What follows belongs to an exercise in optimizing a design on an open flow for small area and a short achievable clock period; a production flow would make more cautious choices.
RTL that was checked went through simulation tests only; none was proved equivalent to the original.
Some runs may be left out. An edit can pass the tests and still lose a function that they never use.
For runs 5 to 11, only the layout was checked, not whether the RTL still works.

File: design/flow/config.mk
export PLATFORM = sky130hd
export DESIGN_NAME = apb_top
export DESIGN_NICKNAME = apb_top
export VERILOG_FILES = /design/flow/design.v
export SDC_FILE = /design/flow/constraint.sdc
export NUM_CORES = 8
export LEC_CHECK = 0
export CAP_MARGIN = 40
export CORE_MARGIN = 2
export CORE_UTILIZATION = 30
export SETUP_SLACK_MARGIN = 0.5
export SLEW_MARGIN = 40
File: design/flow/constraint.sdc
create_clock -name core_clock -period 7.0 [get_ports {PCLK}]
set_input_delay 1.4000 -clock core_clock [delete_from_list [all_inputs] [get_ports {PCLK}]]
set_output_delay 1.4000 -clock core_clock [all_outputs]
set_load 0.01 [all_outputs]
File: design/flow/design.v
module apb_master (
  input PCLK,
  input PRESETn,
  input transfer,        
  input read_write,    
  input  [7:0] write_addr,
  input  [7:0] write_data,
  input  [7:0] read_addr,
  input  [7:0] PRDATA,
  input  PREADY,
  output reg PWRITE,
  output reg PSEL,
  output reg PENABLE,
  output reg [7:0] PADDR,
  output reg [7:0] PWDATA,
  output reg [7:0] read_data_out
);
   reg [1:0] state;
   parameter IDLE = 2'b00,
              SETUP = 2'b01,
              ENABLE = 2'b10;
    always @(posedge PCLK or negedge PRESETn) begin
        if (!PRESETn) begin
            state <= IDLE;
            PSEL <= 0;
            PENABLE <= 0;
        end
        else begin
        case (state)
      IDLE: begin
        if (transfer) begin
         PSEL <= 1;
         PENABLE <= 0;
         state <= SETUP;
        if (read_write) begin
         PWRITE <= 1;
         PADDR  <= write_addr;
         PWDATA <= write_data;
        end
        else begin
         PWRITE <= 0;
         PADDR  <= read_addr;
        end
        end
        end
      SETUP: begin
         PENABLE <= 1;
         state <= ENABLE;
         end
      ENABLE: begin
       if (PREADY) begin
       if (!PWRITE)
        read_data_out <= PRDATA;
        PSEL <= 0;
        PENABLE <= 0;
        state <= IDLE;
     end
     end
       endcase
     end
     end
endmodule
module apb_slave (
  input PCLK,
  input PRESETn,
  input [7:0] PADDR,
  input [7:0] PWDATA,
  input PWRITE,
  input PSEL,
  input PENABLE,
  output reg [7:0] PRDATA,
  output reg PREADY
);
  reg [7:0] mem [0:255];
  always @(posedge PCLK or negedge PRESETn) begin
   if (!PRESETn) begin
    PREADY <= 0;
   end
   else begin
   if (PSEL && PENABLE) begin
    PREADY <= 1;
   if (PWRITE)
    mem[PADDR] <= PWDATA;      
   else
    PRDATA <= mem[PADDR];     
   end
   else begin
    PREADY <= 0;
  end
  end
  end
endmodule
module apb_top (
 input PCLK,
 input PRESETn,
 input transfer,
 input read_write,
 input  [7:0] write_addr,
 input  [7:0] write_data,
 input  [7:0] read_addr,
 output [7:0] read_data_out
);
 wire [7:0] PADDR;
 wire [7:0] PWDATA;
 wire [7:0] PRDATA;
 wire PWRITE, PSEL, PENABLE, PREADY;
    apb_master master (
     PCLK, PRESETn, transfer, read_write,write_addr, write_data, read_addr,PRDATA, PREADY,PWRITE,PSEL, PENABLE,PADDR, PWDATA, read_data_out
    );
    apb_slave slave (
     PCLK, PRESETn,PADDR, PWDATA, PWRITE,PSEL, PENABLE,PRDATA, PREADY
    );
endmodule
File: design/flow/run.sh
#!/bin/bash
# synth_recipe.tcl (not shown) runs the flow's synth.tcl, then flattens the netlist and writes it again
# the make line also repeats each setting of config.mk as NAME=value (left out here)
make -C /OpenROAD-flow-scripts/flow DESIGN_CONFIG=/design/flow/config.mk WORK_HOME=/design/flow/orfs CLKGATE_MAP_FILE= SYNTH_SCRIPT=/design/flow/synth_recipe.tcl finish
**Run 1: zoomed window**

Window x 234 to 284, y 234 to 284 um. Cells in gray, sequential cells in the stronger gray; small squares are vias.
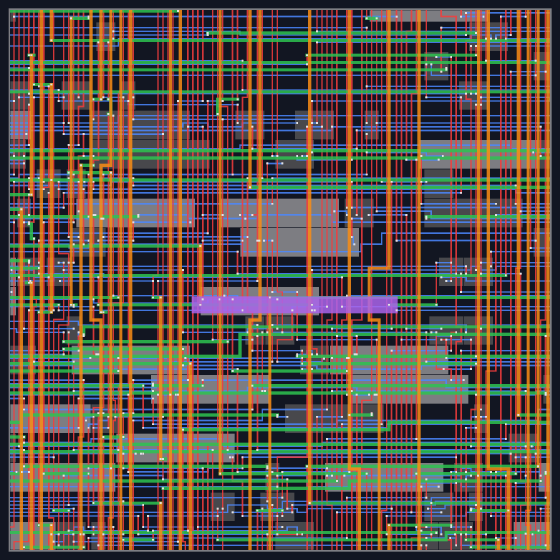
green -> M3
blue -> M1
orange -> M4
red -> M2
purple -> M5
sequential cells in the window = 13
most frequent = edfxtp_1 (13), nor2_1 (6), buf_4 (6)
cells with their middle in the window = 60
netlist names of flops here include = `slave.mem` (13)

**Run 1: clock tree after CTS**

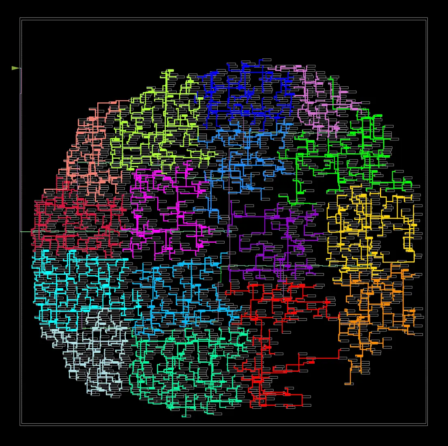
CTS sink count: 2085
clock root buffer: clkbuf_16
TritonCTS buffer count: 216
H-tree levels: 4

**Run 1: the routed nets**

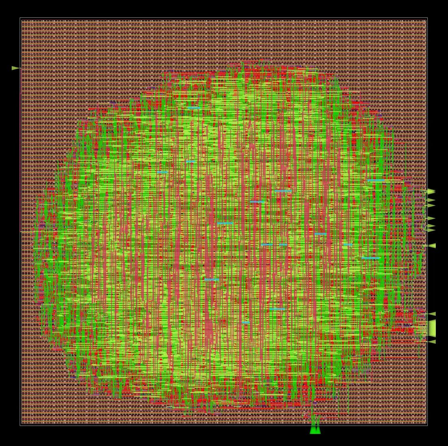
via count: 58.8k
WL met2: 182 mm

==> results.toml, run 1 <==
[global_route]
grt_pass1_vias = 52152
overflow = 0
grt_pass1_wl_mm = 574
grt_max_degree = 160
track_usage = 0.335
antenna_found_initial = 56

[sta]
rsz0062_at_grt = "no"
hold_viol_final = 0
clock_skew_ns = 0.105
maxSlewHeadroom = 0.312
fin_hold_ws_ns = 0.425
post-route-period-util = 0.885
max_freq_mhz = 161
period_needed_ns = 6.19
finalMaxSlewViolations = 0
tightest_slew_ns = 1.03
setup_viol = 0
tns_ns = 0

[route]
detail-route-antenna-nets = 0
avgViaCountPerCell = 6.68
drt_iter0_markers = 14117
drt_wl_total_mm = 458
drc_errors = 0
routedWlPerCell_um = 52.1
dr.pass1.iters = 8

[logic_synthesis]
netlist_area_um2 = 79000
synth-edff-count = 2081
avgSynthCellArea_um2 = 17.0
dominantRegCellSynth = "edfxtp_1"
ys_seq_elements = 2085
synth_cell_types = 70
synth_fp_nets = 4678
synth_warnings = 3
synth_top_cell_by_area = "edfxtp_1"
yosys-top-cells-area = "edfxtp_1 79%, a22oi_1 5.2%, a32oi_1 1.7%"
yosysTopAreaCellShare = 0.791
async_reset_ff_frac = 0.00192
yosysSeqAreaShare = 0.792
synthCells = 4647

[placed_design]
place_hpwl_mm = 313
gp_congestion = 1.09
io_buffers = 35

[layout]
syn2layout_area_growth_pct = 21.8
mostFrequentLayoutCells = "2081 x edfxtp_1, 542 x a22oi_1, 406 x buf_4"
final_util = 0.367
multi_input_area_um2 = 16800
mostFrequentLayoutCell = "edfxtp_1"
layout.nets = 5099
regArea_um2 = 62600
nFillCells = 24337
drive_above_1_share = 0.221

[run]
drv_cap = 0

[cts]
cts_buffer_depth = 3
clk_latency_ns = 0.94
cts.clk_slew.worst_paths_ns = 0.07
cts_hold_buf = 0
cts_resized = 0
post_cts_buffers = 0
cts_tree = "done"

[critical_path]
endpoint_kind = "flop"
cp.required_ns = 7.64
crit_arrival_ns = 6.83
start_kind = "flop"
worstPathMaxFanout = 28
criticalPathCategory = "flop to flop"

[die]
core_um2 = 262000
die_height_um = 517
num_rows = 188
ios = 36
die_w_um = 517
die-area_um2 = 268000
initial_core_util = 0.301

[outcome]
status = "no timing/DRC/antenna violations"

[hold_path]
worstHoldPathType = "flop to flop"
[run 1: per-stage QoR]
stage                     area, um^2  std cells  worst slack [ns]
after floorplan                79000       4647              2.95
after global placement         87300       8296             0.587
after detailed placement       88500       8347              1.16
after CTS                      95800       8752              1.09
after global routing           96200       8772              1.02
final                          96200       8794             0.808
[run 1: sequential cells by signal, indices dropped and copies added (netlist names)]
signal                count
slave.mem              2048
master.PADDR              8
master.read_data_out      8
master.state              2
master.PSEL               1
master.PWRITE             1
master.PWDATA             8
slave.PRDATA              8
slave.PREADY              1
[run 1: cells in the mapped netlist (all sizes together), types with 3 or more instances]
cell / count
a2111oi: 19
a211oi: 3
a21oi: 58
a221oi: 51
a222oi: 81
a22o: 74
a22oi: 544
a31oi: 8
a32o: 11
a32oi: 157
and3: 60
and4: 8
and4b: 8
buf: 189
clkbuf: 147
dfrtp: 4
edfxtp: 2081
ha: 3
inv: 5
mux2: 17
nand2: 91
nand2b: 8
nand3: 101
nand4: 84
nand4b: 9
nand4bb: 9
nor2: 309
nor2b: 4
nor3: 133
nor4: 71
nor4b: 11
nor4bb: 11
o2111ai: 5
o211ai: 14
o21ai: 29
o221ai: 6
o22a: 6
o22ai: 154
or3: 8
or4: 23
or4b: 9
or4bb: 4
[run 1: path summary, 6_finish.rpt]
path	startpoint	to	slack, ns	cells past startpoint
worst max-delay path	master.PADDR[1]	slave.PRDATA[0]	0.81	10
worst min-delay path	slave.PRDATA[6]	master.read_data_out[6]	0.42	0
worst max register to register	master.PADDR[1]	slave.PRDATA[0]	0.81	10
worst min register to register	slave.PRDATA[6]	master.read_data_out[6]	0.42	0
max in group asynchronous	PRESETn	slave.PREADY	5.95	1
min in group asynchronous	PRESETn	master.state[0]	0.76	1
[run 1: metal layers]
layer  routed length [um]  global-route usage  part of all wire  up-vias
met5                  210             0.00415           0.00046        -
met4                39500               0.231             0.086       30
met3                76200               0.157              0.17     1368
met2               182000               0.458              0.40     6485
met1               160000               0.416              0.35    30307
li1                     -                   -                 -    20580
[run 1: worst max-delay path, cell delays in order, from the launching register on]
cell and delay [ns]:
edfxtp_1 0.74, buf_8 0.24, or4b_4 0.68, nor2_2 0.39, nor4_1 0.83, buf_4 0.25, nand4_1 0.28, or4_1 0.73
nor4_1 0.43, and4_1 0.85, mux2_2 0.42
[run 1: cells by family after synthesis]
kind of cell / synth area share
compound gates: 0.120
xor+xnor: 0.000333
fa+ha+maj: 0.000475
buf+inv: 0.0199
flops: 0.792
mux: 0.00268
simple gates: 0.0647
[run 1: layout make-up]
cell class                 count  area share
clock inverter               150      0.0182
clock buffer                 255      0.0577
sequential                  2085       0.650
inverter                       5    0.000195
tap                         3515      0.0457
antenna                       24    0.000624
multi-input combinational   2221       0.175
timing repair buffer         539      0.0524
**Run 1: selected gate families**

Bar = 200 um.
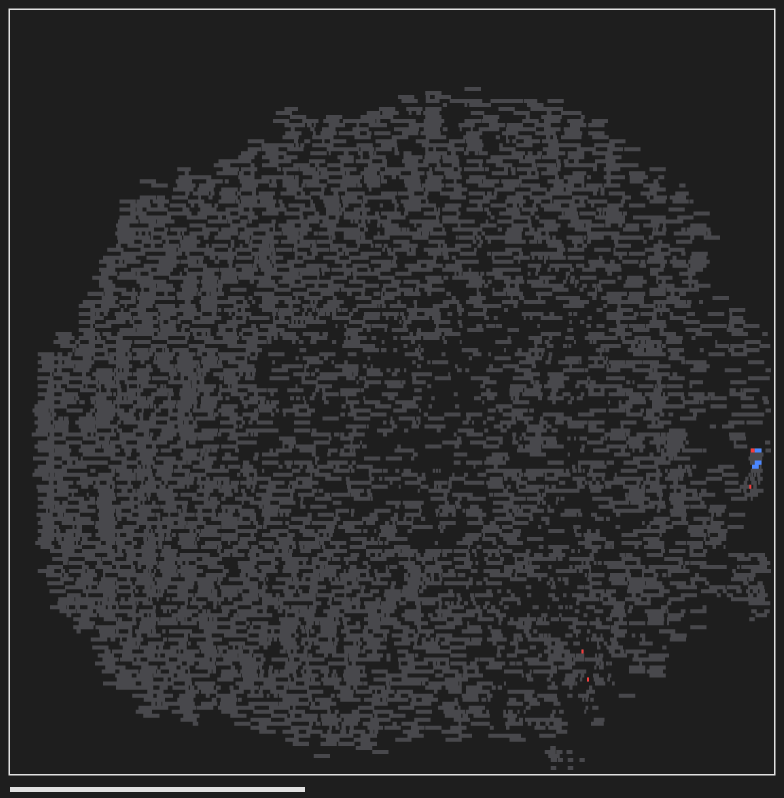

==> inputs of run 2 (changes only) <==
==> design/flow/design.v (replaced) <==
module apb_master (
  input PCLK,
  input PRESETn,
  input transfer,
  input read_write,
  input  [7:0] write_addr,
  input  [7:0] write_data,
  input  [7:0] read_addr,
  output reg [15:0] lo_n,    
  output reg [15:0] hi_n,    
  output reg [15:0] hw_n,    
  output reg [7:0]  wdata,
  input  [7:0] rdata,
  output reg [7:0] read_data_out
);
  reg st1, st2, st3;         
  reg rd1, rd2, rd3;         
  reg [7:0] m1, m2;          
  wire idle  = ~(st1 | st2 | st3);
  wire start = idle & transfer;
  wire [7:0] addr = read_write ? write_addr : read_addr;
  integer i;
  always @(posedge PCLK or negedge PRESETn) begin
    if (!PRESETn) begin
      st1 <= 1'b0; st2 <= 1'b0; st3 <= 1'b0;
      rd1 <= 1'b0; rd2 <= 1'b0; rd3 <= 1'b0;
      hw_n <= 16'hffff;
    end else begin
      st1 <= start;
      st2 <= st1;
      st3 <= st2;
      rd1 <= start & ~read_write;
      rd2 <= rd1;
      rd3 <= rd2;
      for (i = 0; i < 16; i = i + 1)
        hw_n[i] <= ~(start & read_write & (addr[7:4] == i));
    end
  end
  always @(posedge PCLK) begin
    for (i = 0; i < 16; i = i + 1) begin
      lo_n[i] <= ~(addr[3:0] == i);
      hi_n[i] <= ~(addr[7:4] == i);
    end
    wdata <= write_data;
    m1 <= rdata;
    m2 <= m1;
    if (rd3)
      read_data_out <= m2;
  end
endmodule
module apb_slave (
  input PCLK,
  input [15:0] lo_n,
  input [15:0] hi_n,
  input [15:0] hw_n,
  input [7:0]  wdata,
  output [7:0] rdata
);
  reg [2047:0] mem;
  genvar h, l;
  generate
    for (h = 0; h < 16; h = h + 1) begin : g_h
      for (l = 0; l < 16; l = l + 1) begin : g_l
        wire we = ~(hw_n[h] | lo_n[l]);
        always @(posedge PCLK)
          if (we)
            mem[(h*16+l)*8 +: 8] <= wdata;
      end
    end
  endgenerate
  reg [7:0] grp [0:15];
  reg [7:0] acc;
  integer gi, li;
  always @* begin
    for (gi = 0; gi < 16; gi = gi + 1) begin
      acc = 8'hff;
      for (li = 0; li < 16; li = li + 1)
        acc = acc & (mem[(gi*16+li)*8 +: 8] | {8{lo_n[li]}});
      grp[gi] = acc;
    end
  end
  reg [7:0] r;
  always @* begin
    r = 8'hff;
    for (gi = 0; gi < 16; gi = gi + 1)
      r = r & (grp[gi] | {8{hi_n[gi]}});
  end
  assign rdata = r;
endmodule
module apb_top (
 input PCLK,
 input PRESETn,
 input transfer,
 input read_write,
 input  [7:0] write_addr,
 input  [7:0] write_data,
 input  [7:0] read_addr,
 output [7:0] read_data_out
);
 wire [15:0] lo_n;
 wire [15:0] hi_n;
 wire [15:0] hw_n;
 wire [7:0]  wdata;
 wire [7:0]  rdata;
 wire        rd3;
    apb_master master (
     .PCLK(PCLK), .PRESETn(PRESETn), .transfer(transfer), .read_write(read_write),
     .write_addr(write_addr), .write_data(write_data), .read_addr(read_addr),
     .lo_n(lo_n), .hi_n(hi_n), .hw_n(hw_n), .wdata(wdata),
     .rdata(rdata), .read_data_out(read_data_out)
    );
    apb_slave slave (
     .PCLK(PCLK), .lo_n(lo_n), .hi_n(hi_n), .hw_n(hw_n), .wdata(wdata), .rdata(rdata)
    );
endmodule
--- a/design/flow/config.mk
+++ b/design/flow/config.mk
@@ -9,4 +9,6 @@
 export CORE_MARGIN = 2
-export CORE_UTILIZATION = 30
-export SETUP_SLACK_MARGIN = 0.5
+export CORE_UTILIZATION = 60
+export CTS_BUF_LIST = sky130_fd_sc_hd__clkbuf_4 sky130_fd_sc_hd__clkbuf_8
+export PLACE_DENSITY = 0.7
+export SETUP_SLACK_MARGIN = 4.5
 export SLEW_MARGIN = 40
**Run 2: selected gate families**

Bar = 100 um.
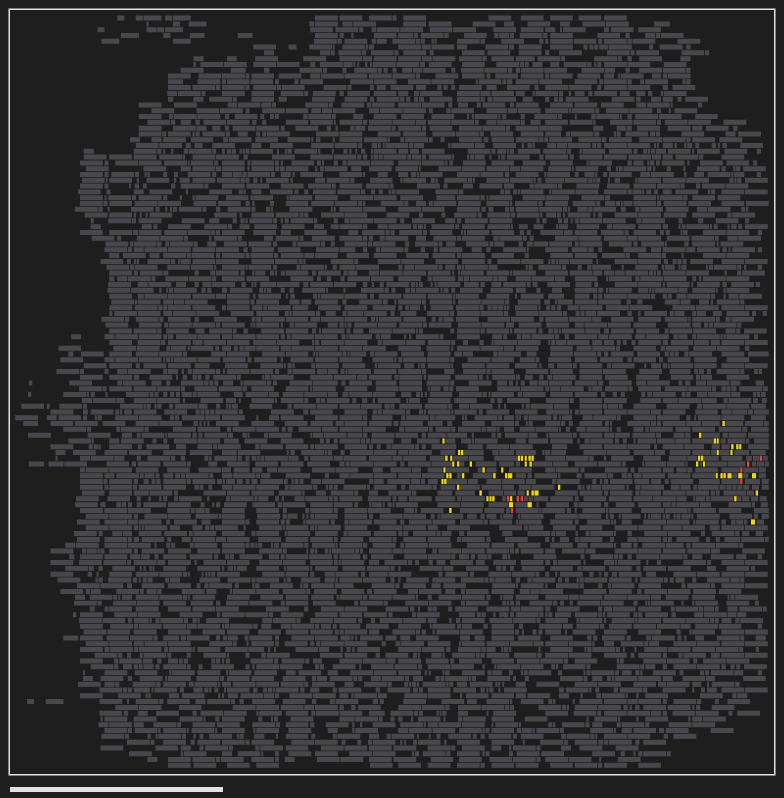
red -> inv cells  # cells 8, most used inv_1
yellow -> nand cells  # cells 61, most used nand2_1
commonest non-fill, non-tap cell in the layout: edfxtp_1
Final Non-Filler Cells: 6468
fraction of area in multi-input gates: 0.135

**Run 2: sequential cells colored by instance or generate block**

Bar = 100 um.
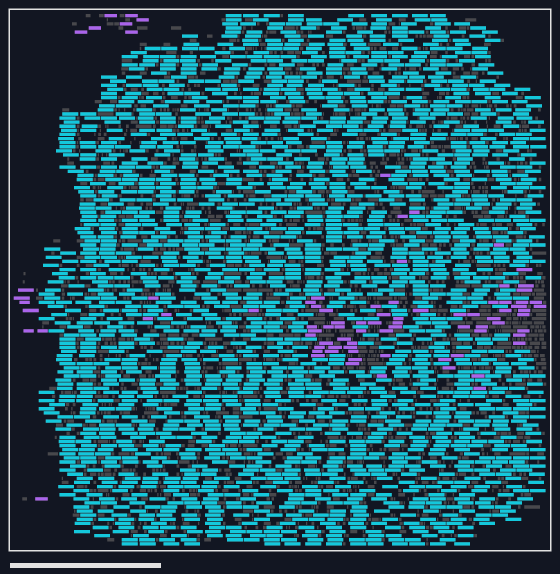
cyan -> `slave`  # sequential cells 2048, where widely spread
purple -> `master`  # sequential cells 86
die area: 129000 um^2
Final Core Density: 0.692

**Run 2: the routed nets**

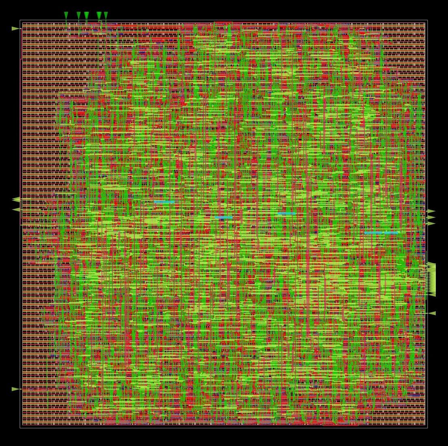
routed wire length: 213 mm
WL met3: 30.4 mm
Top Metal Used: met5
via count: 44.8k

==> results.toml, run 2 <==
[hold_path]
whs_path_depth = 0
worstHoldPathType = "flop to flop"

[global_route]
antenna_found_initial = 13
grt_max_degree = 180
grt_pass1_wl_mm = 290
track_usage = 0.316
overflow = 0
grt_pass1_vias = 42195

[route]
drt_iter0_markers = 7527
avgViaCountPerCell = 6.93
dr.pass1.iters = 6
detail-route-antenna-nets = 0
routedWlPerCell_um = 33.0
drc_errors = 0

[layout]
syn2layout_area_growth_pct = 14.8
nFillCells = 7641
mostFrequentLayoutCells = "2056 x edfxtp_1, 1032 x o22ai_1, 486 x nor2_1"
fin_area_um2 = 86700
largest_reg_flops = 2048
layout.nets = 4625
drive_above_1_share = 0.178
largest_register = "slave.mem"

[placed_design]
placed_area_um2 = 77500
gp_congestion = 0.822
place_hpwl_mm = 102
io_buffers = 35
place_ws_ns = 3.17

[die]
ios = 36
num_rows = 130
core_um2 = 125000
die_w_um = 359
die_height_um = 359
initial_core_util = 0.603

[logic_synthesis]
yosysTopAreaCellShare = 0.818
synth_fp_nets = 4391
synthCells = 4363
avgSynthCellArea_um2 = 17.3
dominantRegCellSynth = "edfxtp_1"
synth_top_cell_by_area = "edfxtp_1"
async_reset_ff_frac = 0.0103
yosys-top-cells-area = "edfxtp_1 82%, o22ai_1 8.5%, nor2_1 2.5%"
yosysSeqAreaShare = 0.840
synth-edff-count = 2056
synth_cell_types = 20
netlist_area_um2 = 75500
ys_seq_elements = 2134
synth_most_common_cell = "edfxtp_1"
synth_warnings = 3
synth_commonest_cells = "2056 x edfxtp_1, 1032 x o22ai_1, 512 x nor2_1"

[sta]
hold_viol_final = 0
setup_viol = 0
fin_hold_ws_ns = 0.366
clock_skew_ns = 0.0622
post-route-period-util = 0.432
max_freq_mhz = 331
finalMaxSlewViolations = 0
tns_ns = 0
maxSlewHeadroom = 0.420
tightest_slew_ns = 0.867
period_needed_ns = 3.02
finalWorstSetupSlack_ns = 3.98
rsz0062_at_grt = "yes"

[critical_path]
reg2reg_slack_ns = 4.36
critical-path-top-delay-family = "flip-flops"
worstPathMaxFanout = 1
crit_slowest_cell = "edfxtp_1"
criticalPathCategory = "flop to output port"
cp.required_ns = 5.60
start_kind = "flop"
endpoint_kind = "output port"
r2r_cells = 7
critical_path.cell_chain = "buf_2"
crit_arrival_ns = 1.62
cp.buffers_inverters = 1
cp.depth = 1
cpPeakStageDelay_ns = 0.45

[cts]
cts_root_buf = "clkbuf_8"
cts_tree = "done"
cts.clk_slew.worst_paths_ns = 0.07
cts_max_level = 5
cts_hold_buf = 0
cts_buffers = 340
clock_sinks = 2134
cts_buffer_depth = 4
clk_latency_ns = 1.04

[run]
drv_cap = 0

[outcome]
status = "no timing/DRC/antenna violations"
run 2: area by class of cell:
cell class / instances / area (um^2) / share of cell area
Tap cell: 1650 / 2060 / 0.0238
Clock inverter: 105 / 707 / 0.00816
Antenna cell: 5 / 12.5 / 0.000144
Timing Repair Buffer: 198 / 3050 / 0.0351
Sequential cell: 2134 / 63500 / 0.733
Clock buffer: 453 / 5620 / 0.0649
Inverter: 8 / 30.0 / 0.000346
Multi-Input combinational cell: 1915 / 11700 / 0.135
run 2: per-layer routing:
layer  up-vias  wire [um]  GRT usage
met5         -         67          0
met4        10       8110      0.122
met3       490      30400     0.0852
met2      3575      97500      0.473
met1     22428      77400      0.450
li1      18337          -          -
run 2: cell families (layout without fill, tap and decap cells):
kind of cell	after synthesis	count (layout)	share of synthesized area
flops	2134	2134	0.840
compound gates	1168	1168	0.0970
simple gates	747	747	0.0435
buf+inv	314	764	0.0195
other cells	0	5	0
run 2: stage by stage:
step | cells | utilization
6_report | 6468 | 0.692
3_3_place_gp | 5794 | 0.616
3_5_place_dp | 5806 | 0.619
2_1_floorplan | 4363 | -
4_1_cts | 6431 | 0.684
5_1_grt | 6464 | 0.692
run 2: path summary, 6_finish.rpt:
| kind | from | endpoint |
|---|---|---|
| setup / recovery | master.read_data_out[3] | read_data_out[3] |
| max in group asynchronous | PRESETn | master.rd3 |
| hold / removal | master.m1[3] | master.m2[3] |
| hold reg to reg | master.m1[3] | master.m2[3] |
| setup reg to reg | master.lo_n[2] | master.m1[7] |
| min in group asynchronous | PRESETn | master.st2 |
run 2: timing repair:
action,in CTS,in global routing
buffers inserted,53,19
cloned,14,11
endpoints found under the hold margin,0,0
pin swaps,15,23
setup endpoints to repair,56,148
resized for setup,169,71
run 2: worst reg2reg max path, stage by stage (launching register included):
cell and delay (ns):
dfxtp_4 0.46, buf_12 0.18, buf_16 0.23, o22ai_1 0.16
nor4_1 0.52, a31oi_1 0.22, nor4_4 0.57, and4_1 0.26
**Run 2: zoomed window**

Window x 154 to 204, y 154 to 204 um. Cells in gray, sequential cells in the stronger gray; small squares are vias.
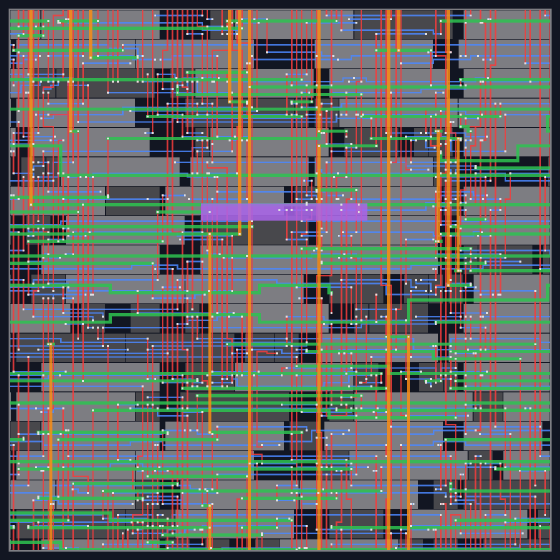

==> inputs of run 3 (changes only) <==
--- a/design/flow/config.mk
+++ b/design/flow/config.mk
@@ -9,5 +9,3 @@
 export CORE_MARGIN = 2
-export CORE_UTILIZATION = 60
-export CTS_BUF_LIST = sky130_fd_sc_hd__clkbuf_4 sky130_fd_sc_hd__clkbuf_8
-export PLACE_DENSITY = 0.7
+export CORE_UTILIZATION = 30
 export SETUP_SLACK_MARGIN = 4.5
**Run 3: zoomed window**

Window x 228 to 278, y 228 to 278 um. Cells in gray, sequential cells in the stronger gray; small squares are vias.
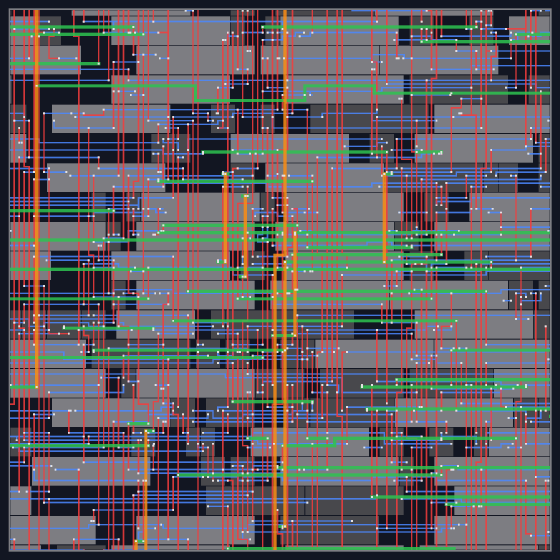
blue -> M1
red -> M2
green -> M3
orange -> M4
sequential cells in the window = 44
most frequent = edfxtp_1 (43), o22ai_1 (22), nor2_1 (20)
netlist names of flops here include = `slave.mem` (43), `master.m1` (1)
cells with their middle in the window = 109

**Run 3: selected gate families**

Bar = 200 um.
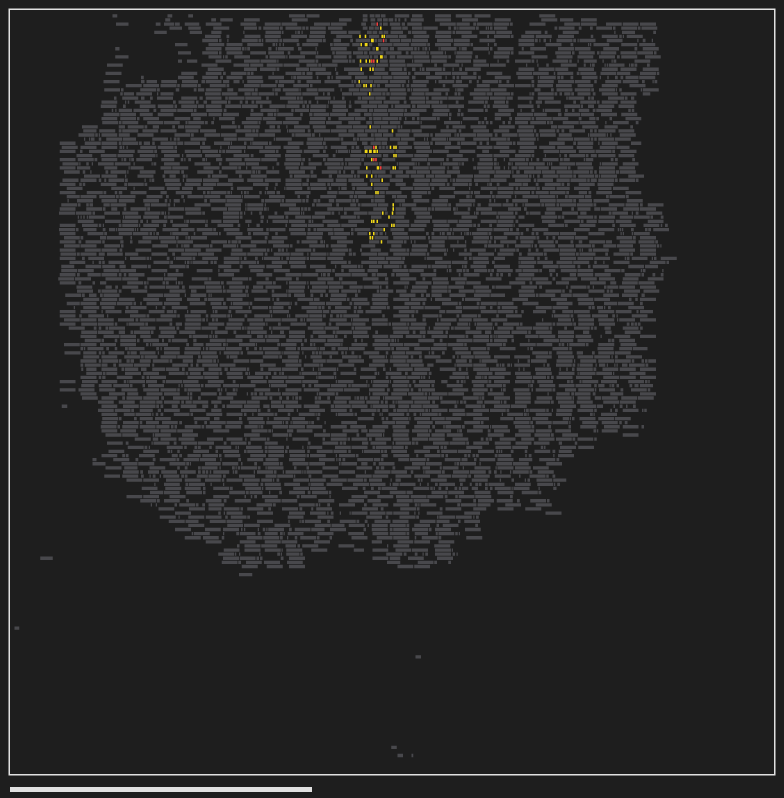
red -> inv cells  # cells 8, most used inv_1, where top center
yellow -> nand cells  # cells 61, most used nand2_1, where top center
Final Non-Filler Cells: 8043
fraction of area in multi-input gates: 0.133

==> results.toml, run 3 <==
[critical_path]
endpoint_kind = "output port"
cpPeakStageDelay_ns = 0.54
critical-path-top-delay-family = "flip-flops"
r2r_cells = 8
cp.depth = 1
critical_path.cell_chain = "buf_2"
cp.buffers_inverters = 1
cp.required_ns = 5.60
crit_arrival_ns = 1.61
crit_slowest_cell = "edfxtp_1"
criticalPathCategory = "flop to output port"
critPathLaunch = "master.read_data_out[5]"
worstPathMaxFanout = 2
r2r_start = "master.lo_n[9]"

[placed_design]
io_buffers = 35
gp_congestion = 0.808
place_hpwl_mm = 112

[logic_synthesis]
ys_seq_elements = 2134
synth_commonest_cells = "2056 x edfxtp_1, 1032 x o22ai_1, 512 x nor2_1"
synth_warnings = 3
yosys-top-cells-area = "edfxtp_1 82%, o22ai_1 8.5%, nor2_1 2.5%"
dominantRegCellSynth = "edfxtp_1"
synthCells = 4363
yosysSeqAreaShare = 0.840
avgSynthCellArea_um2 = 17.3
synth_cell_types = 20
netlist_area_um2 = 75500
synth-edff-count = 2056
synth_top_cell_by_area = "edfxtp_1"

[sta]
post-route-period-util = 0.429
clock_skew_ns = 0.0742
tns_ns = 0
hold_viol_final = 0
setup_viol = 0
period_needed_ns = 3.01
finalMaxSlewViolations = 0
finalWorstSetupSlack_ns = 3.99
tightest_slew_ns = 0.895

[route]
drt_wl_total_mm = 220
drc_errors = 0
dr.pass1.iters = 6
drt_iter0_markers = 6173
routedWlPerCell_um = 27.3
detail-route-antenna-nets = 0

[layout]
layout.nets = 4545
drive_above_1_share = 0.159
largest_reg_flops = 2048
fin_area_um2 = 90400
mostFrequentLayoutCell = "edfxtp_1"
syn2layout_area_growth_pct = 19.7
mostFrequentLayoutCells = "2056 x edfxtp_1, 1023 x o22ai_1, 472 x nor2_1"

[global_route]
antenna_found_initial = 9
grt_pass1_vias = 40986
overflow = 0
grt_max_degree = 181
grt_pass1_wl_mm = 299
track_usage = 0.158

[die]
ios = 36
die_height_um = 506
core_um2 = 251000
die-area_um2 = 256000
initial_core_util = 0.301
num_rows = 184
die_w_um = 506

[hold_path]
whs_path_depth = 0
holdCritStartpoint = "master.m1[1]"

[cts]
cts_tree = "done"
cts_buffers = 202
clk_latency_ns = 0.88
cts.clk_slew.worst_paths_ns = 0.07
cts_buffer_depth = 3
cts_root_buf = "clkbuf_16"
clock_sinks = 2134

[outcome]
status = "no timing/DRC/antenna violations"
**Run 3: sequential cells colored by instance or generate block**

Bar = 200 um.
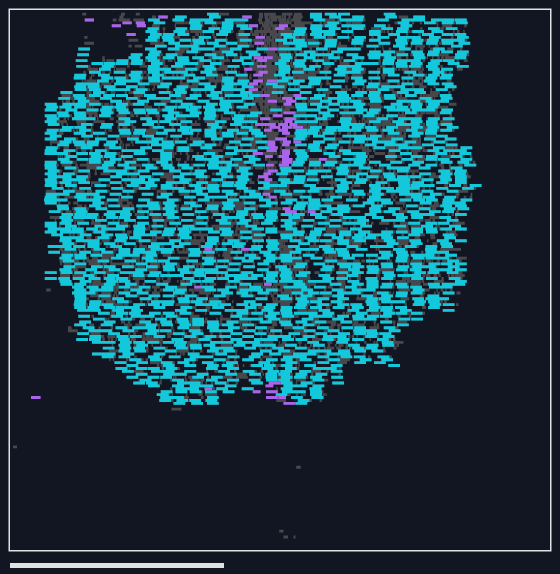
purple -> `master`  # sequential cells 86
cyan -> `slave`  # sequential cells 2048

-- run 3: path summary, 6_finish.rpt --
kind / slack (ns) / to
max: 3.99 / read_data_out[5]
min: 0.34 / master.m2[1]
max reg2reg: 4.45 / master.m1[1]
min reg2reg: 0.34 / master.m2[1]
max in group asynchronous: 6.11 / master.hw_n[10]
min in group asynchronous: 0.51 / master.st2
-- run 3: timing repair --
| action | CTS | global route |
|---|---|---|
| resized for setup | 233 | 132 |
| cloned | 13 | 20 |
| hold buffers | 0 | 0 |
| setup buffers | 65 | 40 |
| endpoints found under the setup margin | 277 | 19 |
| pin swaps | 33 | 60 |
-- run 3: per-stage QoR --
stage	hold slack, ns	utilization	std cells
floorplan	0.310	-	4363
global placement	0.337	0.316	7508
detailed placement	0.340	0.317	7515
CTS	0.347	0.353	7966
global route	0.351	0.360	8040
finish	0.342	0.360	8043
-- run 3: final cells by class --
class / count / share of cell area
Tap cell: 3348 / 0.0463
Multi-Input combinational cell: 1915 / 0.133
Antenna cell: 9 / 0.000249
Clock inverter: 117 / 0.0126
Timing Repair Buffer: 256 / 0.0453
Sequential cell: 2134 / 0.703
Inverter: 8 / 0.000332
Clock buffer: 256 / 0.0593
-- run 3: cell families after synthesis --
kind of cell | synth area share
flip-flops | 0.840
AND/OR/NAND/NOR | 0.0435
AO/OA/AOI/OAI | 0.0970
buffers and inverters | 0.0195
-- run 3: per-layer routing --
metal	vias up	part of all wire	global-route usage
met4	2	0.029	0.0487
met2	2511	0.48	0.255
li1	18185	-	-
met1	22726	0.40	0.219
met3	355	0.095	0.0272
met5	-	0.000050	0
**Run 3: clock tree after CTS**

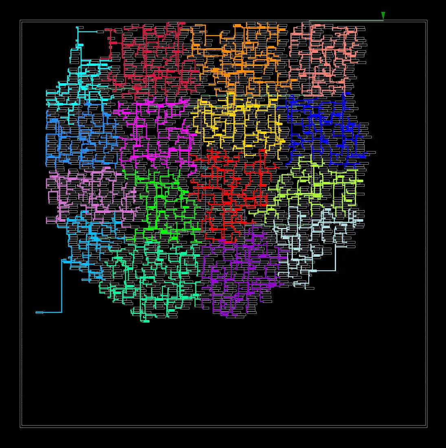

==> inputs of run 4 (changes only) <==
--- a/design/flow/config.mk
+++ b/design/flow/config.mk
@@ -10,3 +10,3 @@
 export CORE_UTILIZATION = 30
-export SETUP_SLACK_MARGIN = 4.5
+export SETUP_SLACK_MARGIN = 0.5
 export SLEW_MARGIN = 40
**Run 4: clock tree after CTS**

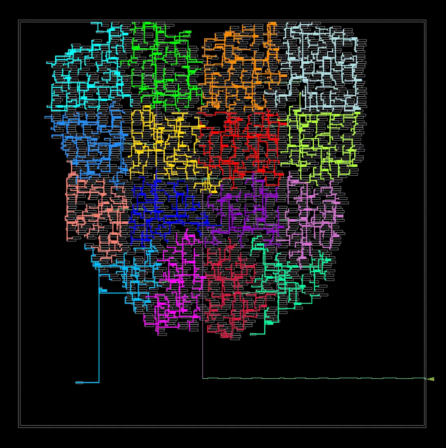
CTS sink count: 2134
TritonCTS buffer count: 201
number of sequential cells: 2134

**Run 4: the routed nets**

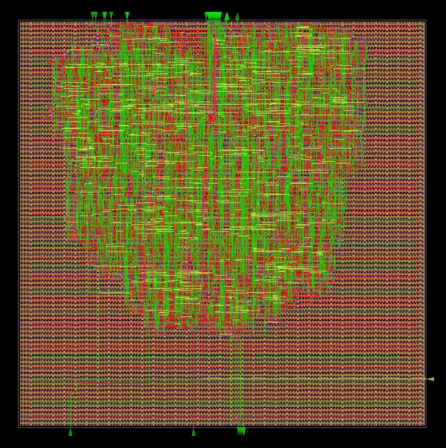
Routed wire per std cell: 23.3 um
WL met3: 12.1 mm

==> results.toml, run 4 <==
[route]
vias = 40606
detail-route-antenna-nets = 0
met2_length_mm = 90.2
drt_wl_total_mm = 184
dr.pass1.iters = 5
drc_errors = 0
drt_iter0_markers = 4387
met1_length_mm = 76.6
routed.top_layer = "met4"
avgViaCountPerCell = 5.14

[logic_synthesis]
synth_compound_area_frac = 0.0970
synth_commonest_cells = "2056 x edfxtp_1, 1032 x o22ai_1, 512 x nor2_1"
synthCells = 4363
synth_simple_gate_area_frac = 0.0435
yosys-mux-area-fraction = 0
synth-edff-count = 2056
netlist_area_um2 = 75500
synth_top_cell_by_area = "edfxtp_1"
async_reset_ff_frac = 0.0103
synth_cell_types = 20
ys_seq_elements = 2134
yosysTopAreaCellShare = 0.818
yosysSeqAreaShare = 0.840
synth_most_common_cell = "edfxtp_1"
synth_warnings = 3
avgSynthCellArea_um2 = 17.3
synth-xor-area-share = 0
synth_fa_ha_area_frac = 0
synth_top_family_by_area = "compound AO/OA/AOI/OAI gates"
synth_fp_nets = 4391
dominantRegCellSynth = "edfxtp_1"
yosys-top-cells-area = "edfxtp_1 82%, o22ai_1 8.5%, nor2_1 2.5%"

[critical_path]
crit_arrival_ns = 4.52
criticalPathCategory = "flop to flop"
cp.buffers_inverters = 1
crit_slowest_cell = "nor4_1"
critical_path.cell_chain = "buf_12, o22ai_1, nor4_1, a31oi_1, nor4_2, and4_1"
start_kind = "flop"
critical-path-top-delay-family = "simple AND/OR/NAND/NOR gates"
cp.required_ns = 7.78
endpoint_kind = "flop"
worstPathMaxFanout = 108
cpPeakStageDelay_ns = 0.71

[die]
initial_core_util = 0.301
die-area_um2 = 256000
die_height_um = 506
num_rows = 184
die_w_um = 506
core_um2 = 251000
ios = 36

[sta]
fin_hold_ws_ns = 0.353
clock_skew_ns = 0.0759
tightest_slew_ns = 1.03
setup_viol = 0
rsz0062_at_grt = "no"
tns_ns = 0
hold_viol_final = 0
maxSlewHeadroom = 0.313
max_freq_mhz = 268
finalMaxSlewViolations = 0
post-route-period-util = 0.533
period_needed_ns = 3.73

[global_route]
track_usage = 0.139
grt_pass1_wl_mm = 269
grt_max_degree = 191
antenna_found_initial = 7
overflow = 0
grt_pass1_vias = 39637

[layout]
layout.nets = 4394
syn2layout_area_growth_pct = 14.4
mostFrequentLayoutCells = "2056 x edfxtp_1, 1032 x o22ai_1, 481 x nor2_1"
largest_reg_flops = 2048
nFillCells = 23552
largest_register = "slave.mem"
mostFrequentLayoutCell = "edfxtp_1"
drive_above_1_share = 0.0990

[cts]
post_cts_buffers = 0
cts_resized = 0
cts_max_level = 4
cts_root_buf = "clkbuf_16"
cts_hold_buf = 0
cts_buffer_depth = 3
cts.clk_slew.worst_paths_ns = 0.06
clk_latency_ns = 0.87
cts_tree = "done"

[placed_design]
gp_congestion = 0.804
place_hpwl_mm = 106
io_buffers = 35

[outcome]
status = "no timing/DRC/antenna violations"

[run]
drv_cap = 0

[hold_path]
worstHoldPathType = "flop to flop"
**Run 4: sequential cells colored by instance or generate block**

Bar = 200 um.
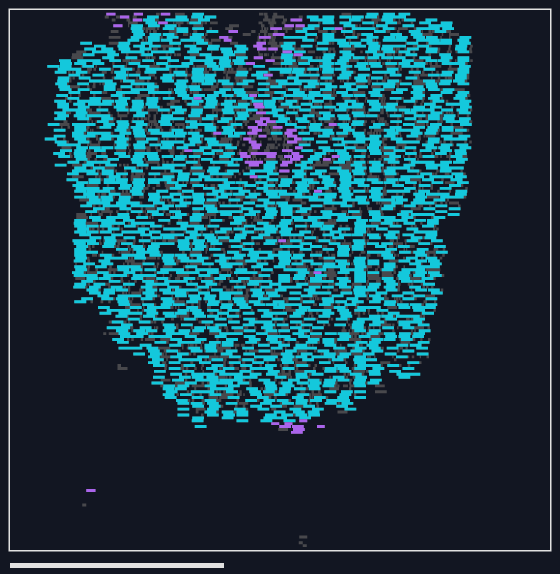
purple -> `master`  # sequential cells 86
cyan -> `slave`  # sequential cells 2048

-- run 4: cell counts after synthesis --
Identical to the previous run, type by type.
-- run 4: per-layer routing --
layer / up-vias / GRT usage
met2: 1646 / 0.230
met5: - / 0
li1: 17852 / -
met1: 20853 / 0.188
met3: 255 / 0.0215
met4: 0 / 0.0457
-- run 4: logic make-up (layout without fill, tap and decap cells) --
logic type	after synthesis	count (layout)
flip-flops	2134	2134
other	0	12
buffers and inverters	314	486
AO/OA/AOI/OAI	1168	1168
AND/OR/NAND/NOR	747	747
-- run 4: path summary, 6_finish.rpt --
kind	from	end	slack [ns]	cells past startpoint
worst max register to register	master.lo_n[3]	master.m1[7]	3.27	6
min in group asynchronous	PRESETn	master.st2	0.50	1
max in group asynchronous	PRESETn	master.hw_n[4]	6.13	1
worst min register to register	master.m1[5]	master.m2[5]	0.35	0
worst min-delay path	master.m1[5]	master.m2[5]	0.35	0
worst max-delay path	master.lo_n[3]	master.m1[7]	3.27	6
-- run 4: stage by stage --
step,setup WS (ns),std cells,area [um^2],util
floorplan,2.77,4363,75500,-
global placement,2.60,7490,79300,0.316
detailed placement,3.23,7501,79600,0.317
CTS,3.20,7873,86000,0.343
global route,3.23,7892,86400,0.344
finish,3.27,7895,86400,0.344
-- run 4: area by class of cell --
class / count / area, um^2 / share of cell area
Tap cell: 3348 / 4190 / 0.0485
Inverter: 8 / 30.0 / 0.000348
Multi-Input combinational cell: 1915 / 10800 / 0.125
Clock inverter: 115 / 1100 / 0.0127
Sequential cell: 2134 / 63500 / 0.735
Antenna cell: 12 / 30.0 / 0.000348
Clock buffer: 257 / 5350 / 0.0620
Timing Repair Buffer: 106 / 1340 / 0.0155
-- run 4: worst register-to-register path, cell delays in order, from the launching register on --
cell and delay (ns):
dfxtp_4 0.67, buf_12 0.46, o22ai_1 0.55, nor4_1 0.71, a31oi_1 0.30, nor4_2 0.67
and4_1 0.31
**Run 4: selected gate families**

Bar = 200 um.
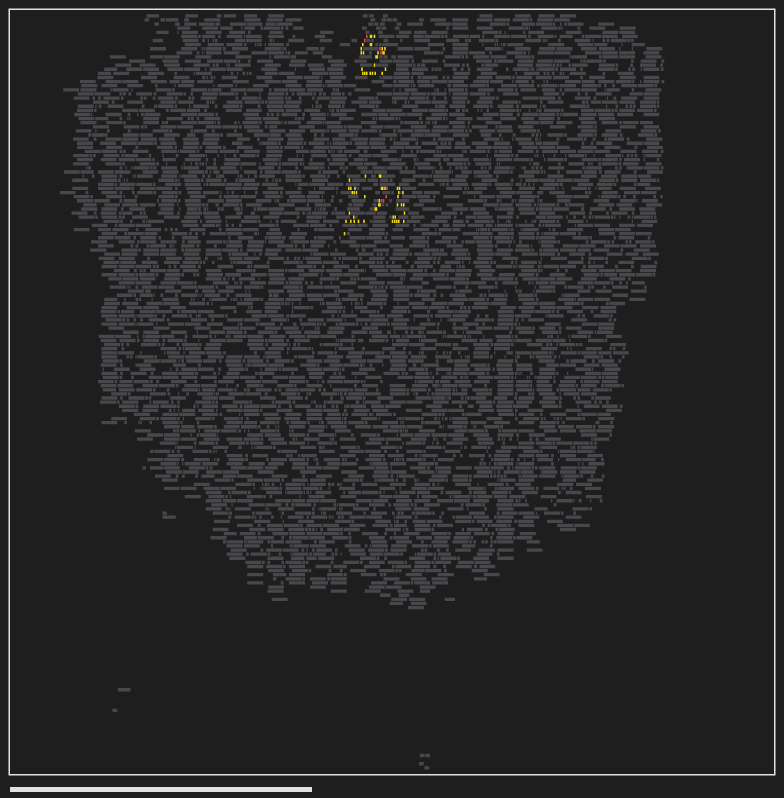

==> inputs of run 5 (changes only) <==
--- a/design/flow/design.v
+++ b/design/flow/design.v
@@ -8,6 +8,7 @@
   input  [7:0] read_addr,
+  output [15:0] wlo_n,       
+  output [15:0] whi_n,       
+  output reg [7:0] wdata,
   output reg [15:0] lo_n,    
   output reg [15:0] hi_n,    
-  output reg [15:0] hw_n,    
-  output reg [7:0]  wdata,
   input  [7:0] rdata,
@@ -16,8 +17,8 @@
   reg st1, st2, st3;         
-  reg rd1, rd2, rd3;         
-  reg [7:0] m1, m2;          
+  reg wr1;                   
+  reg rd1, rd2;              
+  reg [7:0] addr;
+  reg [7:0] rhold;
   wire idle  = ~(st1 | st2 | st3);
   wire start = idle & transfer;
-  wire [7:0] addr = read_write ? write_addr : read_addr;
-  integer i;
   always @(posedge PCLK or negedge PRESETn) begin
@@ -25,4 +26,3 @@
       st1 <= 1'b0; st2 <= 1'b0; st3 <= 1'b0;
-      rd1 <= 1'b0; rd2 <= 1'b0; rd3 <= 1'b0;
-      hw_n <= 16'hffff;
+      wr1 <= 1'b0; rd1 <= 1'b0; rd2 <= 1'b0;
     end else begin
@@ -31,19 +31,22 @@
       st3 <= st2;
+      wr1 <= start & read_write;
       rd1 <= start & ~read_write;
       rd2 <= rd1;
-      rd3 <= rd2;
-      for (i = 0; i < 16; i = i + 1)
-        hw_n[i] <= ~(start & read_write & (addr[7:4] == i));
     end
   end
+  genvar i;
+  generate
+    for (i = 0; i < 16; i = i + 1) begin : g_dec
+      assign wlo_n[i] = ~(addr[3:0] == i);
+      assign whi_n[i] = ~(wr1 & (addr[7:4] == i));
+    end
+  endgenerate
   always @(posedge PCLK) begin
-    for (i = 0; i < 16; i = i + 1) begin
-      lo_n[i] <= ~(addr[3:0] == i);
-      hi_n[i] <= ~(addr[7:4] == i);
-    end
+    addr  <= read_write ? write_addr : read_addr;
     wdata <= write_data;
-    m1 <= rdata;
-    m2 <= m1;
-    if (rd3)
-      read_data_out <= m2;
+    lo_n  <= wlo_n;
+    hi_n  <= ~(16'h1 << addr[7:4]);
+    if (rd2)
+      rhold <= rdata;
+    read_data_out <= rhold;
   end
@@ -52,6 +55,7 @@
   input PCLK,
+  input [15:0] wlo_n,
+  input [15:0] whi_n,
+  input [7:0]  wdata,
   input [15:0] lo_n,
   input [15:0] hi_n,
-  input [15:0] hw_n,
-  input [7:0]  wdata,
   output [7:0] rdata
@@ -63,3 +67,3 @@
       for (l = 0; l < 16; l = l + 1) begin : g_l
-        wire we = ~(hw_n[h] | lo_n[l]);
+        wire we = ~(whi_n[h] | wlo_n[l]);
         always @(posedge PCLK)
@@ -101,6 +105,6 @@
  wire [15:0] hi_n;
- wire [15:0] hw_n;
+ wire [15:0] wlo_n;
+ wire [15:0] whi_n;
  wire [7:0]  wdata;
  wire [7:0]  rdata;
- wire        rd3;
     apb_master master (
@@ -108,3 +112,3 @@
      .write_addr(write_addr), .write_data(write_data), .read_addr(read_addr),
-     .lo_n(lo_n), .hi_n(hi_n), .hw_n(hw_n), .wdata(wdata),
+     .wlo_n(wlo_n), .whi_n(whi_n), .wdata(wdata), .lo_n(lo_n), .hi_n(hi_n),
      .rdata(rdata), .read_data_out(read_data_out)
@@ -112,3 +116,4 @@
     apb_slave slave (
-     .PCLK(PCLK), .lo_n(lo_n), .hi_n(hi_n), .hw_n(hw_n), .wdata(wdata), .rdata(rdata)
+     .PCLK(PCLK), .wlo_n(wlo_n), .whi_n(whi_n), .wdata(wdata),
+     .lo_n(lo_n), .hi_n(hi_n), .rdata(rdata)
     );
--- a/design/flow/config.mk
+++ b/design/flow/config.mk
@@ -9,4 +9,8 @@
 export CORE_MARGIN = 2
-export CORE_UTILIZATION = 30
-export SETUP_SLACK_MARGIN = 0.5
+export CORE_UTILIZATION = 60
+export CTS_BUF_LIST = sky130_fd_sc_hd__clkbuf_16
+export CTS_CLUSTER_DIAMETER = 100
+export CTS_CLUSTER_SIZE = 30
+export PLACE_DENSITY = 0.7
+export SETUP_SLACK_MARGIN = 4.5
 export SLEW_MARGIN = 40
**Run 5: selected gate families**

Bar = 100 um.
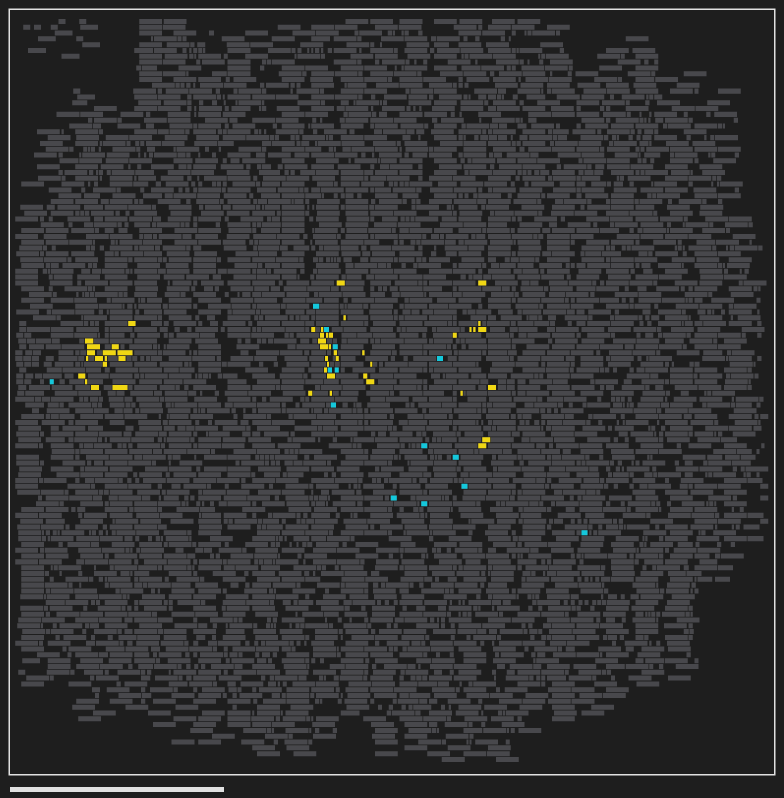
fraction of area in multi-input gates: 0.158
Final Non-Filler Cells: 6123

**Run 5: sequential cells grouped by signal name**

Bar = 100 um.
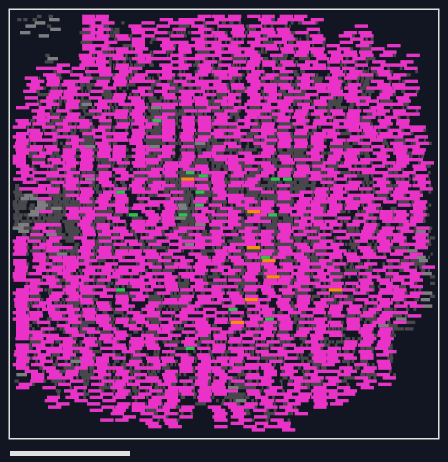
orange -> `master.rhold`  # sequential cells 8, where center
green -> `master.hi_n`  # sequential cells 16, where center
magenta -> `slave.mem`  # sequential cells 2048, where widely spread
not colored = 46

**Run 5: sequential cells colored by instance or generate block**

Bar = 100 um.
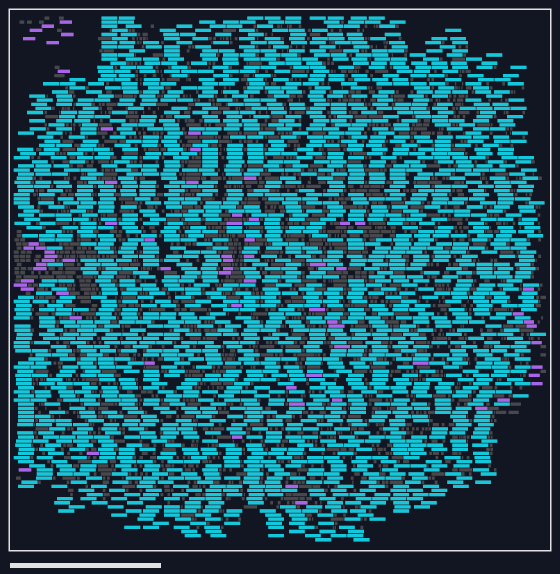
Final Core Density: 0.693
die area: 128000 um^2

==> results.toml, run 5 <==
[critical_path]
r2r_cells = 3
reg2reg_slack_ns = 4.29
r2r-end = "slave.mem[907]"
critPathLaunch = "master.addr[0]"
worstPathMaxFanout = 17
endpoint_kind = "flop"
start_kind = "flop"
cpPeakStageDelay_ns = 0.65
cp.required_ns = 7.38
criticalPathCategory = "flop to flop"
critical_path.cell_chain = "nor2b_2, nand2_4, nor2_2"
crit_slowest_cell = "nor2_2"
crit_arrival_ns = 3.09
r2r_start = "master.addr[0]"

[global_route]
track_usage = 0.337
antenna_found_initial = 9
grt_pass1_vias = 40664
grt_pass1_wl_mm = 301
overflow = 0
grt_max_degree = 141

[logic_synthesis]
yosysTopAreaCellShare = 0.823
synth_simple_gate_area_frac = 0.0441
yosys-top-cells-area = "edfxtp_1 82%, o22ai_1 8.5%, nor2_1 2.6%"
netlist_area_um2 = 75000
synth_top_cell_by_area = "edfxtp_1"
synth_compound_area_frac = 0.0961
async_reset_ff_frac = 0.00283
synth-xor-area-share = 0
ys_seq_elements = 2118
yosysSeqAreaShare = 0.840
dominantRegCellSynth = "edfxtp_1"
synth-edff-count = 2056
synth_fa_ha_area_frac = 0
synth_commonest_cells = "2056 x edfxtp_1, 1024 x o22ai_1, 516 x nor2_1"
synth_top_family_by_area = "compound AO/OA/AOI/OAI gates"
avgSynthCellArea_um2 = 17.4
synthCells = 4310
yosys-mux-area-fraction = 0.00120
synth_cell_types = 21
synth_warnings = 3
synth_most_common_cell = "edfxtp_1"
synth_fp_nets = 4338

[cts]
cts_max_level = 3
clk_latency_ns = 0.74
cts_root_buf = "clkbuf_16"
cts.clk_slew.worst_paths_ns = 0.11
cts_buffers = 80
cts_buffer_depth = 3
cts_tree = "done"
cts_hold_buf = 0
clock_sinks = 2118

[route]
drt_iter0_markers = 8592
detail-route-antenna-nets = 0
routedWlPerCell_um = 38.3
avgViaCountPerCell = 7.40
drt_wl_total_mm = 234
met1_length_mm = 78.7
met2_length_mm = 104
drc_errors = 0
vias = 45332
route.met3.wl_mm = 38.2
routed.top_layer = "met5"
dr.pass1.iters = 13

[sta]
maxSlewHeadroom = 0.370
tightest_slew_ns = 0.944
finalWorstSetupSlack_ns = 4.29
clock_skew_ns = 0.0459
setup_viol = 0
hold_viol_final = 0
rsz0062_at_grt = "yes"
post-route-period-util = 0.387
finalMaxSlewViolations = 0
max_freq_mhz = 369
period_needed_ns = 2.71
tns_ns = 0

[layout]
largest_register = "slave.mem"
mostFrequentLayoutCells = "2056 x edfxtp_1, 1011 x o22ai_1, 261 x nor2_1"
layout.nets = 4444
top_regs = "slave.mem: 2048 flops, master.hi_n: 16 flops, master.lo_n: 16 flops"
syn2layout_area_growth_pct = 14.3
largest_reg_flops = 2048
drive_above_1_share = 0.189
mostFrequentLayoutCell = "edfxtp_1"

[die]
core_um2 = 124000
die_height_um = 358
num_rows = 129
initial_core_util = 0.606
die_w_um = 358
ios = 36

[hold_path]
worstHoldPathType = "flop to flop"
holdCritStartpoint = "master.rd1"
whs_path_depth = 0
holdPathEnd = "master.rd2"

[run]
drv_cap = 0

[placed_design]
place_ws_ns = 2.85
place_hpwl_mm = 115
io_buffers = 35
gp_congestion = 0.894

[outcome]
status = "no timing/DRC/antenna violations"
-- run 5: changes by cell type in the layout (fill, tap and decap cells not counted), moves of 44 or more --
| cell | change |
|---|---|
| nor2_1 | -220 |
| nor2_4 | +169 |
| clkbuf_16 | -94 |
| nor4_1 | -75 |
| buf_4 | +73 |
| nor2_2 | +55 |
| clkbuf_1 | -48 |
| inv_1 | +45 |
| nor4_2 | +45 |
| a31oi_1 | -44 |
-- run 5: layout make-up --
class	instances	area, um^2
Tap cell	1637	2050
Clock inverter	56	230
Fill cell	7461	38000
Sequential cell	2118	63100
Antenna cell	10	25.0
Timing Repair Buffer	308	4610
Multi-Input combinational cell	1908	13600
Clock buffer	86	2150
-- run 5: cells by family after synthesis --
family / count (synthesis)
flops: 2118
mux: 8
simple gates: 748
buf+inv: 284
compound gates: 1152
-- run 5: how the worst max path moves through the flow --
stage	endpoint	slack, ns	cells past startpoint
5_1_grt	slave.mem[927]	4.26	3
3_5_place_dp	master.rhold[4]	2.85	7
6_report	slave.mem[907]	4.29	3
4_1_cts	slave.mem[23]	4.08	4
3_3_place_gp	master.rhold[0]	2.29	7
2_1_floorplan	slave.mem[0]	4.52	0
-- run 5: metal layers --
layer | up-vias | global-route usage
li1 | 17823 | -
met1 | 22594 | 0.481
met2 | 4193 | 0.510
met3 | 712 | 0.0835
met4 | 10 | 0.130
met5 | - | 0
-- run 5: what timing repair did --
action                                 in CTS  in global routing
cloned                                     15                 28
resized for setup                         425                335
setup buffers                              88                 74
endpoints found under the hold margin       0                  0
pin swaps                                  33                 79
setup endpoints to repair                2082               1770
-- run 5: metrics by stage --
| stage | cells | utilization | cell area (um^2) | hold slack (ns) |
|---|---|---|---|---|
| final | 6123 | 0.693 | 85800 | 0.367 |
| after global routing | 6114 | 0.693 | 85700 | 0.386 |
| after CTS | 6011 | 0.668 | 82700 | 0.362 |
| after detailed placement | 5766 | 0.623 | 77100 | 0.336 |
| after global placement | 5758 | 0.620 | 76800 | 0.333 |
| after floorplan | 4310 | - | 75000 | 0.323 |
-- run 5: worst max-delay path: cells and delay by family, from the launching register on --
family | cells | cell delay [ns]
simple gates | 3 | 1.76
flops | 1 | 0.58
==> inputs of run 6 (changes only) <==
--- a/design/flow/config.mk
+++ b/design/flow/config.mk
@@ -7,2 +7,3 @@
 export LEC_CHECK = 0
+export ABC_CLOCK_PERIOD_IN_PS = 2000
 export CAP_MARGIN = 40
**Run 6: clock tree after CTS**

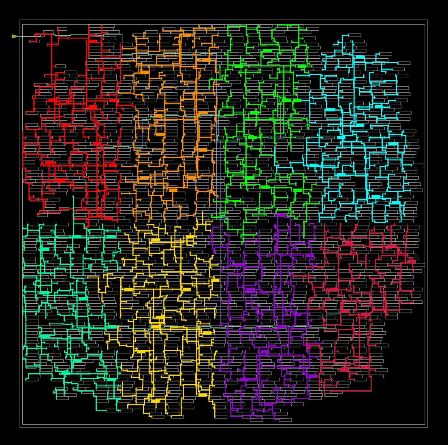
CTS sink count: 2118
H-tree levels: 3
number of sequential cells: 2118
TritonCTS buffer count: 80

**Run 6: zoomed window**

Window x 154 to 204, y 154 to 204 um. Cells in gray, sequential cells in the stronger gray; small squares are vias.
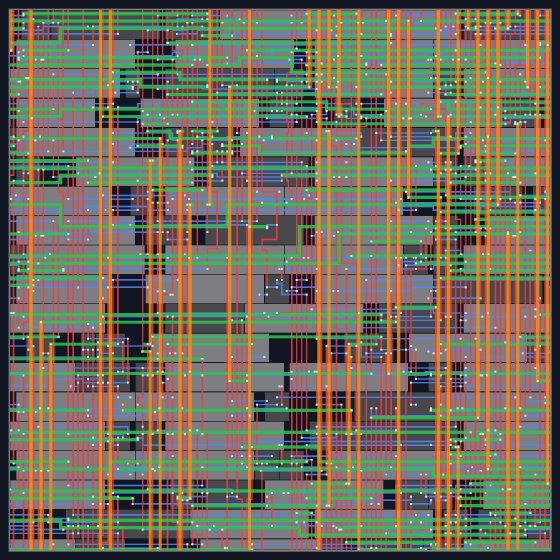
orange -> M4
red -> M2
green -> M3
blue -> M1
most frequent = edfxtp_1 (53), o22ai_1 (17)
sequential cells in the window = 55
netlist names of flops here include = `slave.mem` (51), `master.rhold` (2)
cells with their middle in the window = 114

==> results.toml, run 6 <==
[route]
drc_errors = 0
drt_iter0_markers = 8592
detail-route-antenna-nets = 0
dr.pass1.iters = 13
avgViaCountPerCell = 7.40
vias = 45332

[critical_path]
critical-path-top-delay-family = "simple AND/OR/NAND/NOR gates"
worstPathMaxFanout = 17
criticalPathCategory = "flop to flop"
start_kind = "flop"
cp.buffers_inverters = 0
critical_path.cell_chain = "nor2b_2, nand2_4, nor2_2"
endpoint_kind = "flop"
crit_arrival_ns = 3.09
reg2reg_slack_ns = 4.29
cpPeakStageDelay_ns = 0.65
crit_slowest_cell = "nor2_2"
cp.required_ns = 7.38

[sta]
setup_viol = 0
rsz0062_at_grt = "yes"
post-route-period-util = 0.387
max_freq_mhz = 369
tns_ns = 0
period_needed_ns = 2.71
finalWorstSetupSlack_ns = 4.29
tightest_slew_ns = 0.944
finalMaxSlewViolations = 0
hold_viol_final = 0
fin_hold_ws_ns = 0.367
clock_skew_ns = 0.0459
maxSlewHeadroom = 0.370

[placed_design]
place_ws_ns = 2.85
place_hpwl_mm = 115
placed_cells = 5766
io_buffers = 35
gp_congestion = 0.894

[logic_synthesis]
yosys-top-cells-area = "edfxtp_1 82%, o22ai_1 8.5%, nor2_1 2.6%"
synth_top_cell_by_area = "edfxtp_1"
synth_commonest_cells = "2056 x edfxtp_1, 1024 x o22ai_1, 516 x nor2_1"
synth-edff-count = 2056
synth_cell_types = 21
synthCells = 4310
synth_warnings = 3
synth_most_common_cell = "edfxtp_1"
yosysSeqAreaShare = 0.840
synth_fp_nets = 4338
yosysTopAreaCellShare = 0.823
avgSynthCellArea_um2 = 17.4
dominantRegCellSynth = "edfxtp_1"
netlist_area_um2 = 75000
ys_seq_elements = 2118
async_reset_ff_frac = 0.00283

[die]
num_rows = 129
core_um2 = 124000
die-area_um2 = 128000
die_w_um = 358
die_height_um = 358
initial_core_util = 0.606
ios = 36

[layout]
mostFrequentLayoutCell = "edfxtp_1"
mostFrequentLayoutCells = "2056 x edfxtp_1, 1011 x o22ai_1, 261 x nor2_1"
nFillCells = 7461
drive_above_1_share = 0.189
syn2layout_area_growth_pct = 14.3
top_regs = "slave.mem: 2048 flops, master.hi_n: 16 flops, master.lo_n: 16 flops"
largest_register = "slave.mem"
final_cells = 6123
layout.nets = 4444
largest_reg_flops = 2048

[cts]
cts_tree = "done"
cts_buffer_depth = 3
clk_latency_ns = 0.74
cts.clk_slew.worst_paths_ns = 0.11
cts_root_buf = "clkbuf_16"

[hold_path]
worstHoldPathType = "flop to flop"

[global_route]
grt_max_degree = 141
overflow = 0
antenna_found_initial = 9
track_usage = 0.337
grt_pass1_vias = 40664
grt_pass1_wl_mm = 301

[run]
drv_cap = 0

[outcome]
status = "no timing/DRC/antenna violations"
**Run 6: the routed nets**

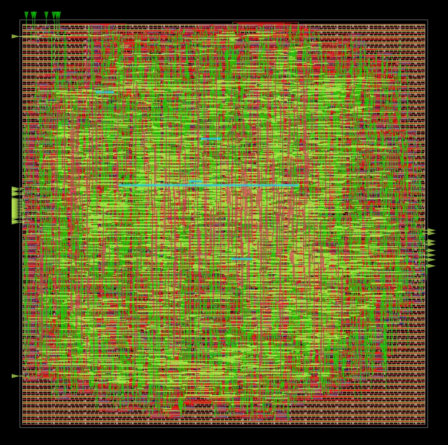
WL met2: 104 mm
Routed wire per std cell: 38.3 um
routed wire length: 234 mm
wire length on met1: 78.7 mm
WL met3: 38.2 mm

[run 6: cell counts in the layout (fill, tap and decap cells not counted)]
No cell type changed its count.
[run 6: final timing paths]
check                          startpoint        endpoint  depth (start not counted)
max in group asynchronous         PRESETn      master.rd2                          1
min in group asynchronous         PRESETn      master.st2                          1
hold reg to reg                master.rd1      master.rd2                          0
hold / removal                 master.rd1      master.rd2                          0
setup reg to reg           master.addr[0]  slave.mem[907]                          3
setup / recovery           master.addr[0]  slave.mem[907]                          3
[run 6: repair_timing]
item                                   in CTS  in global routing
setup buffers                              88                 74
gates resized for setup                   425                335
gates cloned                               15                 28
pin swaps                                  33                 79
hold buffers                                0                  0
endpoints found under the hold margin       0                  0
setup endpoints to repair                2082               1770
[run 6: metrics by stage]
step,util,area (um^2)
2_1_floorplan,-,75000
3_3_place_gp,0.620,76800
3_5_place_dp,0.623,77100
4_1_cts,0.668,82700
5_1_grt,0.693,85700
6_report,0.693,85800
[run 6: cell families (layout without fill, tap and decap cells)]
group                  Yosys count  in the layout  synth area share
AO/OA/AOI/OAI                 1152           1152            0.0961
buffers and inverters          284            450            0.0186
other                            0             10                 0
multiplexers                     8              8           0.00120
AND/OR/NAND/NOR                748            748            0.0441
flip-flops                    2118           2118             0.840
[run 6: layout make-up]
cell class,count,area [um^2],share of cell area
clock buffer,86,2150,0.0251
antenna,10,25.0,0.000292
timing repair buffer,308,4610,0.0538
tap,1637,2050,0.0239
clock inverter,56,230,0.00268
sequential,2118,63100,0.736
multi-input combinational,1908,13600,0.158
[run 6: worst reg2reg max path: stages, from the launching register on]
cell,delay (ns)
dfxtp_1,0.58
nor2b_2,0.50
nand2_4,0.61
nor2_2,0.68
[run 6: metal layers]
layer | part of all wire | global-route usage | routed length (um) | vias to the layer above
met5 | 0.00090 | 0 | 210 | -
met1 | 0.34 | 0.481 | 78700 | 22594
met3 | 0.16 | 0.0835 | 38200 | 712
met2 | 0.45 | 0.510 | 104000 | 4193
li1 | - | - | - | 17823
met4 | 0.055 | 0.130 | 12800 | 10
==> inputs of run 7 (changes only) <==
--- a/design/flow/design.v
+++ b/design/flow/design.v
@@ -8,4 +8,3 @@
   input  [7:0] read_addr,
-  output [15:0] wlo_n,       
-  output [15:0] whi_n,       
+  output reg [15:0] whi_n,   
   output reg [7:0] wdata,
@@ -20,2 +19,3 @@
   reg [7:0] addr;
+  reg [7:0] wdata0;
   reg [7:0] rhold;
@@ -36,14 +36,9 @@
   end
-  genvar i;
-  generate
-    for (i = 0; i < 16; i = i + 1) begin : g_dec
-      assign wlo_n[i] = ~(addr[3:0] == i);
-      assign whi_n[i] = ~(wr1 & (addr[7:4] == i));
-    end
-  endgenerate
   always @(posedge PCLK) begin
     addr  <= read_write ? write_addr : read_addr;
-    wdata <= write_data;
-    lo_n  <= wlo_n;
+    wdata0 <= write_data;
+    wdata <= wdata0;
+    lo_n  <= ~(16'h1 << addr[3:0]);
     hi_n  <= ~(16'h1 << addr[7:4]);
+    whi_n <= ~({15'h0, wr1} << addr[7:4]);
     if (rd2)
@@ -55,3 +50,2 @@
   input PCLK,
-  input [15:0] wlo_n,
   input [15:0] whi_n,
@@ -67,3 +61,3 @@
       for (l = 0; l < 16; l = l + 1) begin : g_l
-        wire we = ~(whi_n[h] | wlo_n[l]);
+        wire we = ~(whi_n[h] | lo_n[l]);
         always @(posedge PCLK)
@@ -105,3 +99,2 @@
  wire [15:0] hi_n;
- wire [15:0] wlo_n;
  wire [15:0] whi_n;
@@ -112,3 +105,3 @@
      .write_addr(write_addr), .write_data(write_data), .read_addr(read_addr),
-     .wlo_n(wlo_n), .whi_n(whi_n), .wdata(wdata), .lo_n(lo_n), .hi_n(hi_n),
+     .whi_n(whi_n), .wdata(wdata), .lo_n(lo_n), .hi_n(hi_n),
      .rdata(rdata), .read_data_out(read_data_out)
@@ -116,3 +109,3 @@
     apb_slave slave (
-     .PCLK(PCLK), .wlo_n(wlo_n), .whi_n(whi_n), .wdata(wdata),
+     .PCLK(PCLK), .whi_n(whi_n), .wdata(wdata),
      .lo_n(lo_n), .hi_n(hi_n), .rdata(rdata)
--- a/design/flow/config.mk
+++ b/design/flow/config.mk
@@ -7,3 +7,2 @@
 export LEC_CHECK = 0
-export ABC_CLOCK_PERIOD_IN_PS = 2000
 export CAP_MARGIN = 40
**Run 7: sequential cells colored by instance or generate block**

Bar = 100 um.
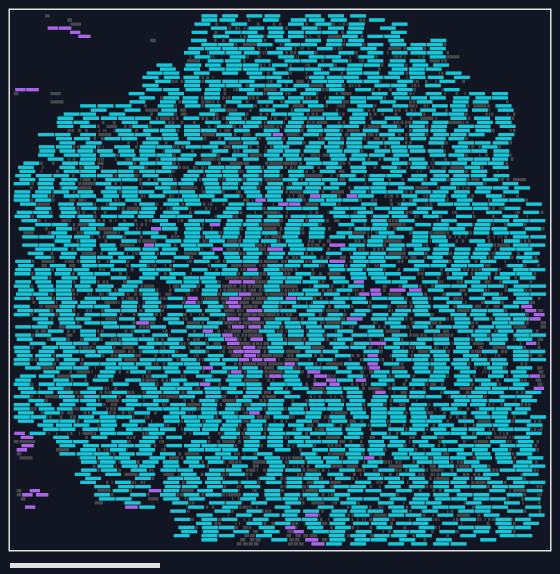
purple -> `master`  # sequential cells 94
cyan -> `slave`  # sequential cells 2048, where widely spread
Final Non-Filler Cells: 6007
die area: 129000 um^2
Final Core Density: 0.656

**Run 7: zoomed window**

Window x 154 to 204, y 154 to 204 um. Cells in gray, sequential cells in the stronger gray; small squares are vias.
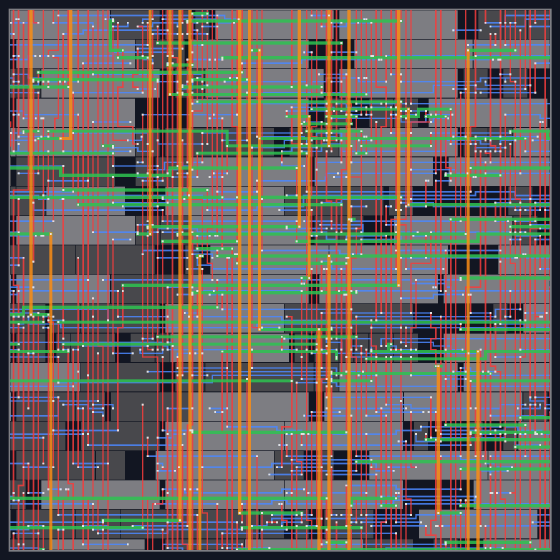
orange -> M4
red -> M2
green -> M3
blue -> M1
netlist names of flops here include = `slave.mem` (42), `master.lo_n` (2), `master.rhold` (2)
most frequent = edfxtp_1 (44), o22ai_1 (20), nor2_1 (14)
sequential cells in the window = 48
cells with their middle in the window = 126

**Run 7: selected gate families**

Bar = 100 um.
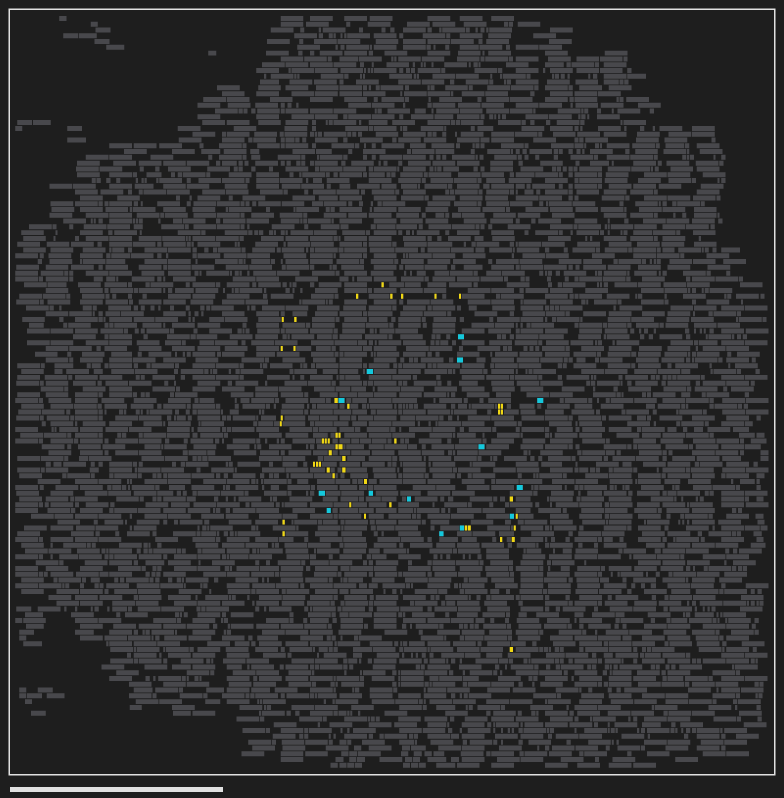
yellow -> nand cells  # cells 48, most used nand2_1, where center
cyan -> and/or cells  # cells 14, most used and4_1

==> results.toml, run 7 <==
[layout]
mostFrequentLayoutCell = "edfxtp_1"
largest_reg_flops = 2048
fin_area_um2 = 82200
drive_above_1_share = 0.0909
largest_register = "slave.mem"
mostFrequentLayoutCells = "2056 x edfxtp_1, 1024 x o22ai_1, 486 x nor2_1"
syn2layout_area_growth_pct = 8.73
layout.nets = 4331

[logic_synthesis]
synthCells = 4358
avgSynthCellArea_um2 = 17.3
yosysSeqAreaShare = 0.840
synth_top_cell_by_area = "edfxtp_1"
synth_most_common_cell = "edfxtp_1"
synth_fp_nets = 4386
netlist_area_um2 = 75600
yosys-top-cells-area = "edfxtp_1 82%, o22ai_1 8.5%, nor2_1 2.6%"
synth-edff-count = 2056
synth_warnings = 3
dominantRegCellSynth = "edfxtp_1"
ys_seq_elements = 2142
yosysTopAreaCellShare = 0.817
synth_cell_types = 21
async_reset_ff_frac = 0.00280
synth_commonest_cells = "2056 x edfxtp_1, 1024 x o22ai_1, 516 x nor2_1"

[die]
core_um2 = 125000
ios = 36
num_rows = 130
die_height_um = 359
initial_core_util = 0.603
die_w_um = 359

[placed_design]
placed_area_um2 = 77300
io_buffers = 35
placed_cells = 5789
place_hpwl_mm = 104
gp_congestion = 0.870

[sta]
maxSlewHeadroom = 0.406
tns_ns = 0
finalMaxSlewViolations = 0
hold_viol_final = 0
rsz0062_at_grt = "yes"
period_needed_ns = 2.67
setup_viol = 0
max_freq_mhz = 375
post-route-period-util = 0.381
tightest_slew_ns = 0.888
clock_skew_ns = 0.0527

[cts]
cts_root_buf = "clkbuf_16"
cts.clk_slew.worst_paths_ns = 0.12
clock_sinks = 2142
cts_tree = "done"
cts_buffers = 83
cts_hold_buf = 0
cts_buffer_depth = 3
clk_latency_ns = 0.75
cts_max_level = 3

[critical_path]
cp.required_ns = 7.62
worstPathMaxFanout = 12
endpoint_kind = "flop"
crit_arrival_ns = 3.29
criticalPathCategory = "flop to flop"
start_kind = "flop"

[route]
drt_wl_total_mm = 199
routedWlPerCell_um = 33.1
drt_iter0_markers = 7716
vias = 42502
dr.pass1.iters = 6
drc_errors = 0
detail-route-antenna-nets = 0
avgViaCountPerCell = 7.08

[outcome]
status = "no timing/DRC/antenna violations"

[global_route]
track_usage = 0.301
grt_pass1_vias = 39572
overflow = 0
antenna_found_initial = 7
grt_pass1_wl_mm = 281
grt_max_degree = 189

[hold_path]
worstHoldPathType = "flop to flop"

[run]
drv_cap = 0
[run 7: cell types whose count changed after synthesis]
cell / delta
buf_2: -14
buf_1: +8
buf_6: +2
dfxtp_1: +24
clkbuf_1: +29
buf_4: -1
[run 7: per-stage QoR]
step	setup slack, ns	hold WS (ns)
5_1_grt	4.32	0.335
2_1_floorplan	4.52	0.310
3_3_place_gp	2.98	0.310
6_report	4.33	0.327
3_5_place_dp	3.33	0.312
4_1_cts	4.32	0.329
[run 7: path summary, 6_finish.rpt]
path | start | endpoint | slack (ns) | cells past startpoint
max | master.lo_n[2] | master.rhold[5] | 4.33 | 7
min | master.wdata0[2] | master.wdata[2] | 0.33 | 0
max reg2reg | master.lo_n[2] | master.rhold[5] | 4.33 | 7
min reg2reg | master.wdata0[2] | master.wdata[2] | 0.33 | 0
max in group asynchronous | PRESETn | master.st3 | 5.78 | 1
min in group asynchronous | PRESETn | master.rd1 | 0.94 | 1
[run 7: cell families after synthesis]
kind of cell           after synthesis  share of synthesized area
DFF                               2142                      0.840
muxes                                8                    0.00119
and+or+nand+nor                    748                     0.0437
buffers and inverters              308                     0.0196
AOI/OAI and AO/OA                 1152                     0.0954
[run 7: what timing repair did]
item / CTS / global route
hold endpoints to repair: 0 / 0
gates resized for setup: 170 / 59
pin swaps: 14 / 18
setup buffers: 54 / 9
endpoints found under the setup margin: 58 / 30
cloned: 9 / 3
[run 7: layout make-up]
cell class / instances / area [um^2]
tap: 1650 / 2060
sequential: 2142 / 63600
timing repair buffer: 168 / 2640
fill: 8243 / 43100
clock buffer: 85 / 2130
multi-input combinational: 1908 / 11400
antenna: 1 / 2.50
clock inverter: 53 / 310
[run 7: routing by layer]
layer  vias to the layer above  global-route usage  wire (um)
met5                         -                   0         34
met4                         6              0.0793       6170
met3                       336              0.0502      24200
met2                      3079               0.470      93500
met1                     21541               0.448      74800
li1                      17540                   -          -
[run 7: critical path, cell delays in order, from the launching register on]
cell and delay [ns]:
dfxtp_4 0.47, buf_4 0.28, o22ai_1 0.16, nor4_2 0.55, a31oi_1 0.22, nor4_1 0.44, buf_4 0.23, and4_1 0.17
**Run 7: the routed nets**

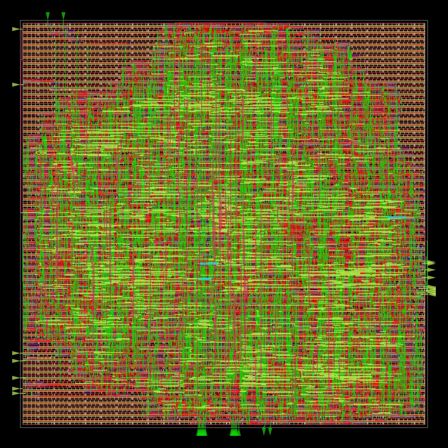

==> inputs of run 8 (changes only) <==
--- a/design/flow/config.mk
+++ b/design/flow/config.mk
@@ -11,4 +11,4 @@
 export CTS_BUF_LIST = sky130_fd_sc_hd__clkbuf_16
-export CTS_CLUSTER_DIAMETER = 100
-export CTS_CLUSTER_SIZE = 30
+export CTS_CLUSTER_DIAMETER = 80
+export CTS_CLUSTER_SIZE = 25
 export PLACE_DENSITY = 0.7
**Run 8: the routed nets**

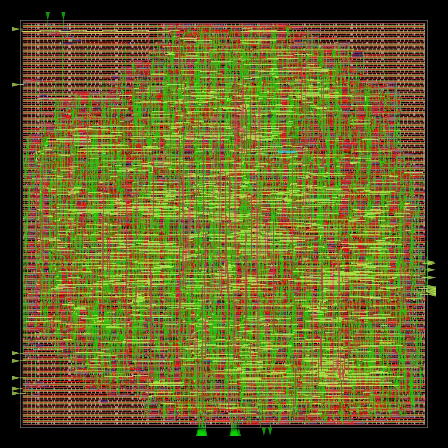
via count: 43.0k
Routed wire per std cell: 33.5 um

**Run 8: selected gate families**

Bar = 100 um.
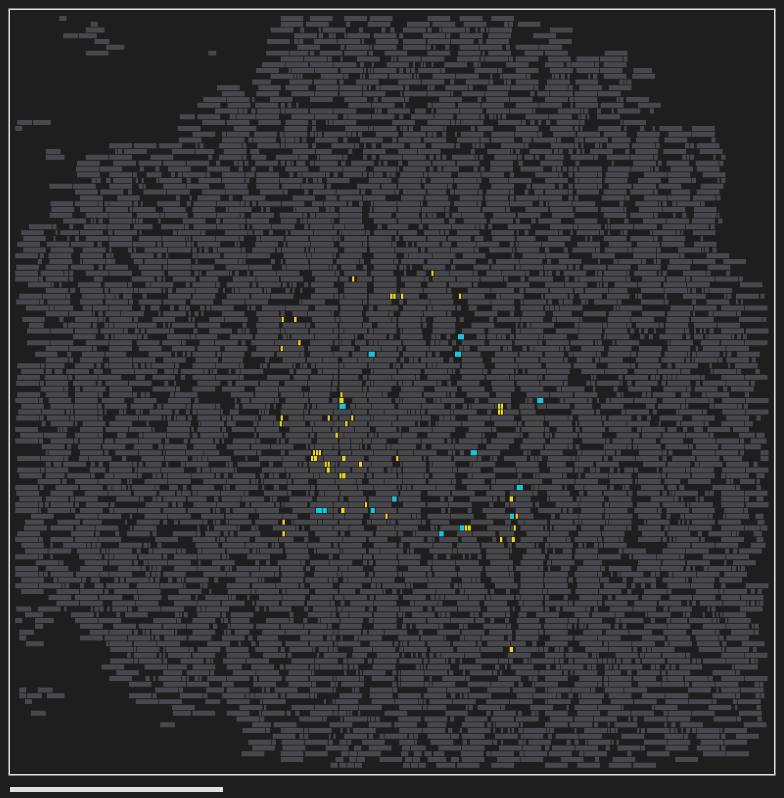
cyan -> and/or cells  # cells 14, most used and4_1
yellow -> nand cells  # cells 48, most used nand2_1, where center
Final Non-Filler Cells: 6076
fraction of area in multi-input gates: 0.138

==> results.toml, run 8 <==
[die]
die_w_um = 359
die-area_um2 = 129000
ios = 36
num_rows = 130
core_um2 = 125000

[critical_path]
cp.buffers_inverters = 3
r2r_cells = 8
crit_slowest_cell = "nor4_4"
cp.required_ns = 7.65
r2r_start = "master.lo_n[3]"
critical_path.cell_chain = "buf_12, buf_12, clkbuf_16, o22ai_1, nor4_2, a31oi_2, nor4_4, and4_1"
worstPathMaxFanout = 27
reg2reg_slack_ns = 4.28
r2r-end = "master.rhold[1]"
criticalPathCategory = "flop to flop"
cp_common_cell = "buf_12"

[logic_synthesis]
ys_seq_elements = 2142
synthCells = 4358
synth_simple_gate_area_frac = 0.0437
synth_compound_area_frac = 0.0954
synth_fp_nets = 4386
synth_commonest_cells = "2056 x edfxtp_1, 1024 x o22ai_1, 516 x nor2_1"
yosysSeqAreaShare = 0.840
synth_cell_types = 21
netlist_area_um2 = 75600
dominantRegCellSynth = "edfxtp_1"
synth-xor-area-share = 0
yosys-mux-area-fraction = 0.00119
synth-edff-count = 2056
synth_top_cell_by_area = "edfxtp_1"
synth_most_common_cell = "edfxtp_1"
async_reset_ff_frac = 0.00280
synth_fa_ha_area_frac = 0

[route]
drt_wl_total_mm = 203
detail-route-antenna-nets = 0
avgViaCountPerCell = 7.08

[sta]
tightest_slew_ns = 0.895
setup_viol = 0
hold_viol_final = 0
max_freq_mhz = 368
rsz0062_at_grt = "yes"

[cts]
cts_tree = "done"
cts_buffers = 100
clock_sinks = 2142
cts_buffer_depth = 3
clk_latency_ns = 0.78
cts.clk_slew.worst_paths_ns = 0.10

[outcome]
status = "no timing/DRC/antenna violations"

[placed_design]
gp_congestion = 0.870
io_buffers = 35
place_hpwl_mm = 104
placed_cells = 5789

[layout]
drive_above_1_share = 0.102
largest_reg_flops = 2048
syn2layout_area_growth_pct = 10.3
nFillCells = 8028
final_util = 0.666
mostFrequentLayoutCell = "edfxtp_1"
layout.nets = 4371
largest_register = "slave.mem"

[global_route]
track_usage = 0.304
grt_pass1_vias = 40194
grt_max_degree = 189
antenna_found_initial = 4

[hold_path]
holdCritStartpoint = "master.wdata0[5]"
holdPathEnd = "master.wdata[5]"
whs_path_depth = 0

[run]
drv_cap = 0
**Run 8: zoomed window**

Window x 154 to 204, y 154 to 204 um. Cells in gray, sequential cells in the stronger gray; small squares are vias.
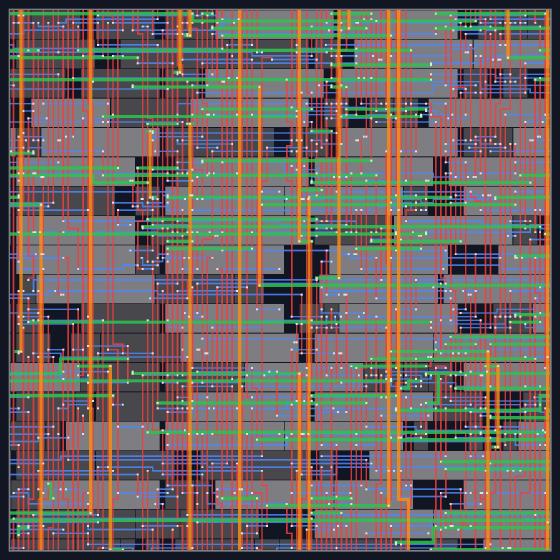
orange -> M4
blue -> M1
red -> M2
green -> M3
cells with their middle in the window = 124
sequential cells in the window = 48
netlist names of flops here include = `slave.mem` (42), `master.lo_n` (2), `master.rhold` (2)
most frequent = edfxtp_1 (44), o22ai_1 (18), buf_12 (14)

run 8: changes by cell type in the layout (fill, tap and decap cells not counted), moves of 4 or more:
cell / change
clkbuf_16: +22
inv_1: +14
buf_12: +13
nor4_1: -9
buf_16: +6
nor4_2: +6
clkinv_1: +4
diode_2: +4
run 8: cell type report:
| cell class | instances | area share |
|---|---|---|
| Clock inverter | 76 | 0.00521 |
| Clock buffer | 104 | 0.0312 |
| Tap cell | 1650 | 0.0248 |
| Multi-Input combinational cell | 1908 | 0.138 |
| Timing Repair Buffer | 191 | 0.0376 |
| Sequential cell | 2142 | 0.763 |
| Antenna cell | 5 | 0.000150 |
run 8: worst max path at each step:
| stage | startpoint | endpoint | cells past startpoint |
|---|---|---|---|
| floorplan | master.wdata[0] | slave.mem[0] | 0 |
| CTS | master.read_data_out[1] | read_data_out[1] | 1 |
| finish | master.lo_n[3] | master.rhold[1] | 8 |
| detailed placement | master.lo_n[3] | master.rhold[1] | 6 |
| global placement | master.lo_n[2] | master.rhold[7] | 6 |
| global route | master.lo_n[3] | master.rhold[1] | 8 |
run 8: logic make-up (layout without fill, tap and decap cells):
family                 after synthesis  in the layout
AO/OA/AOI/OAI                     1152           1152
buffers and inverters              308            371
other                                0              5
AND/OR/NAND/NOR                    748            748
multiplexers                         8              8
flip-flops                        2142           2142
run 8: metrics by stage:
stage | cell area [um^2] | setup WS (ns)
final | 83400 | 4.28
after global routing | 83400 | 4.26
after CTS | 82400 | 4.27
after detailed placement | 77300 | 3.33
after global placement | 77100 | 2.98
after floorplan | 75600 | 4.52
run 8: routing by layer:
metal,vias up,track usage,share of wire
met4,2,0.116,0.037
met1,21730,0.448,0.37
met5,-,0,0.000064
li1,17679,-,-
met3,406,0.0514,0.12
met2,3202,0.465,0.47
run 8: repair_timing:
item	in CTS	in global routing
endpoints found under the setup margin	74	16
resized for setup	178	70
pin swaps	12	30
cloned	10	6
hold buffers	0	0
buffers inserted	64	17
**Run 8: clock tree after CTS**

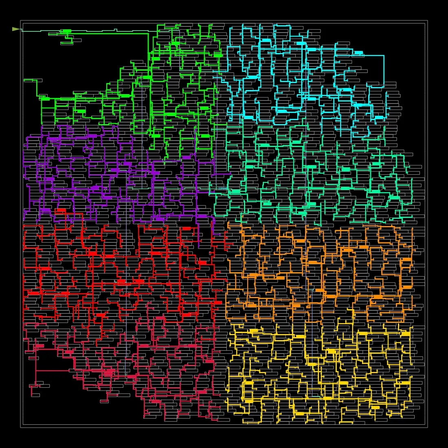

==> inputs of run 9 (changes only) <==
--- a/design/flow/design.v
+++ b/design/flow/design.v
@@ -11,3 +11,3 @@
   output reg [15:0] lo_n,    
-  output reg [15:0] hi_n,    
+  output reg [15:0] hi,      
   input  [7:0] rdata,
@@ -41,3 +41,3 @@
     lo_n  <= ~(16'h1 << addr[3:0]);
-    hi_n  <= ~(16'h1 << addr[7:4]);
+    hi    <= 16'h1 << addr[7:4];
     whi_n <= ~({15'h0, wr1} << addr[7:4]);
@@ -53,3 +53,3 @@
   input [15:0] lo_n,
-  input [15:0] hi_n,
+  input [15:0] hi,
   output [7:0] rdata
@@ -57,3 +57,3 @@
   reg [2047:0] mem;
-  genvar h, l;
+  genvar h, l, b, k;
   generate
@@ -61,3 +61,4 @@
       for (l = 0; l < 16; l = l + 1) begin : g_l
-        wire we = ~(whi_n[h] | lo_n[l]);
+        wire we;
+        rd_nor2 u_we (.a(whi_n[h]), .b(lo_n[l]), .y(we));
         always @(posedge PCLK)
@@ -67,21 +68,39 @@
     end
+    for (b = 0; b < 8; b = b + 1) begin : g_b
+      wire [15:0] z;
+      for (h = 0; h < 16; h = h + 1) begin : g_grp
+        wire [7:0] t;
+        wire [3:0] u;
+        for (k = 0; k < 8; k = k + 1) begin : g_t
+          rd_oai22 u_t (.a1(mem[(h*16+2*k)*8+b]), .a2(lo_n[2*k]),
+                        .b1(mem[(h*16+2*k+1)*8+b]), .b2(lo_n[2*k+1]), .y(t[k]));
+        end
+        for (k = 0; k < 4; k = k + 1) begin : g_u
+          rd_nor2 u_u (.a(t[2*k]), .b(t[2*k+1]), .y(u[k]));
+        end
+        rd_nand4 u_z (.a(u[0]), .b(u[1]), .c(u[2]), .d(u[3]), .y(z[h]));
+      end
+      wire [7:0] v;
+      wire [1:0] w;
+      for (k = 0; k < 8; k = k + 1) begin : g_v
+        rd_aoi22 u_v (.a1(z[2*k]), .a2(hi[2*k]), .b1(z[2*k+1]), .b2(hi[2*k+1]), .y(v[k]));
+      end
+      for (k = 0; k < 2; k = k + 1) begin : g_w
+        rd_nand4 u_w (.a(v[4*k]), .b(v[4*k+1]), .c(v[4*k+2]), .d(v[4*k+3]), .y(w[k]));
+      end
+      rd_nor2 u_r (.a(w[0]), .b(w[1]), .y(rdata[b]));
+    end
   endgenerate
-  reg [7:0] grp [0:15];
-  reg [7:0] acc;
-  integer gi, li;
-  always @* begin
-    for (gi = 0; gi < 16; gi = gi + 1) begin
-      acc = 8'hff;
-      for (li = 0; li < 16; li = li + 1)
-        acc = acc & (mem[(gi*16+li)*8 +: 8] | {8{lo_n[li]}});
-      grp[gi] = acc;
-    end
-  end
-  reg [7:0] r;
-  always @* begin
-    r = 8'hff;
-    for (gi = 0; gi < 16; gi = gi + 1)
-      r = r & (grp[gi] | {8{hi_n[gi]}});
-  end
-  assign rdata = r;
+endmodule
+module rd_nor2 (input a, input b, output y);
+  assign y = ~(a | b);
+endmodule
+module rd_nand4 (input a, input b, input c, input d, output y);
+  assign y = ~(a & b & c & d);
+endmodule
+module rd_oai22 (input a1, input a2, input b1, input b2, output y);
+  assign y = ~((a1 | a2) & (b1 | b2));
+endmodule
+module rd_aoi22 (input a1, input a2, input b1, input b2, output y);
+  assign y = ~((a1 & a2) | (b1 & b2));
 endmodule
@@ -98,3 +117,3 @@
  wire [15:0] lo_n;
- wire [15:0] hi_n;
+ wire [15:0] hi;
  wire [15:0] whi_n;
@@ -105,3 +124,3 @@
      .write_addr(write_addr), .write_data(write_data), .read_addr(read_addr),
-     .whi_n(whi_n), .wdata(wdata), .lo_n(lo_n), .hi_n(hi_n),
+     .whi_n(whi_n), .wdata(wdata), .lo_n(lo_n), .hi(hi),
      .rdata(rdata), .read_data_out(read_data_out)
@@ -110,3 +129,3 @@
      .PCLK(PCLK), .whi_n(whi_n), .wdata(wdata),
-     .lo_n(lo_n), .hi_n(hi_n), .rdata(rdata)
+     .lo_n(lo_n), .hi(hi), .rdata(rdata)
     );
--- a/design/flow/config.mk
+++ b/design/flow/config.mk
@@ -11,6 +11,7 @@
 export CTS_BUF_LIST = sky130_fd_sc_hd__clkbuf_16
-export CTS_CLUSTER_DIAMETER = 80
-export CTS_CLUSTER_SIZE = 25
+export CTS_CLUSTER_DIAMETER = 100
+export CTS_CLUSTER_SIZE = 30
 export PLACE_DENSITY = 0.7
-export SETUP_SLACK_MARGIN = 4.5
+export SETUP_SLACK_MARGIN = 4.7
 export SLEW_MARGIN = 40
+export SYNTH_HIERARCHICAL = 1
**Run 9: clock tree after CTS**

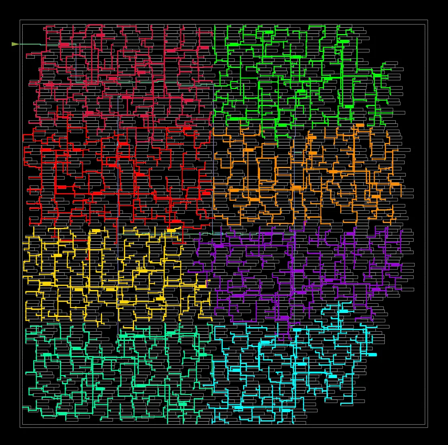
number of sequential cells: 2142
CTS sink count: 2142
TritonCTS buffer count: 81

**Run 9: the routed nets**

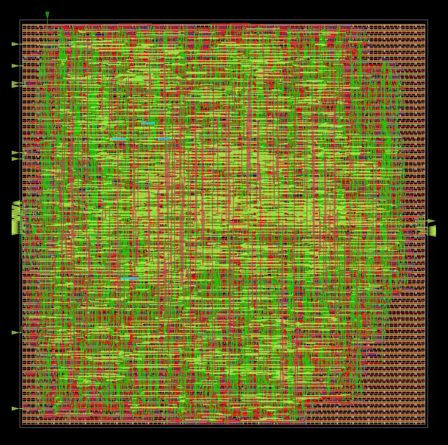
wire length on met1: 79.0 mm
via count: 46.1k
Routed wire per std cell: 36.3 um

==> results.toml, run 9 <==
[die]
ios = 36
die-area_um2 = 128000
core_um2 = 124000
die_height_um = 358
num_rows = 129
die_w_um = 358
initial_core_util = 0.606

[cts]
cts_max_level = 3
cts_root_buf = "clkbuf_16"
clk_latency_ns = 0.73
cts.clk_slew.worst_paths_ns = 0.12
cts_tree = "done"
cts_buffer_depth = 3

[logic_synthesis]
synth_most_common_cell = "edfxtp_1"
synth_top_cell_by_area = "edfxtp_1"
ys_seq_elements = 2142
synthCells = 4233
dominantRegCellSynth = "edfxtp_1"
synth_warnings = 8
synth_cell_types = 22
synth-edff-count = 2056
async_reset_ff_frac = 0.00280
synth_fp_nets = 4261
yosys-top-cells-area = "edfxtp_1 82%, o22ai_1 8.5%, nor2_1 3.9%"
netlist_area_um2 = 75000
yosysSeqAreaShare = 0.847
yosysTopAreaCellShare = 0.823
synth_commonest_cells = "2056 x edfxtp_1, 1024 x o22ai_1, 788 x nor2_1"
avgSynthCellArea_um2 = 17.7

[route]
dr.pass1.iters = 6
detail-route-antenna-nets = 0
avgViaCountPerCell = 7.29
drt_wl_total_mm = 229
drt_iter0_markers = 9336
drc_errors = 0

[outcome]
status = "no timing/DRC/antenna violations"

[critical_path]
cp.required_ns = 7.57
endpoint_kind = "flop"
r2r_cells = 11
criticalPathCategory = "flop to flop"
crit_arrival_ns = 3.30
start_kind = "flop"
worstPathMaxFanout = 6

[sta]
clock_skew_ns = 0.0394
finalWorstSetupSlack_ns = 4.27
setup_viol = 0
tns_ns = 0
post-route-period-util = 0.389
hold_viol_final = 0
finalMaxSlewViolations = 0
max_freq_mhz = 367
rsz0062_at_grt = "yes"
maxSlewHeadroom = 0.372
period_needed_ns = 2.73
tightest_slew_ns = 0.938

[global_route]
grt_pass1_wl_mm = 307
track_usage = 0.341
overflow = 0
antenna_found_initial = 8
grt_pass1_vias = 41803
grt_max_degree = 193

[layout]
syn2layout_area_growth_pct = 14.1
mostFrequentLayoutCells = "2056 x edfxtp_1, 989 x o22ai_1, 707 x nor2_1"
largest_reg_flops = 2048
mostFrequentLayoutCell = "edfxtp_1"
largest_register = "slave.mem"
drive_above_1_share = 0.126
nFillCells = 7609
layout.nets = 4645

[placed_design]
place_ws_ns = 3.57
io_buffers = 35
place_hpwl_mm = 105
gp_congestion = 0.860

[run]
drv_cap = 0

[hold_path]
worstHoldPathType = "flop to flop"
whs_path_depth = 0
**Run 9: zoomed window**

Window x 154 to 204, y 154 to 204 um. Cells in gray, sequential cells in the stronger gray; small squares are vias.
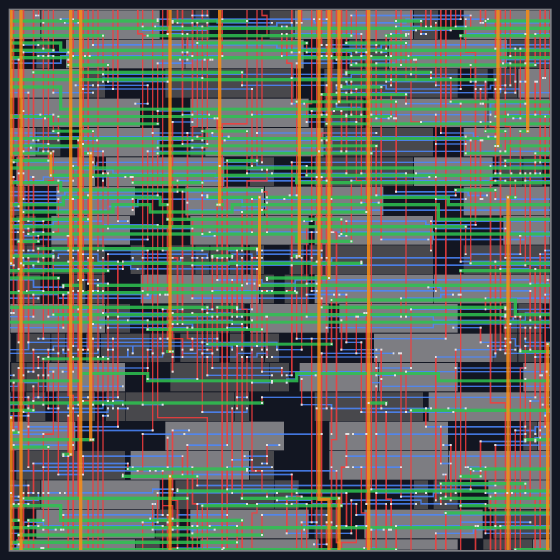

==> run 9: changes by cell type after synthesis, sizes merged, moves of 8 or more <==
cell	change
and4	-8
buf	-196
clkbuf	-107
nor2	+272
nor4	-159
a22oi	+64
nand4	+144
a31oi	-128
nand2	-14
==> run 9: critical path: stages (launching register included) <==
cell	delay, ns
dfxtp_4	0.41
buf_12	0.11
buf_16	0.16
buf_16	0.20
buf_12	0.13
buf_6	0.09
o22ai_4	0.06
nor2_4	0.17
nand4_1	0.16
a22oi_2	0.52
nand4_1	0.33
nor2_1	0.21
==> run 9: layer usage <==
metal,track usage,routed length (um)
met1,0.499,79000
met2,0.506,103000
met3,0.0810,36100
met4,0.131,10900
met5,0,43
==> run 9: final timing paths <==
kind / from / endpoint / slack, ns
worst max-delay path: master.lo_n[1] / master.rhold[6] / 4.27
worst min-delay path: master.wdata0[0] / master.wdata[0] / 0.33
worst max register to register: master.lo_n[1] / master.rhold[6] / 4.27
worst min register to register: master.wdata0[0] / master.wdata[0] / 0.33
max in group asynchronous: PRESETn / master.st3 / 5.89
min in group asynchronous: PRESETn / master.wr1 / 0.91
==> run 9: repair_timing <==
action                                  4_1_cts  5_1_grt
resized for setup                           251       81
hold buffers                                  0        0
pin swaps                                   122       97
cloned                                       53       22
hold endpoints to repair                      0        0
buffers inserted                            105       38
endpoints found under the setup margin      138       16
==> run 9: area by class of cell <==
type | instances | area (um^2) | area share
diodes | 1 | 2.50 | 0.0000292
clock buffers | 87 | 2180 | 0.0254
clock inverters | 63 | 259 | 0.00303
repair buffers | 306 | 5450 | 0.0636
flip-flops and latches | 2142 | 63600 | 0.743
multi-input cells | 2086 | 12100 | 0.141
well taps | 1637 | 2050 | 0.0239
==> run 9: kinds of logic (layout without fill, tap and decap cells) <==
| kind of cell | count (synthesis) | count (layout) | share of synthesized area |
|---|---|---|---|
| flops | 2142 | 2142 | 0.847 |
| compound gates | 1088 | 1088 | 0.0961 |
| simple gates | 990 | 990 | 0.0557 |
| mux | 8 | 8 | 0.00120 |
| buf+inv | 5 | 456 | 0.000400 |
| other cells | 0 | 1 | 0 |
==> run 9: metrics by stage <==
step	utilization	hold slack [ns]	cell area, um^2	instances
2_1_floorplan	-	0.309	75100	4233
3_3_place_gp	0.629	0.311	77900	5939
3_5_place_dp	0.631	0.312	78100	5948
4_1_cts	0.680	0.332	84200	6256
5_1_grt	0.691	0.336	85600	6321
6_report	0.691	0.330	85600	6322
==> run 9: modules after synthesis, one instance, submodules excluded, a selection <==
| module | flops+latches | cell area (um^2) | times used | cells |
|---|---|---|---|---|
| apb_master | 94 | 2480 | 1 | 177 |
| apb_slave | 2048 | 61500 | 1 | 2048 |
| rd_aoi22 | 0 | 12.5 | 64 | 1 |
| rd_nand4 | 0 | 6.26 | 144 | 1 |
| rd_nor2 | 0 | 3.75 | 776 | 1 |
| rd_oai22 | 0 | 6.26 | 1024 | 1 |
**Run 9: selected gate families**

Bar = 100 um.
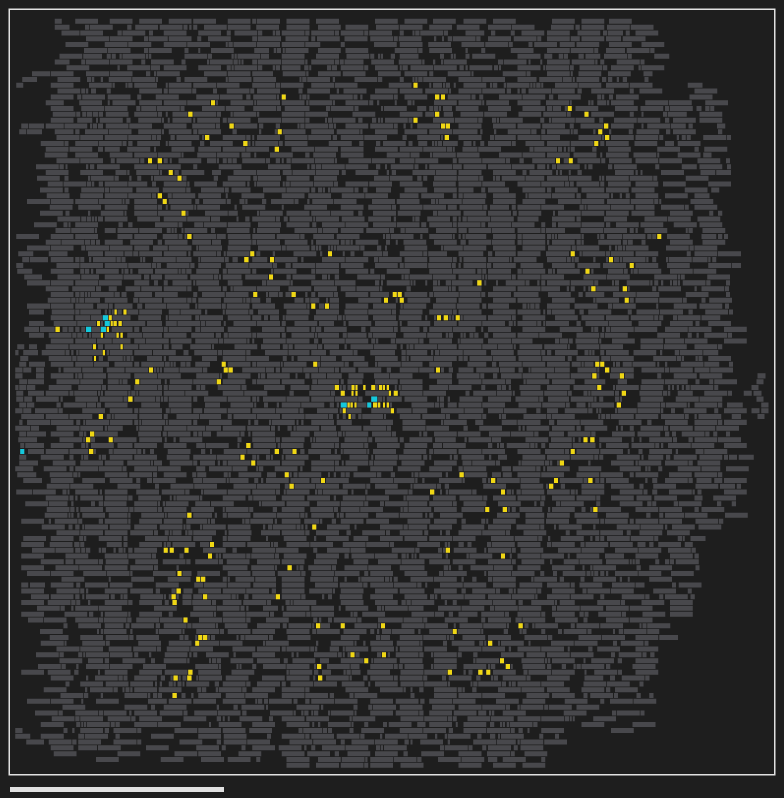

==> inputs of run 10 (changes only) <==
--- a/design/flow/config.mk
+++ b/design/flow/config.mk
@@ -14,3 +14,3 @@
 export PLACE_DENSITY = 0.7
-export SETUP_SLACK_MARGIN = 4.7
+export SETUP_SLACK_MARGIN = 4.5
 export SLEW_MARGIN = 40
**Run 10: selected gate families**

Bar = 100 um.
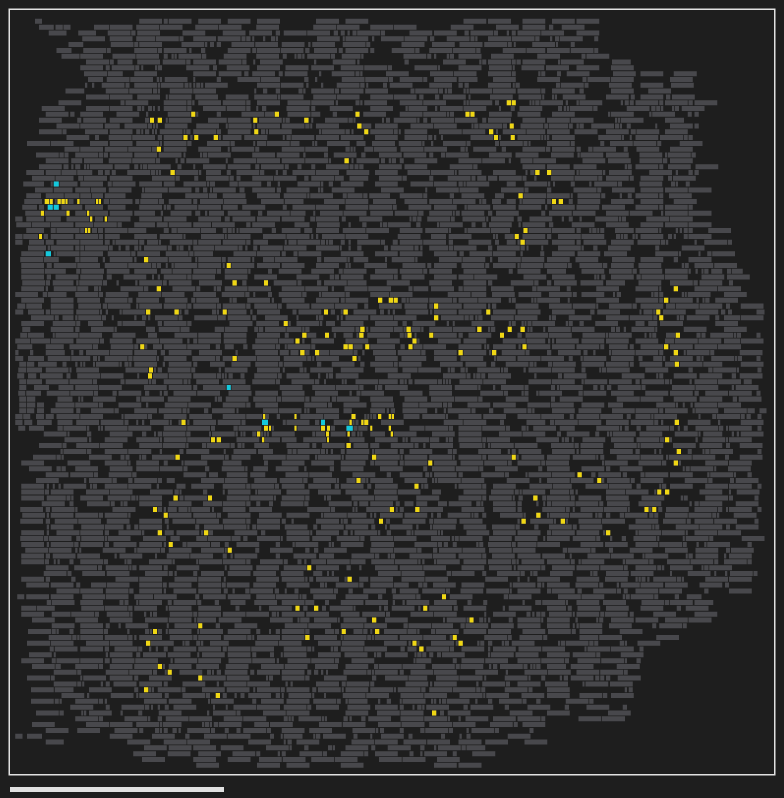
cyan -> and/or cells  # cells 8, most used and2b_1
yellow -> nand cells  # cells 182, most used nand4_1

**Run 10: clock tree after CTS**

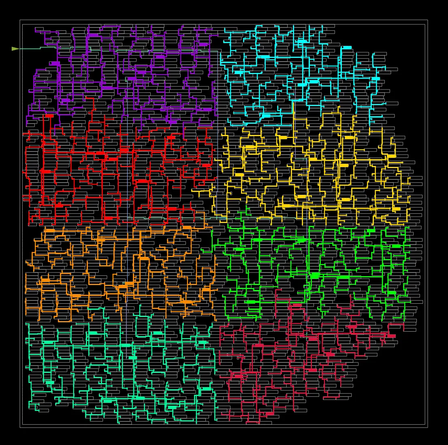

**Run 10: sequential cells colored by instance or generate block**

Bar = 100 um.
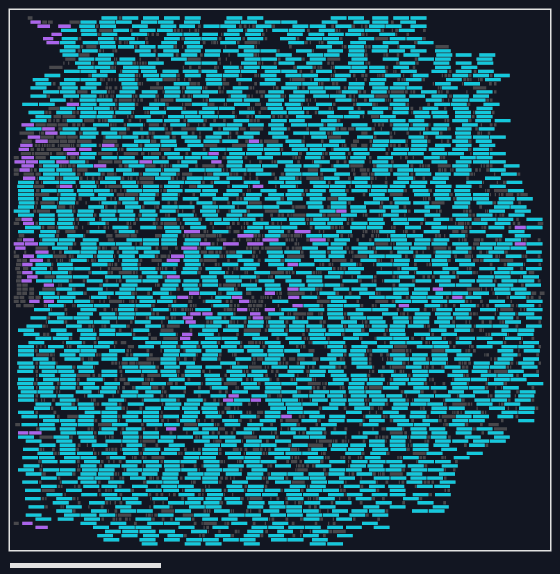
purple -> `master`  # sequential cells 94
cyan -> `slave`  # sequential cells 2048, where widely spread

==> results.toml, run 10 <==
[route]
avgViaCountPerCell = 6.89
drt_iter0_markers = 6458
drt_wl_total_mm = 190
routedWlPerCell_um = 30.8
drc_errors = 0
dr.pass1.iters = 5
detail-route-antenna-nets = 0
vias = 42452

[sta]
clock_skew_ns = 0.0479
maxSlewHeadroom = 0.415
hold_viol_final = 0
period_needed_ns = 2.58
finalMaxSlewViolations = 0
setup_viol = 0
tightest_slew_ns = 0.874
tns_ns = 0
max_freq_mhz = 388
rsz0062_at_grt = "yes"
post-route-period-util = 0.368

[global_route]
overflow = 0
grt_max_degree = 193
grt_busiest_layer = "met2"
met2_usage = 0.452
grt_pass1_wl_mm = 270
track_usage = 0.292
use_met3 = 0.0639
antenna_found_initial = 6
gr-usage-met1 = 0.434
grt_pass1_vias = 39629

[hold_path]
worstHoldPathType = "flop to flop"
holdCritStartpoint = "master.wdata0[4]"
holdPathEnd = "master.wdata[4]"
whs_path_depth = 0

[layout]
mostFrequentLayoutCell = "edfxtp_1"
syn2layout_area_growth_pct = 9.27
largest_reg_flops = 2048
final_cells = 6162
drive_above_1_share = 0.0760
layout.nets = 4493
mostFrequentLayoutCells = "2056 x edfxtp_1, 1024 x o22ai_1, 765 x nor2_1"
largest_register = "slave.mem"
final_util = 0.662
n_antenna_cell = 0

[critical_path]
critPathLaunch = "master.lo_n[1]"
r2r_start = "master.lo_n[1]"
reg2reg_slack_ns = 4.42
cp.buffers_inverters = 1
r2r-end = "master.rhold[7]"
crit_slowest_cell = "dfxtp_4"
critical_path.cell_chain = "buf_12, o22ai_1, nor2_1, nand4_1, a22oi_2, nand4_1, nor2_1"
criticalPathCategory = "flop to flop"
critical-path-top-delay-family = "simple AND/OR/NAND/NOR gates"
worstPathMaxFanout = 74
start_kind = "flop"
cpPeakStageDelay_ns = 0.47
cp.required_ns = 7.57
endpoint_kind = "flop"
r2r_cells = 7
crit_arrival_ns = 3.15

[placed_design]
gp_congestion = 0.894
place_hpwl_mm = 105
io_buffers = 35
placed_cells = 5953

[logic_synthesis]
yosysSeqAreaShare = 0.847
yosysTopAreaCellShare = 0.823
dominantRegCellSynth = "edfxtp_1"
synthCells = 4233
synth_fp_nets = 4261
async_reset_ff_frac = 0.00280
synth_fa_ha_area_frac = 0
ys_seq_elements = 2142
synth_top_family_by_area = "compound AO/OA/AOI/OAI gates"
synth_commonest_cells = "2056 x edfxtp_1, 1024 x o22ai_1, 788 x nor2_1"
yosys-mux-area-fraction = 0.00120
netlist_area_um2 = 75000
synth_simple_gate_area_frac = 0.0557
synth-edff-count = 2056
synth_warnings = 8
synth_compound_area_frac = 0.0961
avgSynthCellArea_um2 = 17.7
yosys-top-cells-area = "edfxtp_1 82%, o22ai_1 8.5%, nor2_1 3.9%"
synth_most_common_cell = "edfxtp_1"
synth_cell_types = 22
synth-xor-area-share = 0
synth_top_cell_by_area = "edfxtp_1"

[outcome]
status = "no timing/DRC/antenna violations"

[cts]
cts_hold_buf = 0
clk_latency_ns = 0.73
cts_buffers = 81
cts.clk_slew.worst_paths_ns = 0.11
cts_tree = "done"
cts_max_level = 3
cts_root_buf = "clkbuf_16"
cts_buffer_depth = 3
clock_sinks = 2142

[die]
num_rows = 129
core_um2 = 124000
die_w_um = 358
ios = 36
die-area_um2 = 128000
die_height_um = 358
initial_core_util = 0.606

[run]
drv_cap = 0
-- run 10: changes by cell type in the layout (fill, tap and decap cells not counted), moves of 4 or more --
cell       delta
nor2_2       -53
nor2_1       +58
buf_16       -51
buf_4        -38
buf_12       -27
buf_6        -13
nor2_4        -5
bufbuf_16     -8
o22ai_2      -14
clkbuf_16    -20
inv_1         -4
o22ai_1      +35
o22ai_4      -21
-- run 10: per-stage QoR --
step | hold slack [ns] | setup WS (ns) | instance area, um^2
2_1_floorplan | 0.310 | 4.50 | 75000
3_3_place_gp | 0.312 | 3.64 | 77900
3_5_place_dp | 0.312 | 3.80 | 78200
4_1_cts | 0.331 | 4.38 | 81600
5_1_grt | 0.337 | 4.41 | 82000
6_report | 0.331 | 4.42 | 82000
-- run 10: cell families (layout without fill, tap and decap cells) --
group | after synthesis | after routing
flops | 2142 | 2142
simple gates | 990 | 990
mux | 8 | 8
buf+inv | 5 | 297
compound gates | 1088 | 1088
-- run 10: worst max-delay path by stage --
stage                             endpoint  slack (ns)  cells after the start
after floorplan            master.rhold[0]        4.50                      6
after CTS                 read_data_out[0]        4.38                      1
after global placement     master.rhold[7]        3.64                      7
after global routing      read_data_out[2]        4.41                      1
after detailed placement   master.rhold[7]        3.80                      7
final                      master.rhold[7]        4.42                      7
-- run 10: what timing repair did --
item                       4_1_cts  5_1_grt
setup buffers                   45        8
cloned                           4        4
pin swaps                        3        5
resized for setup               98       19
setup endpoints to repair       16       15
-- run 10: area by class of cell --
| type | count | area (um^2) |
|---|---|---|
| clock inverter | 59 | 255 |
| tap | 1637 | 2050 |
| fill | 8079 | 41800 |
| multi-input combinational | 2086 | 11500 |
| sequential | 2142 | 63600 |
| timing repair buffer | 154 | 2420 |
| clock buffer | 84 | 2100 |
-- run 10: layer usage --
metal / vias up / share of wire
met1: 21774 / 0.39
met3: 233 / 0.12
met2: 2495 / 0.47
met4: 4 / 0.022
met5: - / 0.00013
li1: 17946 / -
-- run 10: Yosys stat by module, one instance, submodules excluded, excerpt --
module      area [um^2]  times used
apb_slave         61500           1
apb_master         2480           1
rd_aoi22           12.5          64
rd_nand4           6.26         144
rd_oai22           6.26        1024
rd_nor2            3.75         776
**Run 10: zoomed window**

Window x 154 to 204, y 154 to 204 um. Cells in gray, sequential cells in the stronger gray; small squares are vias.
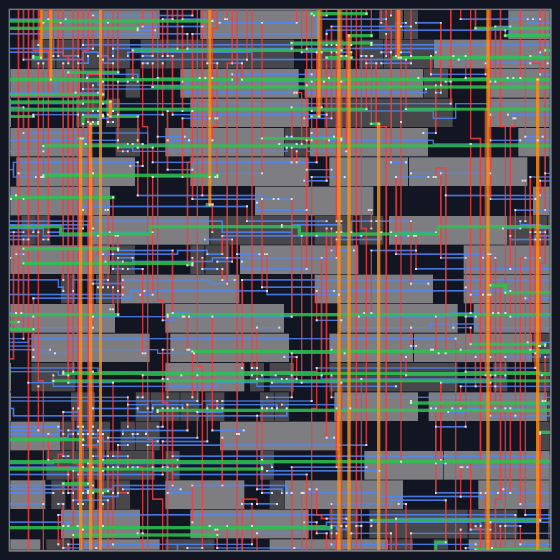

==> inputs of run 11 (changes only) <==
--- a/design/flow/design.v
+++ b/design/flow/design.v
@@ -10,3 +10,3 @@
   output reg [7:0] wdata,
-  output reg [15:0] lo_n,    
+  output [63:0] lo_n,        
   output reg [15:0] hi,      
@@ -36,2 +36,9 @@
   end
+  wire [15:0] lo_dec_n = ~(16'h1 << addr[3:0]);
+  genvar c;
+  generate
+    for (c = 0; c < 4; c = c + 1) begin : g_lo
+      apb_lo_reg u_lo (.PCLK(PCLK), .d(lo_dec_n), .q_n(lo_n[16*c +: 16]));
+    end
+  endgenerate
   always @(posedge PCLK) begin
@@ -40,3 +47,2 @@
     wdata <= wdata0;
-    lo_n  <= ~(16'h1 << addr[3:0]);
     hi    <= 16'h1 << addr[7:4];
@@ -48,2 +54,10 @@
 endmodule
+module apb_lo_reg (
+  input PCLK,
+  input [15:0] d,
+  output reg [15:0] q_n
+);
+  always @(posedge PCLK)
+    q_n <= d;
+endmodule
 module apb_slave (
@@ -52,3 +66,3 @@
   input [7:0]  wdata,
-  input [15:0] lo_n,
+  input [63:0] lo_n,        
   input [15:0] hi,
@@ -62,3 +76,3 @@
         wire we;
-        rd_nor2 u_we (.a(whi_n[h]), .b(lo_n[l]), .y(we));
+        rd_nor2 u_we (.a(whi_n[h]), .b(lo_n[16*(h/4)+l]), .y(we));
         always @(posedge PCLK)
@@ -74,4 +88,4 @@
         for (k = 0; k < 8; k = k + 1) begin : g_t
-          rd_oai22 u_t (.a1(mem[(h*16+2*k)*8+b]), .a2(lo_n[2*k]),
-                        .b1(mem[(h*16+2*k+1)*8+b]), .b2(lo_n[2*k+1]), .y(t[k]));
+          rd_oai22 u_t (.a1(mem[(h*16+2*k)*8+b]), .a2(lo_n[16*(h/4)+2*k]),
+                        .b1(mem[(h*16+2*k+1)*8+b]), .b2(lo_n[16*(h/4)+2*k+1]), .y(t[k]));
         end
@@ -116,3 +130,3 @@
 );
- wire [15:0] lo_n;
+ wire [63:0] lo_n;
  wire [15:0] hi;
**Run 11: zoomed window**

Window x 155 to 205, y 155 to 205 um. Cells in gray, sequential cells in the stronger gray; small squares are vias.
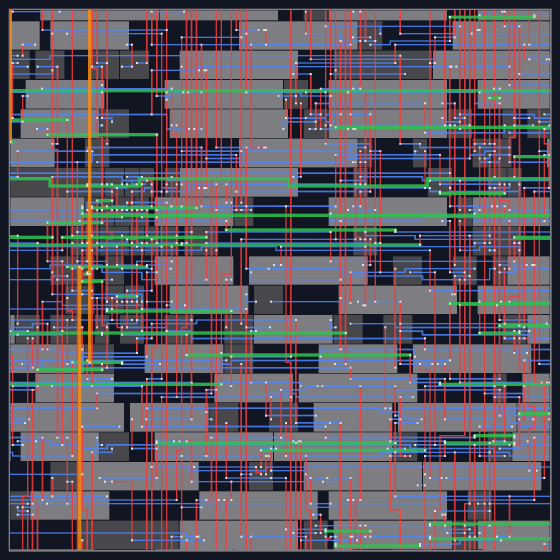
orange -> M4
blue -> M1
red -> M2
green -> M3
cells with their middle in the window = 123
sequential cells in the window = 48
netlist names of flops here include = `slave.mem` (29), `master.g_lo.u_lo.q_n` (16)
most frequent = edfxtp_1 (30), dfxtp_1 (18)

**Run 11: the routed nets**

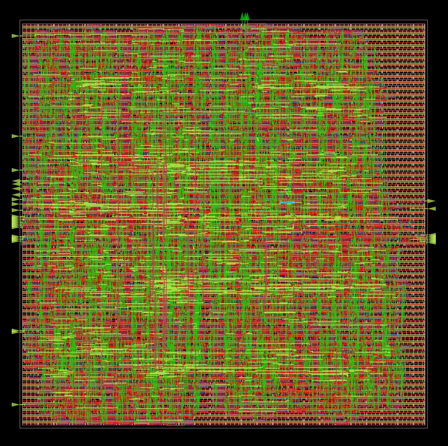
WL met3: 15.7 mm
WL met2: 83.0 mm
routed wire length: 174 mm
wire length on met1: 72.2 mm
via count: 41.2k

**Run 11: sequential cells colored by instance or generate block**

Bar = 100 um.
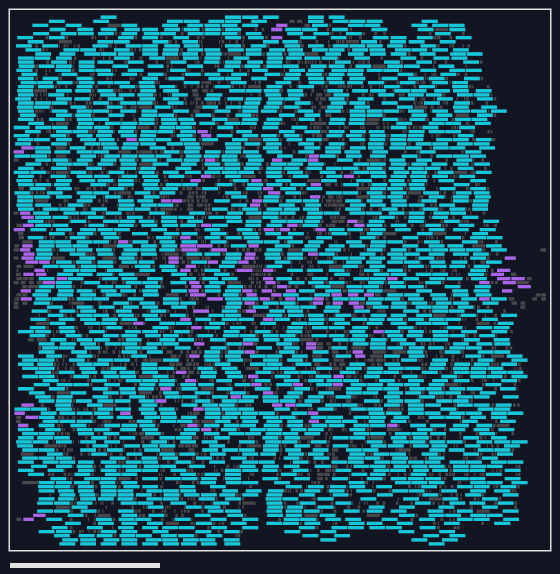
purple -> `master`  # sequential cells 142
cyan -> `slave`  # sequential cells 2048, where widely spread
die area: 129000 um^2
Final Core Density: 0.652
Final Non-Filler Cells: 6203

==> results.toml, run 11 <==
[outcome]
status = "no timing/DRC/antenna violations"

[critical_path]
cp.buffers_inverters = 1
cpPeakStageDelay_ns = 0.34
r2r_cells = 7
r2r_start = "master.g_lo[0].u_lo.q_n[0]"
endpoint_kind = "output port"
criticalPathCategory = "flop to output port"
r2r-end = "master.rhold[6]"
crit_arrival_ns = 1.16
critical-path-top-delay-family = "flip-flops"
critical_path.cell_chain = "buf_6"
reg2reg_slack_ns = 4.52
crit_slowest_cell = "dfxtp_2"
endpoint = "read_data_out[6]"
worstPathMaxFanout = 1
cp.depth = 1
cp.required_ns = 5.60
critPathLaunch = "master.read_data_out[6]"
start_kind = "flop"

[sta]
clock_skew_ns = 0.0392
hold_viol_final = 0
max_freq_mhz = 390
finalMaxSlewViolations = 0
maxSlewHeadroom = 0.431
tns_ns = 0
tightest_slew_ns = 0.851
setup_viol = 0
post-route-period-util = 0.366
rsz0062_at_grt = "yes"
fin_hold_ws_ns = 0.332
period_needed_ns = 2.56

[die]
ios = 36
die_w_um = 360
core_um2 = 126000
die_height_um = 360
num_rows = 130
initial_core_util = 0.605

[run]
drv_cap = 0

[cts]
cts_hold_buf = 0
cts_tree = "done"
cts_max_level = 3
clk_latency_ns = 0.71
cts_buffer_depth = 3
cts_buffers = 83
post_cts_buffers = 0
clock_sinks = 2190
cts_root_buf = "clkbuf_16"
cts.clk_slew.worst_paths_ns = 0.11

[layout]
nFillCells = 8519
mostFrequentLayoutCells = "2056 x edfxtp_1, 1024 x o22ai_1, 785 x nor2_1"
top_regs = "slave.mem: 2048 flops, master.g_lo.u_lo.q_n: 64 flops"
syn2layout_area_growth_pct = 7.71
mostFrequentLayoutCell = "edfxtp_1"
layout.nets = 4512
largest_reg_flops = 2048
largest_register = "slave.mem"
drive_above_1_share = 0.0628
fin_area_um2 = 81800

[route]
drt_iter0_markers = 5862
avgViaCountPerCell = 6.65
dr.pass1.iters = 5
drc_errors = 0
routedWlPerCell_um = 28.1
detail-route-antenna-nets = 0

[global_route]
track_usage = 0.264
grt_pass1_vias = 38590
grt_max_degree = 183
antenna_found_initial = 6
overflow = 0
grt_pass1_wl_mm = 254

[logic_synthesis]
yosysTopAreaCellShare = 0.813
synth_compound_area_frac = 0.0949
synthCells = 4281
synth_most_common_cell = "edfxtp_1"
synth_fp_nets = 4309
dominantRegCellSynth = "edfxtp_1"
netlist_area_um2 = 76000
synth_simple_gate_area_frac = 0.0550
synth_cell_types = 22
yosys-top-cells-area = "edfxtp_1 81%, o22ai_1 8.4%, nor2_1 3.9%"
synth_top_cell_by_area = "edfxtp_1"
ys_seq_elements = 2190
synth_top_family_by_area = "compound AO/OA/AOI/OAI gates"
synth_fa_ha_area_frac = 0
synth_warnings = 9
yosysSeqAreaShare = 0.849
yosys-mux-area-fraction = 0.00119
async_reset_ff_frac = 0.00274
avgSynthCellArea_um2 = 17.7
synth-edff-count = 2056
synth-xor-area-share = 0
synth_commonest_cells = "2056 x edfxtp_1, 1024 x o22ai_1, 788 x nor2_1"

[placed_design]
io_buffers = 35
gp_congestion = 0.886
placed_area_um2 = 79100
place_hpwl_mm = 103

[hold_path]
worstHoldPathType = "flop to flop"
## run 11: how the worst min path moves through the flow
stage                      from              end  slack [ns]  depth (start not counted)
3_5_place_dp   master.wdata0[7]  master.wdata[7]        0.31                          0
3_3_place_gp   master.wdata0[6]  master.wdata[6]        0.31                          0
4_1_cts        master.wdata0[0]  master.wdata[0]        0.33                          0
5_1_grt        master.wdata0[7]  master.wdata[7]        0.34                          0
6_report       master.wdata0[0]  master.wdata[0]        0.33                          0
2_1_floorplan  master.wdata0[0]  master.wdata[0]        0.31                          0
## run 11: Yosys stat by module, one instance, submodules excluded, a selection
module	area, um^2	copies in the design	flip-flops and latches	cells
rd_nor2	3.75	776	0	1
rd_oai22	6.26	1024	0	1
apb_lo_reg	320	4	16	16
apb_master	2160	1	78	161
apb_slave	61500	1	2048	2048
rd_nand4	6.26	144	0	1
rd_aoi22	12.5	64	0	1
## run 11: area by class of cell
type                            instances  area (um^2)  share of cell area
Clock buffer                           89         2230              0.0272
Timing Repair Buffer                  123         1260              0.0155
Multi-Input combinational cell       2086        11500               0.140
Clock inverter                         63          267             0.00326
Antenna cell                            2         5.00           0.0000612
Sequential cell                      2190        64500               0.788
Tap cell                             1650         2060              0.0252
## run 11: routing by layer
| layer | part of all wire | wire length (um) | GRT usage | up-vias |
|---|---|---|---|---|
| met5 | 0.000063 | 11 | 0 | - |
| met1 | 0.41 | 72200 | 0.400 | 21064 |
| met3 | 0.090 | 15700 | 0.0408 | 194 |
| li1 | - | - | - | 18023 |
| met4 | 0.018 | 3220 | 0.0551 | 2 |
| met2 | 0.48 | 83000 | 0.415 | 1952 |
## run 11: cell families after synthesis
logic type | count (synthesis)
compound gates | 1088
buf+inv | 5
mux | 8
flops | 2190
simple gates | 990
## run 11: what timing repair did
| action | 4_1_cts | 5_1_grt |
|---|---|---|
| gates resized for setup | 45 | 24 |
| setup endpoints to repair | 16 | 15 |
| pin swaps | 0 | 2 |
## run 11: stage by stage
| stage | setup WS, ns | instances |
|---|---|---|
| after floorplan | 4.52 | 4281 |
| after global placement | 4.02 | 6041 |
| after detailed placement | 3.97 | 6045 |
| after CTS | 4.29 | 6197 |
| after global routing | 4.40 | 6201 |
| final | 4.44 | 6203 |

## what the ideal ports hide
The flow's constraints put no driver on any port. The routed layouts listed below were extracted and timed again, unchanged, in two steps.
Step 1 assumes that a clkbuf_16 drives the clock port and a buf_2 every other input.
Step 2 times the ports against the registers' clock, not the clock port: input delays grow and output delays shrink by t, the midpoint of the rising clock arrivals with the driver on.
Three values: no drivers, after step 1, after step 2; two values: the first two.
run | shift t [ns] | setup slack, ns | latest minus earliest clock arrival (ns) | worst register clock-pin slew, ns | cell pins on the clock port's net
run 1 | 0.994 | 0.808 / 0.808 / 0.808 | 0.128 / 0.128 | 0.07 / 0.07 | 1
run 2 | 1.077 | 3.979 / 3.909 / 3.700 | 0.075 / 0.075 | 0.07 / 0.07 | 1
run 3 | 0.934 | 3.995 / 3.905 / 3.623 | 0.076 / 0.076 | 0.07 / 0.07 | 1
run 4 | 0.925 | 3.267 / 3.267 / 3.267 | 0.077 / 0.076 | 0.07 / 0.07 | 1
run 5 | 0.802 | 4.292 / 4.292 / 4.279 | 0.054 / 0.054 | 0.12 / 0.12 | 1
run 6 | 0.802 | 4.292 / 4.292 / 4.279 | 0.054 / 0.054 | 0.12 / 0.12 | 1
run 7 | 0.798 | 4.332 / 4.276 / 3.927 | 0.056 / 0.056 | 0.12 / 0.12 | 1
run 8 | 0.824 | 4.282 / 4.223 / 3.951 | 0.054 / 0.054 | 0.10 / 0.10 | 1
run 9 | 0.798 | 4.274 / 4.274 / 4.274 | 0.041 / 0.042 | 0.12 / 0.12 | 1
run 10 | 0.786 | 4.424 / 4.350 / 4.193 | 0.050 / 0.050 | 0.12 / 0.12 | 1
run 11 | 0.769 | 4.436 / 4.359 / 4.519 | 0.042 / 0.042 | 0.11 / 0.11 | 1
After both steps every run listed still meets setup and hold. For run 7, which loses most, drivers alone change the setup slack by -0.056 ns; drivers and shift together by -0.405 ns.
